Context: an optimization exercise on an open-source flow, tuned for a short achievable clock period and few clock cycles. The choices shown serve that exercise and are no tape-out recipe.
Only simulation tests tie the RTL to the original design; equivalence was not proved.

==> design/flow/design.v <==
module alu (
    input wire clk, rst,
    input wire flushE,
    input wire mem_stall,
    input wire [31:0] src_aE, src_bE,
    input wire [4:0] alu_controlE,
    input wire [4:0] sa,
    input wire [63:0] hilo,
    output wire div_stallE,
    output wire [63:0] alu_outE,
    output wire overflowE
);
    wire [63:0] alu_out_div, alu_out_mul;
    wire mul_sign;
    wire mul_valid;
    wire div_sign;
	wire div_vaild;
	wire ready;
    reg [31:0] alu_out_not_mul_div;  
    reg carry_bit;
    assign alu_outE = ({64{div_vaild}} & alu_out_div)
                    | ({64{mul_valid}} & alu_out_mul)
                    | ({64{~mul_valid & ~div_vaild}} & {32'b0, alu_out_not_mul_div})
                    | ({64{(alu_controlE == 5'b1_1011)}} & {src_aE, hilo[31:0]})
                    | ({64{(alu_controlE == 5'b1_1100)}} & {hilo[63:32], src_aE});
    assign overflowE = (alu_controlE==5'b0_0010 || alu_controlE==5'b0_0011) & (carry_bit ^ alu_out_not_mul_div[31]);
    always @(*) begin
        carry_bit = 0;
        case(alu_controlE)
            5'b0_0000:       alu_out_not_mul_div = src_aE & src_bE;
            5'b0_0001:        alu_out_not_mul_div = src_aE | src_bE;
            5'b0_1011:       alu_out_not_mul_div =~(src_aE | src_bE);
            5'b0_1010:       alu_out_not_mul_div = src_aE ^ src_bE;
            5'b0_0010:       {carry_bit, alu_out_not_mul_div} = {src_aE[31], src_aE} + {src_bE[31], src_bE};
            5'b1_0000:      alu_out_not_mul_div = src_aE + src_bE;
            5'b0_0011:       {carry_bit, alu_out_not_mul_div} = {src_aE[31], src_aE} - {src_bE[31], src_bE};
            5'b1_0001:      alu_out_not_mul_div = src_aE - src_bE;
            5'b0_0100:       alu_out_not_mul_div = $signed(src_aE) < $signed(src_bE);
            5'b0_1000:      alu_out_not_mul_div = src_aE < src_bE;
            5'b0_0101:       alu_out_not_mul_div = src_bE << src_aE[4:0];
            5'b0_0110:       alu_out_not_mul_div = src_bE >> src_aE[4:0];
            5'b0_0111:       alu_out_not_mul_div = $signed(src_bE) >>> src_aE[4:0];
            5'b1_0110:    alu_out_not_mul_div = src_bE << sa;
            5'b1_0111:    alu_out_not_mul_div = src_bE >> sa;
            5'b1_1000:    alu_out_not_mul_div = $signed(src_bE) >>> sa;
            5'b0_1111:       alu_out_not_mul_div = {src_bE[15:0], 16'b0};
            5'b1_1111: alu_out_not_mul_div = src_aE;
            default:    alu_out_not_mul_div = 32'b0;
        endcase
    end
	assign div_sign = (alu_controlE == 5'b0_1110);
	assign div_vaild = (alu_controlE == 5'b0_1110 || alu_controlE == 5'b0_1100);
	div_radix2 DIV(
		.clk(clk),   
		.rst(rst),
        .flush(flushE),
		.a(src_aE),   
		.b(src_bE),   
		.valid(div_vaild & ~mem_stall),  
		.sign(div_sign),    
		.div_stall(div_stallE),
		.result(alu_out_div)
	);
	assign mul_sign = (alu_controlE == 5'b0_1101);
    assign mul_valid = (alu_controlE == 5'b0_1101) | (alu_controlE == 5'b0_1001);
	mul_booth2 MUL(
		.a(src_aE),
		.b(src_bE),
		.sign(mul_sign),    
		.result(alu_out_mul)
	);
endmodule
`timescale 1ns / 1ps
module alu_decoder(
	input wire [31:0] instrD,
    output reg [4:0] alu_controlD,
	output reg [4:0] branch_judge_controlD
    );
    wire [5:0] op_code;
	wire [4:0] rs, rt;
	wire [5:0] funct;
    assign op_code = instrD[31:26];
    assign rs = instrD[25:21];
    assign rt = instrD[20:16];
    assign funct = instrD[5:0];
	always @* begin
		case(op_code)
			6'b000000: 
				case(funct)
					6'b100100:   	alu_controlD <= 5'b0_0000;  
					6'b100101:    	alu_controlD <= 5'b0_0001;
					6'b100110:   	alu_controlD <= 5'b0_1010;
					6'b100111:   	alu_controlD <= 5'b0_1011;
					6'b100000:   	alu_controlD <= 5'b0_0010;	 
					6'b100010:   	alu_controlD <= 5'b0_0011;
					6'b100001:  	alu_controlD <= 5'b1_0000;
					6'b100011:  	alu_controlD <= 5'b1_0001;
					6'b101010:   	alu_controlD <= 5'b0_0100;
					6'b101011:  	alu_controlD <= 5'b0_1000;
					6'b011010:   	alu_controlD <= 5'b0_1110;
					6'b011011:  	alu_controlD <= 5'b0_1100;
					6'b011000:  	alu_controlD <= 5'b0_1101;
					6'b011001: 	alu_controlD <= 5'b0_1001;
					6'b000000:   	alu_controlD <= 5'b1_0110;	 
					6'b000010:   	alu_controlD <= 5'b1_0111;
					6'b000011:   	alu_controlD <= 5'b1_1000;
					6'b000100:  	alu_controlD <= 5'b0_0101;
					6'b000110:  	alu_controlD <= 5'b0_0110;
					6'b000111:  	alu_controlD <= 5'b0_0111;
					6'b010001:  	alu_controlD <= 5'b1_1011;
					6'b010011:  	alu_controlD <= 5'b1_1100;
					default:    	alu_controlD <= 5'b1_1111;
				endcase
			6'b001000: 	alu_controlD <= 5'b0_0010;
			6'b001001: alu_controlD <= 5'b1_0000;
			6'b001010: 	alu_controlD <= 5'b0_0100;
			6'b001011: alu_controlD <= 5'b0_1000;
			6'b001100: 	alu_controlD <= 5'b0_0000;
			6'b001110: alu_controlD <= 5'b0_1010;
			6'b001111: 	alu_controlD <= 5'b0_1111;
			6'b001101: alu_controlD <= 5'b0_0001;
			6'b100011, 6'b100000, 6'b100100, 6'b100001, 6'b100101, 6'b101011, 6'b101000, 6'b101001:
						alu_controlD <= 5'b1_0000;
			default:
						alu_controlD <= 5'b1_1111;
		endcase
	end
	always @(*) begin
		case(op_code)
			6'b000100:
                branch_judge_controlD <= 5'b1_1001;
            6'b000111:
                branch_judge_controlD <= 5'b1_0011;
            6'b000110:   
                branch_judge_controlD <= 5'b1_0010;
            6'b000101:
                branch_judge_controlD <= 5'b1_1010;
            6'b000001:    
                case(rt)
                    5'b00000, 5'b10000:      
                        branch_judge_controlD <= 5'b1_0101;
                    5'b00001, 5'b10001: 
                        branch_judge_controlD <= 5'b1_0100;
                    default:
                        branch_judge_controlD <= 5'b1_1111; 
                endcase
			default:
						branch_judge_controlD <= 5'b1_1111;
		endcase	
	end
endmodule
module branch_judge (
    input wire [4:0] branch_judge_controlE,
    input wire [31:0] src_aE, src_bE,
    output reg actual_takeE
);
    always @(*) begin
        case(branch_judge_controlE)
            5'b1_1001:        actual_takeE = ~(|(src_aE ^ src_bE));
            5'b1_1010:       actual_takeE = |(src_aE ^ src_bE);
            5'b1_0011:       actual_takeE = ~src_aE[31] & (|src_aE);
            5'b1_0100:       actual_takeE = ~src_aE[31];
            5'b1_0101:       actual_takeE = src_aE[31];
            5'b1_0010:       actual_takeE = src_aE[31] | ~(|src_aE);
            default:
                actual_takeE = 1'b0;
        endcase
    end
endmodule
module branch_predict (
    input wire [31:0] instrD,
    input wire [31:0] immD,
    output wire branchD,
    output wire pred_takeD
);
    assign branchD = ( ~(|(instrD[31:26] ^6'b000001)) &  ~(|(instrD[19:17] ^ 3'b000)) ) 
                    | ~(|(instrD[31:28] ^4'b0001));  
    assign pred_takeD = branchD & (immD[31]) ? 1'b1 : 1'b0; 
endmodule
`timescale 1ns / 1ps
module cp0_reg(
      input clk,rst,
      input we_i,
      input en,
      input [4:0] waddr_i,
      input [4:0] raddr_i,
      input [31:0] data_i,
      output wire [31:0] data_o,
      input [31:0] except_type_i,
      input [31:0] current_inst_addr_i,
      input        is_in_delayslot_i,
      input [31:0] badvaddr_i,
      output reg [31:0] count_o,
      output reg [31:0] compare_o,
      output reg [31:0] status_o,
      output reg [31:0] cause_o,
      output reg [31:0] epc_o,
      output reg [31:0] config_o,
      output reg [31:0] prid_o,
      output reg [31:0] badvaddr_o,
      output reg        timer_int_o
   );
   always @(posedge clk) begin
      if(rst) begin
         count_o <=           32'd0;
         compare_o <=         32'd0;
         status_o <=          32'b000000000_1_000000_00000000_000000_0_0;
         cause_o <=           32'b0_0_000000000000000_00000000_0_00000_00;
         epc_o <=             32'd0;
         config_o <=          32'h0000_8000;
         prid_o <=            32'h004c_0102;
         timer_int_o <=       1'b0;
      end
      else begin
         count_o <= count_o + 1;
         if(compare_o != 32'b0 && count_o == compare_o) begin
            timer_int_o <= 1'b1;
         end
         if(we_i) begin
            case (waddr_i)
               5'b01001:begin 
                  count_o <= data_i;
               end
               5'b01011:begin 
                  compare_o <= data_i;
                  timer_int_o <= 1'b0;
               end
               5'b01100:begin 
                  status_o[0] <= data_i[0];
                  status_o[15:8] <= data_i[15:8];
               end
               5'b01101:begin 
                  cause_o[9:8] <= data_i[9:8];
               end
               5'b01110:begin 
                  epc_o <= data_i;
               end
            endcase
         end
         if(en) begin
            case (except_type_i)
               32'h0000_0001: begin
                  if(is_in_delayslot_i == 1'b1) begin
                     epc_o <= current_inst_addr_i - 4;
                     cause_o[31] <= 1'b1;
                  end else begin 
                     epc_o <= current_inst_addr_i;
                     cause_o[31] <= 1'b0;
                  end
                  status_o[1] <= 1'b1;
                  cause_o[6:2] <= 5'h00;
               end
               32'h0000_0004: begin
                  if(is_in_delayslot_i == 1'b1) begin
                     epc_o <= current_inst_addr_i - 4;
                     cause_o[31] <= 1'b1;
                  end else begin 
                     epc_o <= current_inst_addr_i;
                     cause_o[31] <= 1'b0;
                  end
                  status_o[1] <= 1'b1;
                  cause_o[6:2] <= 5'h04;
                  badvaddr_o <= badvaddr_i;
               end
               32'h0000_000a: begin
                  if(is_in_delayslot_i == 1'b1) begin
                     epc_o <= current_inst_addr_i - 4;
                     cause_o[31] <= 1'b1;
                  end else begin 
                     epc_o <= current_inst_addr_i;
                     cause_o[31] <= 1'b0;
                  end
                  status_o[1] <= 1'b1;
                  cause_o[6:2] <= 5'h0a;
               end
               32'h0000_0008: begin
                  if(is_in_delayslot_i == 1'b1) begin
                     epc_o <= current_inst_addr_i - 4;
                     cause_o[31] <= 1'b1;
                  end else begin 
                     epc_o <= current_inst_addr_i;
                     cause_o[31] <= 1'b0;
                  end
                  status_o[1] <= 1'b1;
                  cause_o[6:2] <= 5'h08;
               end
               32'h0000_0009: begin
                  if(is_in_delayslot_i == 1'b1) begin
                     epc_o <= current_inst_addr_i - 4;
                     cause_o[31] <= 1'b1;
                  end else begin 
                     epc_o <= current_inst_addr_i;
                     cause_o[31] <= 1'b0;
                  end
                  status_o[1] <= 1'b1;
                  cause_o[6:2] <= 5'h09;
               end
               32'h0000_0005: begin
                  if(is_in_delayslot_i == 1'b1) begin
                     epc_o <= current_inst_addr_i - 4;
                     cause_o[31] <= 1'b1;
                  end else begin 
                     epc_o <= current_inst_addr_i;
                     cause_o[31] <= 1'b0;
                  end
                  status_o[1] <= 1'b1;
                  cause_o[6:2] <= 5'h05;
                  badvaddr_o <= badvaddr_i;
               end
               32'h0000_000c: begin
                  if(is_in_delayslot_i == 1'b1) begin
                     epc_o <= current_inst_addr_i - 4;
                     cause_o[31] <= 1'b1;
                  end else begin 
                     epc_o <= current_inst_addr_i;
                     cause_o[31] <= 1'b0;
                  end
                  status_o[1] <= 1'b1;
                  cause_o[6:2] <= 5'h0c;
               end
               32'h0000_000e: begin
                  status_o[1] <= 1'b0;
               end
            endcase
         end
      end
   end
   wire count, compare, status, cause, epc, prid, config1, badvaddr;
   assign count    = (~rst & ~(|( raddr_i ^ 5'b01001     )));
   assign compare  = (~rst & ~(|( raddr_i ^ 5'b01011   )));
   assign status   = (~rst & ~(|( raddr_i ^ 5'b01100    )));
   assign cause    = (~rst & ~(|( raddr_i ^ 5'b01101     )));
   assign epc      = (~rst & ~(|( raddr_i ^ 5'b01110       )));
   assign prid     = (~rst & ~(|( raddr_i ^ 5'b01111      )));
   assign config1  = (~rst & ~(|( raddr_i ^ 5'b10000    )));
   assign badvaddr = (~rst & ~(|( raddr_i ^ 5'b01000  )));
   assign data_o = ( {32{rst}     } & 32'd0 )
                 | ( {32{count}   } & count_o )
                 | ( {32{compare} } & compare_o )
                 | ( {32{status}  } & status_o )
                 | ( {32{cause}   } & cause_o )
                 | ( {32{epc}     } & epc_o )
                 | ( {32{prid}    } & prid_o )
                 | ( {32{config1}  } & config_o )
                 | ( {32{badvaddr}} & badvaddr_o );
endmodule
module d_cache (
    input wire clk, rst,
    input wire        data_en    ,
    input wire [31:0] data_addr  ,
    output wire [31:0] data_rdata ,
    input wire [3:0] data_wen       ,
    input wire [31:0] data_wdata    ,
    output stall               ,
    output wire data_sram_en,
    output wire [3:0] data_sram_wen    ,
    output wire [31:0] data_sram_addr  ,
    output wire [31:0] data_sram_wdata ,
    input wire [31:0] data_sram_rdata  ,
    input data_sram_data_ok
);
    assign stall = data_en & ~(|data_wen) & ~data_sram_data_ok;
    assign data_rdata = data_sram_rdata;
    assign data_sram_en = data_en;
    assign data_sram_wen = data_wen;
    assign data_sram_addr = data_addr;
    assign data_sram_wdata = data_wdata;
endmodule
module datapath (
    input wire clk, rst,
    input wire [5:0] ext_int,
    output wire [31:0] inst_addrF,
    output wire inst_enF,
    input wire [31:0] instrF,   
    output wire mem_enM,                    
    output wire [31:0] mem_addrM,    
    input wire [31:0] mem_rdataM,   
    output wire [3:0] mem_wenM,     
    output wire [31:0] mem_wdataM,  
    input wire d_cache_stall,
    output wire [31:0]  debug_wb_pc,      
    output wire [3:0]   debug_wb_rf_wen,
    output wire [4:0]   debug_wb_rf_wnum, 
    output wire [31:0]  debug_wb_rf_wdata
);
    wire [31:0] pcF, pc_next, pc_plus4F;
    wire pc_reg_ceF;
    wire [2:0] pc_sel;
    wire [31:0] instrF_temp;
    wire is_in_delayslot_iF;
    wire [31:0] instrD;
    wire [31:0] pcD, pc_plus4D;
    wire [4:0] rsD, rtD, rdD, saD;
    wire [31:0] rd1D, rd2D;
    wire [31:0] immD;
    wire sign_extD;
    wire [31:0] pc_branchD;
    wire pred_takeD;
    wire branchD;
    wire flush_pred_failedM;
    wire [31:0] pc_jumpD;
    wire jumpD;
    wire jump_conflictD;
    wire is_in_delayslot_iD;
    wire [4:0] alu_controlD;
    wire [4:0] branch_judge_controlD;
    wire [31:0] pcE;
    wire [31:0] rd1E, rd2E, mem_wdataE;
    wire [4:0] rsE, rtE, rdE, saE;
    wire [31:0] immE;
    wire [31:0] pc_plus4E;
    wire pred_takeE;
    wire [1:0] reg_dstE;
    wire [4:0] alu_controlE;
    wire [31:0] src_aE, src_bE;
    wire [63:0] alu_outE;
    wire alu_imm_selE;
    wire [4:0] reg_writeE;
    wire [31:0] instrE;
    wire branchE;
    wire [31:0] pc_branchE;
    wire [31:0] pc_jumpE;
    wire jump_conflictE;
    wire reg_write_enE;
    wire div_stallE;
    wire [31:0] rs_valueE, rt_valueE;
    wire flush_jump_confilctE;
    wire is_in_delayslot_iE;
    wire overflowE;
    wire jumpE;
    wire actual_takeE;
    wire [4:0] branch_judge_controlE;
    wire [31:0] pcM;
    wire [31:0] alu_outM;
    wire [4:0] reg_writeM;
    wire [31:0] instrM;
    wire mem_read_enM;
    wire mem_write_enM;
    wire reg_write_enM;
    wire mem_to_regM;
    wire [31:0] resultM;
    wire actual_takeM;
    wire succM;
    wire pred_takeM;
    wire branchM;
    wire [31:0] pc_branchM;
    wire [31:0] mem_ctrl_rdataM;
    wire [31:0] mem_wdataM_temp;
    wire hilo_wenE;
    wire [63:0] hilo_oM;
    wire [31:0] hilo_o32M;
    wire [63:0] hilo_allM;
    assign hilo_oM = {32'b0, hilo_o32M};
    wire hilo_to_regM;
    wire riM;
    wire breakM;
    wire syscallM;
    wire eretM;
    wire overflowM;
    wire addrErrorLwM, addrErrorSwM;
    wire pcErrorM;
    wire [31:0] except_typeM;
    wire [31:0] cp0_statusM;
    wire [31:0] cp0_causeM;
    wire [31:0] cp0_epcM;
    wire flush_exceptionM;
    wire [31:0] pc_exceptionM;
    wire pc_trapM;
    wire [31:0] badvaddrM;
    wire is_in_delayslot_iM;
    wire [4:0] rdM;
    wire cp0_to_regM;
    wire mem_error_enM;
    wire cp0_wenM;
    wire [31:0] rt_valueM;
    wire [31:0] pcW;
    wire reg_write_enW;
    wire [31:0] alu_outW;
    wire [4:0] reg_writeW;
    wire [31:0] resultW;
    wire [31:0] cp0_statusW, cp0_causeW, cp0_epcW, cp0_data_oW;
    assign debug_wb_pc          = pcM;
    assign debug_wb_rf_wen      = {4{reg_write_enM & ~d_cache_stall & ~flush_exceptionM }};
    assign debug_wb_rf_wnum     = reg_writeM;
    assign debug_wb_rf_wdata    = resultM;
    main_decoder main_decoder0(
        .clk(clk), .rst(rst),
        .instrD(instrD),
        .stallE(stallE), .stallM(stallM), .stallW(stallW),
        .flushE(flushE), .flushM(flushM), .flushW(flushW),
        .sign_extD(sign_extD),
        .reg_dstE(reg_dstE),
        .alu_imm_selE(alu_imm_selE),
        .reg_write_enE(reg_write_enE),
        .hilo_wenE(hilo_wenE),
        .mem_read_enM(mem_read_enM),
        .mem_write_enM(mem_write_enM),
        .reg_write_enM(reg_write_enM),
        .mem_to_regM(mem_to_regM),
        .hilo_to_regM(hilo_to_regM),
        .riM(riM),
        .breakM(breakM),
        .syscallM(syscallM),
        .eretM(eretM),
        .cp0_wenM(cp0_wenM),
        .cp0_to_regM(cp0_to_regM)
    );
    alu_decoder alu_decoder0(
        .instrD(instrD),
        .alu_controlD(alu_controlD),
        .branch_judge_controlD(branch_judge_controlD)
    );
    wire stallF, stallD, stallE, stallM, stallW;
    wire flushF, flushD, flushE, flushM, flushW;
    wire [1:0] forward_aE, forward_bE;
    hazard hazard0(
        .instrE(instrE), .instrM(instrM),
        .d_cache_stall(d_cache_stall),
        .div_stallE(div_stallE),
        .flush_jump_confilctE   (flush_jump_confilctE),
        .flush_pred_failedM     (flush_pred_failedM),
        .flush_exceptionM       (flush_exceptionM),
        .rsE(rsE),
        .rtE(rtE),
        .reg_write_enM(reg_write_enM),
        .reg_write_enW(reg_write_enW),
        .reg_writeM(reg_writeM),
        .reg_writeW(reg_writeW),
        .mem_read_enM(mem_read_enM),
        .stallF(stallF), .stallD(stallD), .stallE(stallE), .stallM(stallM), .stallW(stallW),
        .flushF(flushF), .flushD(flushD), .flushE(flushE), .flushM(flushM), .flushW(flushW),
        .forward_aE(forward_aE), .forward_bE(forward_bE)
    );
    assign pc_plus4F = pcF + 4;
    pc_ctrl pc_ctrl0(
        .branchD(branchD),               
        .branchM(branchM),               
        .pred_takeD(pred_takeD),         
        .succM(succM),                   
        .actual_takeM(actual_takeM),     
        .pc_trapM(pc_trapM),             
        .jumpD(jumpD),                   
        .jump_conflictD(jump_conflictD), 
        .jump_conflictE(jump_conflictE), 
        .pc_sel(pc_sel)
    );
    mux8 #(32) mux8_pc_next(
        .x7(32'b0),
        .x6(pc_exceptionM),             
        .x5(pc_plus4E),                  
        .x4(pc_branchM),                 
        .x3(pc_jumpE),                   
        .x2(pc_jumpD),                   
        .x1(pc_branchD),                 
        .x0(pc_plus4F),                 
        .sel(pc_sel),
        .y(pc_next)
    );
    pc_reg pc_reg0(
        .clk(clk),
        .stallF(stallF),
        .rst(rst),
        .pc_next(pc_next),
        .pc(pcF),
        .ce(pc_reg_ceF)
    );
    assign inst_addrF = pcF;
    assign inst_enF = pc_reg_ceF & ~stallF;
    assign instrF_temp = ({32{~(|(pcF[1:0] ^ 2'b00))}} & instrF);
    assign is_in_delayslot_iF = branchD | jumpD;
    if_id if_id0(
        .clk(clk), .rst(rst),
        .stallD(stallD),
        .flushD(flushD),
        .pcF(pcF),
        .pc_plus4F(pc_plus4F),
        .instrF(instrF_temp),
        .is_in_delayslot_iF(is_in_delayslot_iF),
        .pcD(pcD),
        .pc_plus4D(pc_plus4D),
        .instrD(instrD),
        .is_in_delayslot_iD(is_in_delayslot_iD)
    );
    assign rsD = instrD[25:21];
    assign rtD = instrD[20:16];
    assign rdD = instrD[15:11];
    assign saD = instrD[10:6];
    imm_ext imm_ext0(
        .imm(instrD[15:0]),
        .sign_ext(sign_extD),
        .imm_ext(immD)
    );
    assign pc_branchD = {immD[29:0], 2'b00} + pc_plus4D;
    regfile regfile0(
        .clk(clk),
        .stallW(stallW),
        .we3(reg_write_enM & ~flush_exceptionM),
        .ra1(rsD), .ra2(rtD), .wa3(reg_writeM), 
        .wd3(resultM),
        .rd1(rd1D), .rd2(rd2D)
    );
    branch_predict branch_predict0(
        .instrD(instrD),
        .immD(immD),
        .branchD(branchD),
        .pred_takeD(pred_takeD)
    );
    jump_predict jump_predict0(
        .instrD(instrD),
        .pc_plus4D(pc_plus4D),
        .rd1D(rd1D),
        .reg_write_enE(reg_write_enE), .reg_write_enM(reg_write_enM),
        .reg_writeE(reg_writeE), .reg_writeM(reg_writeM),
        .jumpD(jumpD),                       
        .jump_conflictD(jump_conflictD),     
        .pc_jumpD(pc_jumpD)                  
    );
    id_ex id_ex0(
        .clk(clk),
        .rst(rst),
        .stallE(stallE),
        .flushE(flushE),
        .pcD(pcD),
        .rsD(rsD), .rd1D(rd1D), .rd2D(rd2D),
        .rtD(rtD), .rdD(rdD),
        .immD(immD),
        .pc_plus4D(pc_plus4D),
        .instrD(instrD),
        .branchD(branchD),
        .pred_takeD(pred_takeD),
        .pc_branchD(pc_branchD),
        .jump_conflictD(jump_conflictD),
        .is_in_delayslot_iD(is_in_delayslot_iD),
        .saD(saD),
        .alu_controlD(alu_controlD),
        .jumpD(jumpD),
        .branch_judge_controlD(branch_judge_controlD),
        .pcE(pcE),
        .rsE(rsE), .rd1E(rd1E), .rd2E(rd2E),
        .rtE(rtE), .rdE(rdE),
        .immE(immE),
        .pc_plus4E(pc_plus4E),
        .instrE(instrE),
        .branchE(branchE),
        .pred_takeE(pred_takeE),
        .pc_branchE(pc_branchE),
        .jump_conflictE(jump_conflictE),
        .is_in_delayslot_iE(is_in_delayslot_iE),
        .saE(saE),
        .alu_controlE(alu_controlE),
        .jumpE(jumpE),
        .branch_judge_controlE(branch_judge_controlE)
    );
    alu alu0(
        .clk(clk),
        .rst(rst),
        .flushE(flush_exceptionM),  
        .mem_stall(d_cache_stall),
        .src_aE(src_aE), .src_bE(src_bE),
        .alu_controlE(alu_controlE),
        .sa(saE),
        .hilo(hilo_allM),
        .div_stallE(div_stallE),
        .alu_outE(alu_outE),
        .overflowE(overflowE)
    );
    mux4 #(5) mux4_reg_dst(rdE, rtE, 5'd31, 5'b0, reg_dstE, reg_writeE);
    mux4 #(32) mux4_forward_aE(
        rd1E,                       
        resultM,
        resultW,
        pc_plus4D,                           
        {2{jumpE | branchE}} | forward_aE,   
        src_aE
    );
    mux4 #(32) mux4_forward_bE(
        rd2E,                               
        resultM,                            
        resultW,                            
        immE,                               
        {2{alu_imm_selE}} | forward_bE,      
        src_bE
    );
    mux4 #(32) mux4_rs_valueE(rd1E, resultM, resultW, 32'b0, forward_aE, rs_valueE);  
    mux4 #(32) mux4_rt_valueE(rd2E, resultM, resultW, 32'b0, forward_bE, rt_valueE);  
    branch_judge branch_judge0(
        .branch_judge_controlE(branch_judge_controlE),
        .src_aE(rs_valueE),
        .src_bE(rt_valueE),
        .actual_takeE(actual_takeE)
    );
    assign pc_jumpE = rs_valueE;
    assign flush_jump_confilctE = jump_conflictE;
    ex_mem ex_mem0(
        .clk(clk),
        .rst(rst),
        .stallM(stallM),
        .flushM(flushM),
        .pcE(pcE),
        .alu_outE(alu_outE),
        .rt_valueE(rt_valueE),
        .reg_writeE(reg_writeE),
        .instrE(instrE),
        .branchE(branchE),
        .pred_takeE(pred_takeE),
        .pc_branchE(pc_branchE),
        .overflowE(overflowE),
        .is_in_delayslot_iE(is_in_delayslot_iE),
        .rdE(rdE),
        .actual_takeE(actual_takeE),
        .pcM(pcM),
        .alu_outM(alu_outM),
        .rt_valueM(rt_valueM),
        .reg_writeM(reg_writeM),
        .instrM(instrM),
        .branchM(branchM),
        .pred_takeM(pred_takeM),
        .pc_branchM(pc_branchM),
        .overflowM(overflowM),
        .is_in_delayslot_iM(is_in_delayslot_iM),
        .rdM(rdM),
        .actual_takeM(actual_takeM)
    );
    assign mem_addrM = alu_outM;
    assign mem_enM = (mem_read_enM | mem_write_enM) & (~addrErrorSwM | ~addrErrorLwM); 
    mem_ctrl mem_ctrl0(
        .instrM(instrM),
        .addr(alu_outM),
        .data_wdataM(rt_valueM),     
        .mem_wdataM(mem_wdataM),     
        .mem_wenM(mem_wenM),
        .mem_rdataM(mem_rdataM),    
        .data_rdataM(mem_ctrl_rdataM),
        .addr_error_sw(addrErrorSwM),
        .addr_error_lw(addrErrorLwM)
    );
    hilo_reg hilo0(
        .clk(clk),
        .rst(rst),
        .instrM(instrM),     
        .we(hilo_wenE & ~flush_exceptionM),      
        .hilo_i(alu_outE),
        .hilo_o(hilo_o32M),
        .hilo_all(hilo_allM)
    );
    assign pcErrorM = |(pcM[1:0] ^ 2'b00); 
    exception exception0(
        .rst(rst),
        .ext_int(ext_int),
        .ri(riM), .brk(breakM), .syscall(syscallM), .overflow(overflowM), .addrErrorSw(addrErrorSwM), .addrErrorLw(addrErrorLwM), .pcError(pcErrorM), .eretM(eretM),
        .cp0_status(cp0_statusW), .cp0_cause(cp0_causeW), .cp0_epc(cp0_epcW),
        .pcM(pcM),
        .alu_outM(alu_outM),
        .except_type(except_typeM),
        .flush_exception(flush_exceptionM),
        .pc_exception(pc_exceptionM),
        .pc_trap(pc_trapM),
        .badvaddrM(badvaddrM)
    );
    cp0_reg cp0(
        .clk(clk),
        .rst(rst),
        .en(flush_exceptionM),
        .we_i(cp0_wenM),
        .waddr_i(rdM),
        .data_i(rt_valueM),
        .raddr_i(rdM),
        .except_type_i(except_typeM),
        .current_inst_addr_i(pcM),
        .is_in_delayslot_i(is_in_delayslot_iM),
        .badvaddr_i(badvaddrM),
        .data_o(cp0_data_oW),
        .status_o(cp0_statusW),
        .cause_o(cp0_causeW),
        .epc_o(cp0_epcW)
    );
    mux4 #(32) mux4_mem_to_reg(alu_outM, mem_ctrl_rdataM, hilo_oM, cp0_data_oW, {(hilo_to_regM | cp0_to_regM), (mem_to_regM | cp0_to_regM)}, resultM);
    assign succM = ~(pred_takeM ^ actual_takeM);
    assign flush_pred_failedM = ~succM;
    mem_wb mem_wb0(
        .clk(clk),
        .rst(rst),
        .stallW(stallW),
        .pcM(pcM),
        .alu_outM(alu_outM),
        .reg_writeM(reg_writeM),
        .reg_write_enM(reg_write_enM),
        .resultM(resultM),
        .pcW(pcW),
        .alu_outW(alu_outW),
        .reg_writeW(reg_writeW),
        .reg_write_enW(reg_write_enW),
        .resultW(resultW)
    );
endmodule
module div_radix2(
    input               clk,
    input               rst,
    input               flush,
    input [31:0]        a,   
    input [31:0]        b,   
    input               valid,
    input               sign,    
    output wire         div_stall,
    output [63:0]       result
    );
    reg [31:0] a_save, b_save;
    reg [63:0] SR;  
    reg [32 :0] NEG_DIVISOR;   
    wire [31:0] REMAINER, QUOTIENT;
    assign REMAINER = SR[63:32];
    assign QUOTIENT = SR[31: 0];
    wire [31:0] divident_abs;
    wire [32:0] divisor_abs;
    wire [31:0] remainer, quotient;
    assign divident_abs = (sign & a[31]) ? ~a + 1'b1 : a;
    assign remainer = (sign & a_save[31]) ? ~REMAINER + 1'b1 : REMAINER;
    assign quotient = sign & (a_save[31] ^ b_save[31]) ? ~QUOTIENT + 1'b1 : QUOTIENT;
    assign result = {remainer,quotient};
    wire CO;
    wire [32:0] sub_result;
    wire [32:0] mux_result;
    assign {CO,sub_result} = {1'b0,REMAINER} + NEG_DIVISOR;
    assign mux_result = CO ? sub_result : {1'b0,REMAINER};
    reg [5:0] cnt;
    reg start_cnt;
    always @(negedge clk) begin
        if(rst | flush) begin
            cnt <= 0;
            start_cnt <= 0;
        end
        else if(!start_cnt & valid) begin
            cnt <= 1;
            start_cnt <= 1;
            a_save <= a;
            b_save <= b;
            SR[63:0] <= {31'b0,divident_abs,1'b0};  
            NEG_DIVISOR <= (sign & b[31]) ? {1'b1,b} : ~{1'b0,b} + 1'b1;  
        end
        else if(start_cnt) begin
            if(cnt==32) begin
                cnt <= 0;
                start_cnt <= 0;
                SR[63:32] <= mux_result[31:0];
                SR[0] <= CO;
            end
            else begin
                cnt <= cnt + 1;
                SR[63:0] <= {mux_result[30:0],SR[31:1],CO,1'b0};  
            end
        end
    end
    assign div_stall = |cnt;  
endmodule
module ex_mem (
    input wire clk, rst,flushM,
    input wire stallM,
    input wire [31:0] pcE,
    input wire [63:0] alu_outE,
    input wire [31:0] rt_valueE,
    input wire [4:0] reg_writeE,
    input wire [31:0] instrE,
    input wire branchE,
    input wire pred_takeE,
    input wire [31:0] pc_branchE,
    input wire overflowE,
    input wire is_in_delayslot_iE,
    input wire [4:0] rdE,
    input wire actual_takeE,
    output reg [31:0] pcM,
    output reg [31:0] alu_outM,
    output reg [31:0] rt_valueM,
    output reg [4:0] reg_writeM,
    output reg [31:0] instrM,
    output reg branchM,
    output reg pred_takeM,
    output reg [31:0] pc_branchM,
    output reg overflowM,        
    output reg is_in_delayslot_iM,
    output reg [4:0] rdM,
    output reg actual_takeM
);
    always @(posedge clk) begin
        if(rst | flushM) begin
            pcM                     <=              0;
            alu_outM                <=              0;
            rt_valueM               <=              0;
            reg_writeM              <=              0;
            instrM                  <=              0;
            branchM                 <=              0;
            pred_takeM              <=              0;
            pc_branchM              <=              0;
            overflowM               <=              0;
            is_in_delayslot_iM      <=              0;
            rdM                     <=              0;
            actual_takeM            <=              0;
        end
        else if(~stallM) begin
            pcM                     <=           pcE                ;
            alu_outM                <=           alu_outE[31:0]     ;
            rt_valueM               <=           rt_valueE          ;
            reg_writeM              <=           reg_writeE         ;
            instrM                  <=           instrE             ;
            branchM                 <=           branchE            ;
            pred_takeM              <=           pred_takeE         ;
            pc_branchM              <=           pc_branchE         ;
            overflowM               <=           overflowE          ;
            is_in_delayslot_iM      <=           is_in_delayslot_iE ;
            rdM                     <=           rdE                ;
            actual_takeM            <=           actual_takeE       ;
        end
    end
endmodule
module exception(
   input rst,
   input [5:0] ext_int,
   input ri, brk, syscall, overflow, addrErrorSw, addrErrorLw, pcError, eretM,
   input [31:0] cp0_status, cp0_cause, cp0_epc,
   input [31:0] pcM,
   input [31:0] alu_outM,
   output [31:0] except_type,
   output flush_exception,
   output [31:0] pc_exception,
   output pc_trap,
   output [31:0] badvaddrM
);
   wire int_pend;
   assign int_pend =   cp0_status[0] && ~cp0_status[1] && (
                  ( |(cp0_status[9:8] & cp0_cause[9:8]) ) ||         
                  ( |(cp0_status[15:10] & ext_int) )            
   );
   assign except_type =    (int_pend)                   ? 32'h0000_0001 :
                           (addrErrorLw | pcError) ? 32'h0000_0004 :
                           (ri)                    ? 32'h0000_000a :
                           (syscall)               ? 32'h0000_0008 :
                           (brk)                   ? 32'h0000_0009 :
                           (addrErrorSw)           ? 32'h0000_0005 :
                           (overflow)              ? 32'h0000_000c :
                           (eretM)                 ? 32'h0000_000e :
                                                     32'h0000_0000;
   assign pc_exception =      (except_type == 32'h0000_0000) ? 32'd0:
                           (except_type == 32'h0000_000e)? cp0_epc :
                           32'hbfc0_0380;
   assign pc_trap =        (except_type == 32'h0000_0000) ? 1'b0:
                           1'b1;
   assign flush_exception =   (except_type == 32'h0000_0000) ? 1'b0:
                           1'b1;
   assign badvaddrM =      (pcError) ? pcM : alu_outM;
endmodule
module hazard (
    input wire [31:0] instrE, 
    input wire [31:0] instrM, 
    input wire d_cache_stall,
    input wire div_stallE,
    input wire flush_jump_confilctE, flush_pred_failedM, flush_exceptionM,
    input wire [4:0] rsE,
    input wire [4:0] rtE,
    input wire reg_write_enM,
    input wire reg_write_enW,
    input wire [4:0] reg_writeM,
    input wire [4:0] reg_writeW,
    input wire mem_read_enM,
    output wire stallF, stallD, stallE, stallM, stallW,
    output wire flushF, flushD, flushE, flushM, flushW,
    output wire [1:0] forward_aE, forward_bE  
);
    assign forward_aE = rsE != 0 && reg_write_enM && (rsE == reg_writeM) ? 2'b01 :
                        rsE != 0 && reg_write_enW && (rsE == reg_writeW) ? 2'b10 :
                        2'b00;
    assign forward_bE = reg_write_enM && (rtE == reg_writeM) ? 2'b01 :
                        reg_write_enW && (rtE == reg_writeW) ? 2'b10 :
                        2'b00;
    assign stallF = ~flush_exceptionM & ~flush_pred_failedM & (d_cache_stall | div_stallE);  
    assign stallD = d_cache_stall | div_stallE;
    assign stallE = d_cache_stall | div_stallE;
    assign stallM = d_cache_stall;
    assign stallW = d_cache_stall;               
    assign flushF = 1'b0;
    assign flushD = flush_exceptionM | flush_pred_failedM | (flush_jump_confilctE & ~d_cache_stall);         
    assign flushE = flush_exceptionM | (flush_pred_failedM & ~div_stallE);  
    assign flushM = flush_exceptionM | (div_stallE & ~d_cache_stall);  
    assign flushW = 1'b0;
endmodule
`timescale 1ns / 1ps
module hilo_reg(
                input wire        clk,rst,we,  
                input wire [31:0] instrM,
                input wire [63:0] hilo_i,
                output wire [31:0] hilo_o,
                output wire [63:0] hilo_all
                );
   wire [63:0] hilo_ii;
   reg [63:0] hilo;
   always @(posedge clk) begin
      if(rst)
         hilo <= 0;
      else if(we)
         hilo <= hilo_i;
      else
         hilo <= hilo;
   end
   wire mfhi;
   wire mflo;
   assign mfhi = ~(|(instrM[31:26] ^ 6'b000000)) & ~(|(instrM[5:0] ^ 6'b010000));
   assign mflo = ~(|(instrM[31:26] ^ 6'b000000)) & ~(|(instrM[5:0] ^ 6'b010010));
   assign hilo_all = hilo;
   assign hilo_o = ({32{mfhi}} & hilo[63:32]) | ({32{mflo}} & hilo[31:0]);
endmodule
module i_cache (
    input wire clk, rst,
    input   wire        inst_en    ,
    input   wire [31:0] inst_addr  ,
    output  wire [31:0] inst_rdata ,
    output wire inst_sram_en,
    output wire [31:0] inst_sram_addr  ,
    input wire [31:0] inst_sram_rdata
);
    assign inst_rdata = inst_sram_rdata;
    assign inst_sram_en = inst_en;
    assign inst_sram_addr = inst_addr;
endmodule
module id_ex (
    input wire clk, rst,
    input wire stallE,
    input wire flushE,
    input wire [31:0] pcD,
    input wire [31:0] rd1D, rd2D,
    input wire [4:0] rsD, rtD, rdD,
    input wire [31:0] immD,
    input wire [31:0] pc_plus4D,
    input wire [31:0] instrD,
    input wire [31:0] pc_branchD,
    input wire pred_takeD,
    input wire branchD,
    input wire jump_conflictD,
    input wire [4:0] saD,
    input wire is_in_delayslot_iD,
    input wire [4:0] alu_controlD,
    input wire jumpD,
    input wire [4:0] branch_judge_controlD,
    output reg [31:0] pcE,
    output reg [31:0] rd1E, rd2E,
    output reg [4:0] rsE, rtE, rdE,
    output reg [31:0] immE,
    output reg [31:0] pc_plus4E,
    output reg [31:0] instrE,
    output reg [31:0] pc_branchE,
    output reg pred_takeE,
    output reg branchE,
    output reg jump_conflictE,    
    output reg [4:0] saE,        
    output reg is_in_delayslot_iE,
    output reg [4:0] alu_controlE,
    output reg jumpE,
    output reg [4:0] branch_judge_controlE
);
    always @(posedge clk) begin
        if(rst | flushE) begin
            pcE                     <=   0 ;
            rd1E                    <=   0 ;
            rd2E                    <=   0 ;
            rsE                     <=   0 ;
            rtE                     <=   0 ;
            rdE                     <=   0 ;
            immE                    <=   0 ;
            pc_plus4E               <=   0 ;
            instrE                  <=   0 ;
            pc_branchE              <=   0 ;
            pred_takeE              <=   0 ;
            branchE                 <=   0 ;
            jump_conflictE          <=   0 ;
            saE                     <=   0 ;
            is_in_delayslot_iE      <=   0 ;
            alu_controlE            <=   0 ;
            jumpE                   <=   0 ;
            branch_judge_controlE   <=   0 ;
        end 
        else if(~stallE) begin
            pcE                     <= pcD                  ;
            rd1E                    <= rd1D                 ;
            rd2E                    <= rd2D                 ;
            rsE                     <= rsD                  ;
            rtE                     <= rtD                  ;
            rdE                     <= rdD                  ;
            immE                    <= immD                 ;
            pc_plus4E               <= pc_plus4D            ;
            instrE                  <= instrD               ;
            pc_branchE              <= pc_branchD           ;
            pred_takeE              <= pred_takeD           ;
            branchE                 <= branchD              ;
            jump_conflictE          <= jump_conflictD       ;
            saE                     <= saD                  ;
            is_in_delayslot_iE      <= is_in_delayslot_iD   ;
            alu_controlE            <= alu_controlD         ;
            jumpE                   <= jumpD                ;
            branch_judge_controlE   <= branch_judge_controlD;
        end
    end
endmodule
module if_id(
    input wire clk, rst,
    input wire flushD,
    input wire stallD,
    input wire [31:0] pcF,
    input wire [31:0] pc_plus4F,
    input wire [31:0] instrF,
    input wire [31:0] is_in_delayslot_iF,
    output reg [31:0] pcD,
    output reg [31:0] pc_plus4D,
    output reg [31:0] instrD,
    output reg [31:0] is_in_delayslot_iD
);
    always @(posedge clk) begin
        if(rst | flushD) begin
            pcD                 <= 0    ;
            pc_plus4D           <= 0    ;
            instrD              <= 0    ;
            is_in_delayslot_iD  <= 0    ;
        end
        else if(~stallD) begin
            pcD                 <= pcF                  ;
            pc_plus4D           <= pc_plus4F            ;
            instrD              <= instrF               ;
            is_in_delayslot_iD  <= is_in_delayslot_iF   ;
        end
    end
endmodule
module imm_ext(
    input wire [15:0] imm,
    input wire sign_ext,
    output wire [31:0] imm_ext
);
    assign imm_ext = sign_ext ? {{16{imm[15]}}, imm[15:0]}:
                                {16'b0, imm[15:0]}
                    ;
endmodule
module jump_predict (
    input wire [31:0] instrD,
    input wire [31:0] pc_plus4D,
    input wire [31:0] rd1D,
    input wire reg_write_enE, reg_write_enM,
    input wire [4:0] reg_writeE, reg_writeM,
    output wire jumpD,          
    output wire jump_conflictD, 
    output wire [31:0] pc_jumpD        
);
    wire jr, j;
    wire [4:0] rsD;
    assign rsD = instrD[25:21];
    assign jr = ~(|instrD[31:26]) & ~(|(instrD[5:1] ^ 5'b00100));  
    assign j = ~(|(instrD[31:27] ^ 5'b00001));                    
    assign jumpD = jr | j;
    assign jump_conflictD = jr &&
                            ((reg_write_enE && rsD == reg_writeE) ||          
                            (reg_write_enM && rsD == reg_writeM));
    wire [31:0] pc_jump_immD;
    assign pc_jump_immD = {pc_plus4D[31:28], instrD[25:0], 2'b00};
    assign pc_jumpD = j ?  pc_jump_immD : rd1D;
endmodule
module main_decoder(
    input clk, rst,
    input wire [31:0] instrD,
	input wire stallE, stallM, stallW,
	input wire flushE, flushM, flushW,
    output wire sign_extD,          
    output reg [1:0] reg_dstE,     	 
    output reg alu_imm_selE,         
    output reg reg_write_enE,
	output reg hilo_wenE,
	output reg mem_read_enM, mem_write_enM,
	output reg reg_write_enM,		
    output reg mem_to_regM,          
	output reg hilo_to_regM,			 
	output reg riM,
	output reg breakM, syscallM, eretM, 
	output reg cp0_wenM,
	output reg cp0_to_regM
);
    wire [5:0] op_code;
	wire [4:0] rs,rt;
	wire [5:0] funct;
	assign op_code = instrD[31:26];
	assign rs = instrD[25:21];
	assign rt = instrD[20:16];
	assign funct = instrD[5:0];
    wire [1:0] reg_dstD;
    wire alu_imm_selD, reg_write_enD, mem_to_regD, mem_read_enD, mem_write_enD;
    reg mem_to_regE, mem_read_enE, mem_write_enE;
	reg [3:0] regfile_ctrl;
	reg [2:0] mem_ctrl;
	wire hilo_wenD, cp0_wenD;
	reg cp0_wenE;
	wire hilo_to_regD, cp0_to_regD;
	reg hilo_to_regE, cp0_to_regE;
	reg riD, riE;
	wire 	breakD, syscallD;
	reg 	breakE, syscallE;
	wire 	eretD;
	reg 	eretE;
	assign {reg_write_enD, reg_dstD, alu_imm_selD} = regfile_ctrl;
	assign {mem_to_regD, mem_read_enD, mem_write_enD} = mem_ctrl;
	assign sign_extD = |(op_code[5:2] ^ 4'b0011);		 
	assign hilo_wenD = ~(|( op_code ^ 6'b000000 )) 
						& ( 	~(|(funct[5:2] ^ 4'b0110)) 			 
							| 	( ~(|(funct[5:2] ^ 4'b0100)) & funct[0])  
						  );
	assign hilo_to_regD = ~(|(op_code ^ 6'b000000)) & (~(|(funct[5:2] ^ 4'b0100)) & ~funct[0]);
	assign cp0_wenD = ~(|(op_code ^ 6'b010000)) & ~(|(rs ^ 5'b00100));
	assign cp0_to_regD = ~(|(op_code ^ 6'b010000)) & ~(|(rs ^ 5'b00000));
	assign breakD = ~(|(op_code ^ 6'b000000)) & ~(|(funct ^ 6'b001101));
	assign syscallD = ~(|(op_code ^ 6'b000000)) & ~(|(funct ^ 6'b001100));
	assign eretD = ~(|(instrD ^ {6'b010000, 26'b10000000000000000000011000}));
	always @(*) begin
		riD = 1'b0;
		case(op_code)
			6'b000000:
				case(funct)
					6'b100000,6'b100001,6'b100010,6'b100011,6'b101011,6'b101010 ,
					6'b100100,6'b100111, 6'b100101, 6'b100110,
					6'b000100, 6'b000000, 6'b000111, 6'b000011, 6'b000110, 6'b000010,
					6'b010000, 6'b010010 : begin
						regfile_ctrl 	 =  4'b1_00_0;
						mem_ctrl 		 =  3'b0;
					end
					6'b001000, 6'b011000, 6'b011001, 6'b011010, 6'b011011, 6'b010001, 6'b010011,
					6'b001100, 6'b001101 : begin
						regfile_ctrl  =  4'b0;
						mem_ctrl  =  3'b0;
					end
					6'b001001: begin
						regfile_ctrl  =  4'b1_10_0;	 
						mem_ctrl  =  3'b0;
					end
					default: begin
						riD  =  1'b1;
						regfile_ctrl  =  4'b1_00_0;
						mem_ctrl  =  3'b0;
					end
				endcase
			6'b001000, 6'b001010, 6'b001011, 6'b001001, 6'b001100, 6'b001111, 6'b001110, 6'b001101: begin
				regfile_ctrl  =  4'b1_01_1;
				mem_ctrl  =  3'b0;
			end
			6'b000100, 6'b000101, 6'b000110, 6'b000111: begin
				regfile_ctrl  =  4'b0_00_0;
				mem_ctrl  =  3'b0;
			end
			6'b000001: begin
				case(rt[4:1])
					4'b1000: begin
						regfile_ctrl  =  4'b1_10_0;
						mem_ctrl  =  3'b0;
					end
					4'b0000: begin
						regfile_ctrl  =  4'b0_00_0;
						mem_ctrl  =  3'b0;
					end
					default:begin
						riD  =  1'b1;
						regfile_ctrl  =  4'b0_00_0;
						mem_ctrl  =  3'b0;
					end
				endcase
			end
			6'b100011, 6'b100000, 6'b100100, 6'b100001, 6'b100101: begin
				regfile_ctrl  =  4'b1_01_1;
				mem_ctrl  =  3'b1_1_0;
			end
			6'b101011, 6'b101000, 6'b101001: begin
				regfile_ctrl  =  4'b0_00_1;
				mem_ctrl  =  3'b0_0_1;
			end
			6'b000010: begin
				regfile_ctrl  =  4'b0;
				mem_ctrl  =  3'b0;
			end
			6'b000011: begin
				regfile_ctrl  =  4'b1_10_0;
				mem_ctrl  =  3'b0;
			end
			6'b010000:begin
				case(instrD[25:21])
					5'b00100: begin
						regfile_ctrl  =  4'b0_00_0;
						mem_ctrl  =  3'b0;
					end
					5'b00000: begin
						regfile_ctrl  =  4'b1_01_0;
						mem_ctrl  =  3'b0;
					end
					default: begin
						riD  =  |(instrD[25:0] ^ 26'b10000000000000000000011000);
						regfile_ctrl  =  4'b0_00_0;
						mem_ctrl  =  3'b0;
					end
				endcase
			end
			default: begin
				riD  =  1;
				regfile_ctrl  =  4'b0;
				mem_ctrl  =  3'b0;
			end
		endcase
	end
    always@(posedge clk) begin
		if(rst | flushE) begin
			reg_dstE		<= 0; 
			alu_imm_selE	<= 0;
			mem_read_enE	<= 0;
			mem_write_enE	<= 0;
			reg_write_enE	<= 0;
			mem_to_regE		<= 0;
			hilo_wenE		<= 0;
			hilo_to_regE	<= 0;
			riE				<= 0;
			breakE			<= 0;
			syscallE		<= 0;
			eretE			<= 0;
			cp0_wenE		<= 0;
			cp0_to_regE		<= 0;
		end
		else if(~stallE)begin
			reg_dstE		<= reg_dstD 		; 
			alu_imm_selE	<= alu_imm_selD 	;
			mem_read_enE	<= mem_read_enD		;
			mem_write_enE	<= mem_write_enD	;
			reg_write_enE	<= reg_write_enD 	;
			mem_to_regE		<= mem_to_regD 		;
			hilo_wenE		<= hilo_wenD		;
			hilo_to_regE	<= hilo_to_regD		;
			riE				<= riD				;
			breakE			<= breakD			;
			syscallE		<= syscallD			;
			eretE			<= eretD			;
			cp0_wenE		<= cp0_wenD			;
			cp0_to_regE		<= cp0_to_regD		;
		end
    end
    always@(posedge clk) begin
		if(rst | flushM) begin
			mem_read_enM	<= 0;
			mem_write_enM	<= 0;
			reg_write_enM	<= 0;
			mem_to_regM		<= 0;
			hilo_to_regM	<= 0;
			riM				<= 0;
			breakM			<= 0;
			syscallM		<= 0;
			eretM			<= 0;
			cp0_wenM		<= 0;
			cp0_to_regM		<= 0;
		end
		else if(~stallM) begin
			mem_read_enM	<= mem_read_enE		;
			mem_write_enM	<= mem_write_enE	;
			reg_write_enM	<= reg_write_enE 	;
			mem_to_regM		<= mem_to_regE 		;
			hilo_to_regM	<= hilo_to_regE		;
			riM				<= riE				;
			breakM			<= breakE			;
			syscallM		<= syscallE			;
			eretM			<= eretE			;
			cp0_wenM		<= cp0_wenE			;
			cp0_to_regM		<= cp0_to_regE		;
		end
    end
endmodule
module mem_ctrl(
    input wire [31:0] instrM,
    input wire [31:0] addr,
    input wire [31:0] data_wdataM,
    output wire [31:0] mem_wdataM,
    output wire [3:0] mem_wenM,
    input wire [31:0] mem_rdataM,
    output wire [31:0] data_rdataM,
    output wire addr_error_sw, addr_error_lw
);
    wire [3:0] mem_byte_wen;
    wire [5:0] op_code;
    wire instr_lbu, instr_lw, instr_lh, instr_lb, instr_sw, instr_sh, instr_sb, instr_lhu;
    wire addr_W0, addr_B2, addr_B1, addr_B3;
    assign op_code = instrM[31:26];
    assign addr_W0 = ~(|(addr[1:0] ^ 2'b00));
    assign addr_B2 = ~(|(addr[1:0] ^ 2'b10));
    assign addr_B1 = ~(|(addr[1:0] ^ 2'b01));
    assign addr_B3 = ~(|(addr[1:0] ^ 2'b11));
    assign instr_lw = ~(|(op_code ^ 6'b100011));
    assign instr_lb = ~(|(op_code ^ 6'b100000));
    assign instr_lh = ~(|(op_code ^ 6'b100001));
    assign instr_lbu = ~(|(op_code ^ 6'b100100));
    assign instr_lhu = ~(|(op_code ^ 6'b100101));
    assign instr_sw = ~(|(op_code ^ 6'b101011)); 
    assign instr_sh = ~(|(op_code ^ 6'b101001));
    assign instr_sb = ~(|(op_code ^ 6'b101000));
    assign addr_error_sw = (instr_sw & ~addr_W0)
                        | (  instr_sh & ~(addr_W0 | addr_B2));
    assign addr_error_lw = (instr_lw & ~addr_W0)
                        | (( instr_lh | instr_lhu ) & ~(addr_W0 | addr_B2));
    assign mem_wenM = ( {4{( instr_sw & addr_W0 )}} & 4'b1111)
                        | ( {4{( instr_sh & addr_W0  )}} & 4'b0011)
                        | ( {4{( instr_sh & addr_B2  )}} & 4'b1100)
                        | ( {4{( instr_sb & addr_W0  )}} & 4'b0001)
                        | ( {4{( instr_sb & addr_B1  )}} & 4'b0010)
                        | ( {4{( instr_sb & addr_B2  )}} & 4'b0100)
                        | ( {4{( instr_sb & addr_B3  )}} & 4'b1000);
    assign mem_wdataM =   ({ 32{instr_sw}} & data_wdataM)
                        | ( {32{instr_sh}}  & {2{data_wdataM[15:0]} })
                        | ( {32{instr_sb}}  & {4{data_wdataM[7:0]}  });
    assign data_rdataM =  ( {32{instr_lw}}   & mem_rdataM)
                        | ( {32{ instr_lh   & addr_W0}}  & { {16{mem_rdataM[15]}},  mem_rdataM[15:0]    })
                        | ( {32{ instr_lh   & addr_B2}}  & { {16{mem_rdataM[31]}},  mem_rdataM[31:16]   })
                        | ( {32{ instr_lhu  & addr_W0}}  & {  16'b0,                mem_rdataM[15:0]    })
                        | ( {32{ instr_lhu  & addr_B2}}  & {  16'b0,                mem_rdataM[31:16]   })
                        | ( {32{ instr_lb   & addr_W0}}  & { {24{mem_rdataM[7]}},   mem_rdataM[7:0]     })
                        | ( {32{ instr_lb   & addr_B1}}  & { {24{mem_rdataM[15]}},  mem_rdataM[15:8]    })
                        | ( {32{ instr_lb   & addr_B2}}  & { {24{mem_rdataM[23]}},  mem_rdataM[23:16]   })
                        | ( {32{ instr_lb   & addr_B3}}  & { {24{mem_rdataM[31]}},  mem_rdataM[31:24]   })
                        | ( {32{ instr_lbu  & addr_W0}}  & {  24'b0 ,               mem_rdataM[7:0]     })
                        | ( {32{ instr_lbu  & addr_B1}}  & {  24'b0 ,               mem_rdataM[15:8]    })
                        | ( {32{ instr_lbu  & addr_B2}}  & {  24'b0 ,               mem_rdataM[23:16]   })
                        | ( {32{ instr_lbu  & addr_B3}}  & {  24'b0 ,               mem_rdataM[31:24]   });
endmodule
module mem_wb (
    input wire clk, rst,
    input wire stallW,
    input wire [31:0] pcM,
    input wire [31:0] alu_outM,
    input wire [4:0] reg_writeM,
    input wire reg_write_enM,
    input wire [31:0] mem_rdataM,
    input wire [31:0] resultM,
    output reg [31:0] pcW,
    output reg [31:0] alu_outW,
    output reg [4:0] reg_writeW,
    output reg reg_write_enW,
    output reg [31:0] mem_rdataW,
    output reg [31:0] resultW
);
    always @(posedge clk) begin
        if(rst) begin
            pcW <= 0;
            alu_outW <= 0;
            reg_writeW <= 0;
            reg_write_enW <= 0;
            mem_rdataW <= 0;
            resultW <= 0;
        end
        else if(~stallW) begin
            pcW <= pcM;
            alu_outW <= alu_outM;
            reg_writeW <= reg_writeM;
            reg_write_enW <= reg_write_enM;
            mem_rdataW <= mem_rdataM;
            resultW <= resultM;
        end
    end
endmodule
module mux2 #(parameter WIDTH=32) (
    input wire [WIDTH-1:0] x0, x1,
    input wire sel,
    output wire [WIDTH-1:0] y
);
    assign y = sel ? x1 : x0;
endmodule
module mux4 #(parameter WIDTH=32) (
    input wire [WIDTH-1:0] x0, x1, x2, x3,
    input wire [1:0] sel,
    output wire [WIDTH-1:0] y
);
    assign y = sel[1] ? (sel[0] ? x3: x2):
                        (sel[0] ? x1: x0);
endmodule
module mux8 #(parameter WIDTH=32) (
    input wire [WIDTH-1:0] x7, x6, x5, x4, x3, x2, x1, x0,
    input wire [2:0] sel,
    output wire [WIDTH-1:0] y
);
    assign y = sel[2] ? (sel[1] ? (sel[0] ? x7 : x6):
                                  (sel[0] ? x5 : x4)) :
                        (sel[1] ? (sel[0] ? x3 : x2) :
                                  (sel[0] ? x1 : x0))
                ;
endmodule
module mul_booth2(
    input [31:0]        a,
    input [31:0]        b,
    input               sign,    
    output [63:0]       result
    );
    wire [32:0] a_ex, b_ex;
    assign a_ex = sign ? {a[31],a} : {1'b0,a};
    assign b_ex = sign ? {b[31],b} : {1'b0,b};
    wire [64:0] x, neg_x, xx, neg_xx;
    assign x = {{32{a_ex[32]}},a_ex};
    assign xx = {x[63:0],1'b0};
    assign neg_x = ~x + 1'b1;
    assign neg_xx = ~xx + 1'b1;
    wire [64:0] part_prod [0:16];
    assign part_prod[0] = b_ex[0] ? neg_x : 65'b0;
    assign part_prod[1] = b_ex[2] ? ( b_ex[1] ^ b_ex[0] ? {neg_x[63:0],1'b0} : (b_ex[0] ? 65'b0 : {neg_xx[63:0],1'b0})):
                                ( b_ex[1] ^ b_ex[0] ? {x[63:0],1'b0} : (b_ex[0] ? {xx[63:0],1'b0} : 65'b0));
    assign part_prod[2] = b_ex[4] ? ( b_ex[3] ^ b_ex[2] ? {neg_x[61:0],3'b0} : (b_ex[2] ? 65'b0 : {neg_xx[61:0],3'b0})):
                                    ( b_ex[3] ^ b_ex[2] ? {x[61:0],3'b0} : (b_ex[2] ? {xx[61:0],3'b0} : 65'b0));
    assign part_prod[3] = b_ex[6] ? ( b_ex[5] ^ b_ex[4] ? {neg_x[59:0],5'b0} : (b_ex[4] ? 65'b0 : {neg_xx[59:0],5'b0})):
                                    ( b_ex[5] ^ b_ex[4] ? {x[59:0],5'b0} : (b_ex[4] ? {xx[59:0],5'b0} : 65'b0));
    assign part_prod[4] = b_ex[8] ? ( b_ex[7] ^ b_ex[6] ? {neg_x[57:0],7'b0} : (b_ex[6] ? 65'b0 : {neg_xx[57:0],7'b0})):
                                    ( b_ex[7] ^ b_ex[6] ? {x[57:0],7'b0} : (b_ex[6] ? {xx[57:0],7'b0} : 65'b0));
    assign part_prod[5] = b_ex[10] ? ( b_ex[9] ^ b_ex[8] ? {neg_x[55:0],9'b0} : (b_ex[8] ? 65'b0 : {neg_xx[55:0],9'b0})):
                                    ( b_ex[9] ^ b_ex[8] ? {x[55:0],9'b0} : (b_ex[8] ? {xx[55:0],9'b0} : 65'b0));
    assign part_prod[6] = b_ex[12] ? ( b_ex[11] ^ b_ex[10] ? {neg_x[53:0],11'b0} : (b_ex[10] ? 65'b0 : {neg_xx[53:0],11'b0})):
                                    ( b_ex[11] ^ b_ex[10] ? {x[53:0],11'b0} : (b_ex[10] ? {xx[53:0],11'b0} : 65'b0));
    assign part_prod[7] = b_ex[14] ? ( b_ex[13] ^ b_ex[12] ? {neg_x[51:0],13'b0} : (b_ex[12] ? 65'b0 : {neg_xx[51:0],13'b0})):
                                    ( b_ex[13] ^ b_ex[12] ? {x[51:0],13'b0} : (b_ex[12] ? {xx[51:0],13'b0} : 65'b0));
    assign part_prod[8] = b_ex[16] ? ( b_ex[15] ^ b_ex[14] ? {neg_x[49:0],15'b0} : (b_ex[14] ? 65'b0 : {neg_xx[49:0],15'b0})):
                                    ( b_ex[15] ^ b_ex[14] ? {x[49:0],15'b0} : (b_ex[14] ? {xx[49:0],15'b0} : 65'b0));
    assign part_prod[9] = b_ex[18] ? ( b_ex[17] ^ b_ex[16] ? {neg_x[47:0],17'b0} : (b_ex[16] ? 65'b0 : {neg_xx[47:0],17'b0})):
                                    ( b_ex[17] ^ b_ex[16] ? {x[47:0],17'b0} : (b_ex[16] ? {xx[47:0],17'b0} : 65'b0));
    assign part_prod[10] = b_ex[20] ? ( b_ex[19] ^ b_ex[18] ? {neg_x[45:0],19'b0} : (b_ex[18] ? 65'b0 : {neg_xx[45:0],19'b0})):
                                    ( b_ex[19] ^ b_ex[18] ? {x[45:0],19'b0} : (b_ex[18] ? {xx[45:0],19'b0} : 65'b0));
    assign part_prod[11] = b_ex[22] ? ( b_ex[21] ^ b_ex[20] ? {neg_x[43:0],21'b0} : (b_ex[20] ? 65'b0 : {neg_xx[43:0],21'b0})):
                                    ( b_ex[21] ^ b_ex[20] ? {x[43:0],21'b0} : (b_ex[20] ? {xx[43:0],21'b0} : 65'b0));
    assign part_prod[12] = b_ex[24] ? ( b_ex[23] ^ b_ex[22] ? {neg_x[41:0],23'b0} : (b_ex[22] ? 65'b0 : {neg_xx[41:0],23'b0})):
                                    ( b_ex[23] ^ b_ex[22] ? {x[41:0],23'b0} : (b_ex[22] ? {xx[41:0],23'b0} : 65'b0));
    assign part_prod[13] = b_ex[26] ? ( b_ex[25] ^ b_ex[24] ? {neg_x[39:0],25'b0} : (b_ex[24] ? 65'b0 : {neg_xx[39:0],25'b0})):
                                    ( b_ex[25] ^ b_ex[24] ? {x[39:0],25'b0} : (b_ex[24] ? {xx[39:0],25'b0} : 65'b0));
    assign part_prod[14] = b_ex[28] ? ( b_ex[27] ^ b_ex[26] ? {neg_x[37:0],27'b0} : (b_ex[26] ? 65'b0 : {neg_xx[37:0],27'b0})):
                                    ( b_ex[27] ^ b_ex[26] ? {x[37:0],27'b0} : (b_ex[26] ? {xx[37:0],27'b0} : 65'b0));
    assign part_prod[15] = b_ex[30] ? ( b_ex[29] ^ b_ex[28] ? {neg_x[35:0],29'b0} : (b_ex[28] ? 65'b0 : {neg_xx[35:0],29'b0})):
                                    ( b_ex[29] ^ b_ex[28] ? {x[35:0],29'b0} : (b_ex[28] ? {xx[35:0],29'b0} : 65'b0));
    assign part_prod[16] = b_ex[32] ? ( b_ex[31] ^ b_ex[30] ? {neg_x[33:0],31'b0} : (b_ex[30] ? 65'b0 : {neg_xx[33:0],31'b0})):
                                    ( b_ex[31] ^ b_ex[30] ? {x[33:0],31'b0} : (b_ex[30] ? {xx[33:0],31'b0} : 65'b0));
    wire [64:0] C[0:14],C_temp[0:14],S[0:14];
    wire [64:0] result_tmp;
    assign S[0] = part_prod[16] ^ part_prod[15] ^ part_prod[14];
    assign S[1] = part_prod[13] ^ part_prod[12] ^ part_prod[11];
    assign S[2] = part_prod[10] ^ part_prod[9] ^ part_prod[8];
    assign S[3] = part_prod[7] ^ part_prod[6] ^ part_prod[5];
    assign S[4] = part_prod[4] ^ part_prod[3] ^ part_prod[2];
    assign C_temp[0] = (part_prod[16]&part_prod[15]) | (part_prod[15]&part_prod[14]) | (part_prod[16]&part_prod[14]);
    assign C_temp[1] = (part_prod[13]&part_prod[12]) | (part_prod[12]&part_prod[11]) | (part_prod[13]&part_prod[11]);
    assign C_temp[2] = (part_prod[10]&part_prod[9]) | (part_prod[9]&part_prod[8]) | (part_prod[10]&part_prod[8]);
    assign C_temp[3] = (part_prod[7]&part_prod[6]) | (part_prod[6]&part_prod[5]) | (part_prod[7]&part_prod[5]);
    assign C_temp[4] = (part_prod[4]&part_prod[3]) | (part_prod[3]&part_prod[2]) | (part_prod[4]&part_prod[2]);
    assign C[0] = {C_temp[0][63:0],1'b0};
    assign C[1] = {C_temp[1][63:0],1'b0};
    assign C[2] = {C_temp[2][63:0],1'b0};
    assign C[3] = {C_temp[3][63:0],1'b0};
    assign C[4] = {C_temp[4][63:0],1'b0};
    assign S[5] = S[0] ^ S[1] ^ S[2];
    assign S[6] = S[3] ^ S[4] ^ part_prod[1];
    assign S[7] = part_prod[0] ^ C[0] ^ C[1];
    assign S[8] = C[2] ^ C[3] ^ C[4];
    assign C_temp[5] = (S[0]&S[1]) | (S[1]&S[2]) | (S[0]&S[2]);
    assign C_temp[6] = (S[3]&S[4]) | (S[4]&part_prod[1]) | (S[3]&part_prod[1]);
    assign C_temp[7] = (part_prod[0]&C[0]) | (C[0]&C[1]) | (part_prod[0]&C[1]);
    assign C_temp[8] = (C[2]&C[3]) | (C[3]&C[4]) | (C[2]&C[4]);
    assign C[5] = {C_temp[5][63:0],1'b0};
    assign C[6] = {C_temp[6][63:0],1'b0};
    assign C[7] = {C_temp[7][63:0],1'b0};
    assign C[8] = {C_temp[8][63:0],1'b0};
    assign S[9] = S[5] ^ S[6] ^ S[7];
    assign S[10] = S[8] ^ C[5] ^ C[6];
    assign C_temp[9] = (S[5]&S[6]) | (S[6]&S[7]) | (S[5]&S[7]);
    assign C_temp[10] = (S[8]&C[5]) | (C[5]&C[6]) | (S[8]&C[6]);
    assign C[9] = {C_temp[9][63:0],1'b0};
    assign C[10] = {C_temp[10][63:0],1'b0};
    assign S[11] = S[9] ^ S[10] ^ C[7];
    assign S[12] = C[8] ^ C[9] ^ C[10];
    assign C_temp[11] = (S[9]&S[10]) | (S[10]&C[7]) | (S[9]&C[7]);
    assign C_temp[12] = (C[8]&C[9]) | (C[9]&C[10]) | (C[8]&C[10]);
    assign C[11] = {C_temp[11][63:0],1'b0};
    assign C[12] = {C_temp[12][63:0],1'b0};
    assign S[13] = S[11] ^ S[12] ^ C[11];
    assign C_temp[13] = (S[11]&S[12]) | (S[12]&C[11]) | (S[11]&C[11]);
    assign C[13] = {C_temp[13][63:0],1'b0};
    assign S[14] = S[13] ^ C[12] ^ C[13];
    assign C_temp[14] = (S[13]&C[12]) | (C[12]&C[13]) | (S[13]&C[13]);
    assign C[14] = {C_temp[14][63:0],1'b0};
    assign result_tmp = S[14] + C[14];
    assign result = result_tmp[63:0];
endmodule
module pc_ctrl(
    input wire branchD,
    input wire branchM,
    input wire succM,
    input wire actual_takeM,
    input wire pred_takeD,
    input wire pc_trapM,
    input wire jumpD,
    input wire jump_conflictD,
    input wire jump_conflictE,
    output reg [2:0] pc_sel
);
    always @(*) begin
        if(pc_trapM)
            pc_sel = 3'b110;
        else if(branchM & ~succM & ~actual_takeM)
            pc_sel = 3'b101;
        else if(branchM & ~succM & actual_takeM)
            pc_sel = 3'b100;
        else if(jump_conflictE)
            pc_sel = 3'b011;
        else if(jumpD & ~jump_conflictD)
            pc_sel = 3'b010;
        else if(branchD & ~branchM & pred_takeD ||
                     branchD & branchM & succM & pred_takeD)
            pc_sel = 3'b001;
        else
            pc_sel = 3'b000;
    end
endmodule
module pc_reg #(parameter WIDTH=32)(
    input wire clk,
    input wire stallF,
    input wire rst,
    input wire [WIDTH-1:0] pc_next,
    output reg [ WIDTH-1:0] pc,
    output reg ce
);
    always @(posedge clk) begin
        if(rst) begin
            ce <= 0;
        end
        else begin
            ce <= 1;
        end
    end
    always @(posedge clk) begin
        if(!ce) begin
            pc <= 32'hbfc00000;
        end
        else if(~stallF) begin
            pc <= pc_next;
        end
    end
endmodule
module regfile(
	input wire clk,
	input wire stallW,
	input wire we3,
	input wire[4:0] ra1,ra2,wa3,
	input wire[31:0] wd3,
	output wire[31:0] rd1,rd2
    );
	reg [31:0] rf[31:0];
	always @(posedge clk) begin
		if(we3 & ~stallW) begin
			 rf[wa3] <= wd3;
		end
	end
	assign rd1 = (ra1 != 0) ? rf[ra1] : 0;
	assign rd2 = (ra2 != 0) ? rf[ra2] : 0;
endmodule
module mycpu_top (
    input clk,resetn,
    input [5:0] ext_int,
    output inst_sram_en,
    output [3:0] inst_sram_wen    ,
    output [31:0] inst_sram_addr  ,
    output [31:0] inst_sram_wdata ,
    input [31:0] inst_sram_rdata  , 
    output data_sram_en,
    output [3:0] data_sram_wen    ,
    output [31:0] data_sram_addr  ,
    output [31:0] data_sram_wdata ,
    input [31:0] data_sram_rdata  ,
    input data_sram_data_ok           ,  
    output [31:0] debug_wb_pc     ,
    output [3:0] debug_wb_rf_wen  ,
    output [4:0] debug_wb_rf_wnum ,
    output [31:0] debug_wb_rf_wdata
);
    wire inst_en           ;
    wire [31:0] inst_addr  ;
    wire [31:0] inst_rdata ; 
    wire data_en           ;
    wire [31:0] data_addr  ;
    wire [31:0] data_rdata ;
    wire [3:0] data_wen    ;
    wire [31:0] data_wdata ;
    wire d_cache_stall     ;
    assign inst_sram_wen = 4'b0;
    assign inst_sram_wdata = 32'b0;
    datapath datapath(
        .clk(clk), .rst(~resetn),
        .ext_int(ext_int),
        .inst_addrF(inst_addr),
        .inst_enF(inst_en),
        .instrF(inst_rdata),
        .mem_enM(data_en),              
        .mem_addrM(data_addr),
        .mem_rdataM(data_rdata),
        .mem_wenM(data_wen),
        .mem_wdataM(data_wdata),
        .d_cache_stall(d_cache_stall),
        .debug_wb_pc       (debug_wb_pc       ),  
        .debug_wb_rf_wen   (debug_wb_rf_wen   ),  
        .debug_wb_rf_wnum  (debug_wb_rf_wnum  ),  
        .debug_wb_rf_wdata (debug_wb_rf_wdata )  
    );
    i_cache i_cache(
        .clk(clk), .rst(~resetn),
        .inst_en(inst_en),
        .inst_addr(inst_addr),
        .inst_rdata(inst_rdata),
        .inst_sram_en(inst_sram_en),
        .inst_sram_addr(inst_sram_addr),
        .inst_sram_rdata(inst_sram_rdata)
    );
    wire [31:0] data_sram_addr_temp;
    d_cache d_cache(
        .clk(clk), .rst(~resetn),
        .data_en(data_en),
        .data_addr(data_addr),
        .data_rdata(data_rdata),
        .data_wen(data_wen),
        .data_wdata(data_wdata),
        .stall(d_cache_stall),
        .data_sram_en(data_sram_en),
        .data_sram_wen(data_sram_wen),
        .data_sram_addr(data_sram_addr_temp),
        .data_sram_wdata(data_sram_wdata),
        .data_sram_rdata(data_sram_rdata),
        .data_sram_data_ok(data_sram_data_ok)
    );
    assign data_sram_addr = data_sram_addr_temp[31:16] == 16'hbfaf ? {3'b0, data_sram_addr_temp[28:0]} : data_sram_addr_temp;
endmodule
==> design/flow/run.sh <==
#!/bin/bash
# synth_recipe.tcl (not shown) runs the flow's synth.tcl, then flattens the netlist and writes it again
# the make line also repeats each setting of config.mk as NAME=value (left out here)
make -C /OpenROAD-flow-scripts/flow DESIGN_CONFIG=/design/flow/config.mk WORK_HOME=/design/flow/orfs CLKGATE_MAP_FILE= SYNTH_SCRIPT=/design/flow/synth_recipe.tcl finish
==> design/flow/config.mk <==
export PLATFORM = sky130hd
export DESIGN_NAME = mycpu_top
export DESIGN_NICKNAME = mycpu_top
export VERILOG_FILES = /design/flow/design.v
export SDC_FILE = /design/flow/constraint.sdc
export NUM_CORES = 4
export LEC_CHECK = 0
export CAP_MARGIN = 20
export CORE_MARGIN = 2
export CORE_UTILIZATION = 30
export SLEW_MARGIN = 20
==> design/flow/constraint.sdc <==
create_clock -name core_clock -period 18.0 [get_ports {clk}]
set_input_delay 3.6000 -clock core_clock [delete_from_list [all_inputs] [get_ports {clk}]]
set_output_delay 3.6000 -clock core_clock [all_outputs]
set_load 0.01 [all_outputs]
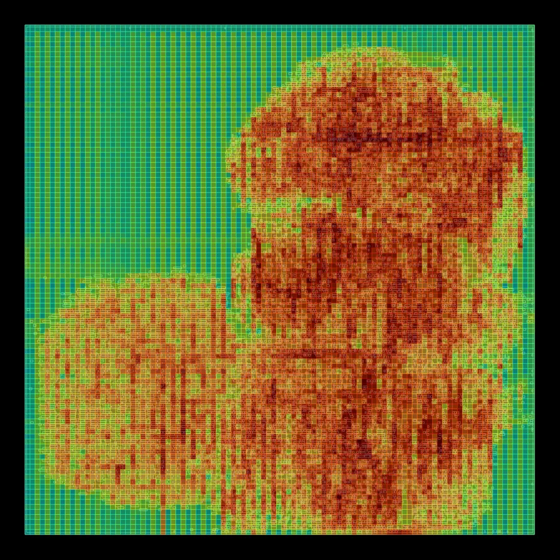
(track usage over the die)
GR Util met3: 10.80%
GRT busiest layer: met2

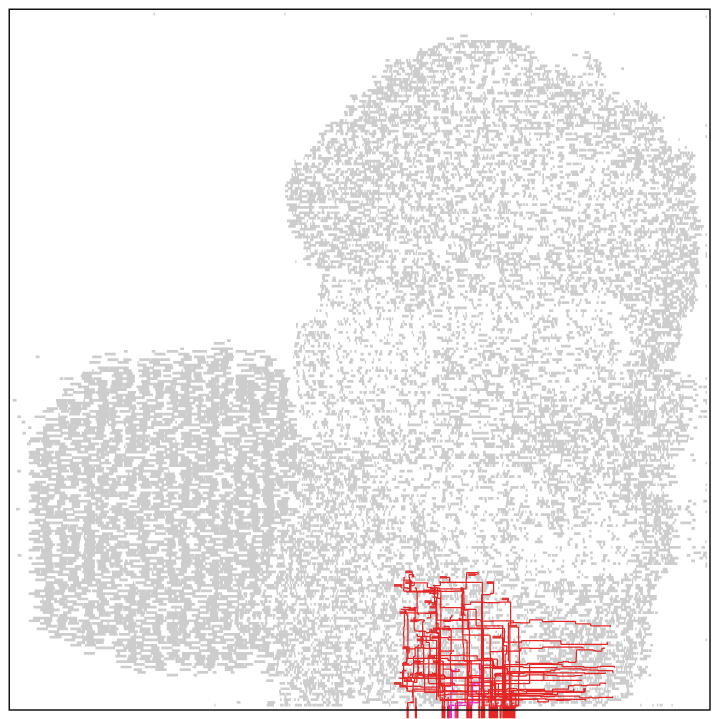
(wires at chosen ports, followed through buffers)
(1 px per um)
Key: `data_sram_wen` = magenta [direction output, edge bottom, end cells 4, buffers 4, wire 212 um]; `inst_sram_addr` = red [direction output, edge bottom, end cells 32, buffers 46, wire 7280 um]
num ports: 284
Port Buffer Count: 247

==> impl_results.md <==
- M1 GR Usage: 40.58%
- Critical path endpoint category: register
- Area leader, netlist: edfxtp_1
- Sum Neg Setup Slack: 0 ns
- Nonclk buf count: roughly 990
- WL final: 777.3 mm
- DR pass1 iterations: 9
- Outcome: finished clean
- Multiplexer share of the synthesized area: 12.81%
- Worst EP arrival: ~8.8 ns
- Non-clock buffer share: 5.064%
- Seq area share: 30.23%
- Clock-pin slew on the worst setup and hold paths: 0.06 ns
- Clk tree area frac: 4.436%
- DRC viols: 0
- Tap cells: 6425
- Worst setup path startpoint: resetn
- Seq cells: about 1900
- Final Hold Fails: 0
- Post-synthesis xor/xnor area fraction: ~2.9%
- Area of the multi-input gates: just under 90000 sq um
- Placed Area: 156900 sq um
- Max layer used: met5
- Hold_buf cts: 0
- Reg2Reg Depth: 19
- Stages on worst setup path: 21
- Clk root buf: clkbuf_16
- Largest register FFs: between 1000 and 1500
- DR vias/cell: between 6 and 7
- Top delay family on crit path: simple AND/OR/NAND/NOR gates
- Most frequent cells after synthesis: 1795 x a21oi_1, 1528 x nand2_1, 1221 x clkbuf_1, 1155 x edfxtp_1, 1117 x nor2_1
- Largest net degree at the start of global routing: 158
- Placed cells: 21000
- Buf/Inv on CP: 4
- Post-DP HPWL: 547.9 mm
- Vias in the first global route: 125200
- ANT nets after route: 0
- First-pass GRT wire length: 1056 mm
- Initial DRC count: 24000
- Remaining global-route overflow: 0
- Ranking of synthesized cells by area: edfxtp_1 24%, dfxtp_1 10%, mux4_2 10%
- Syn. warnings: 18
- Mapped Area: roughly 140000 sq um
- Post-Synth Adder-Cell Area: 12.45%
- H-tree levels: 4
- Final worst setup slack: 0.8045 ns
- CTS Sinks: 1904
- Initial Util: 30.09%
- Mapped Avg Cell Area: 9.624 sq um
- Cell with the most instances after synthesis: a21oi_1
- Drt wl/cell: 36.10 um
- Multi-input gates: about 11000
- Clock buffer depth: 4
- Routability cong.: 1.056
- Reg2Reg Launch Point: datapath.ex_mem0.reg_writeM[1]
- Beginning of the worst hold path: datapath.if_id0.pcD[24]
- Post-Place Worst Slack: 0.07858 ns
- Ant diodes: 47
- Core region area: 481800 sq um
- Met2 Resource Use GR: 42.43%
- Crit path max fanout: 7
- CTS Buf Count: 208
- Final Cell Area: between 150000 and 200000 sq um
- Number of clock buffers in the layout: 264
- Synth top area share: 23.92%
- Die span in y: 699.2 um
- Slew @ Worst Pin: 1.408 ns
- Synth Area in Simple Gates: 11.62%
- Commonest non-fill, non-tap cells in the layout: 1786 x a21oi_1, 1523 x nand2_1, 1155 x edfxtp_1, 1056 x nor2_1, 906 x inv_1
- #FFs+latches synth: 1904
- RSZ-0062 raised after global routing: no
- Critical path endpoint: datapath.alu0.DIV.NEG_DIVISOR[31]
- Commonest non-fill, non-tap cell in the layout: a21oi_1
- Post-CTS sizing: 0
Testbench counts, summed over its fixed seeds: cycles 121,692.
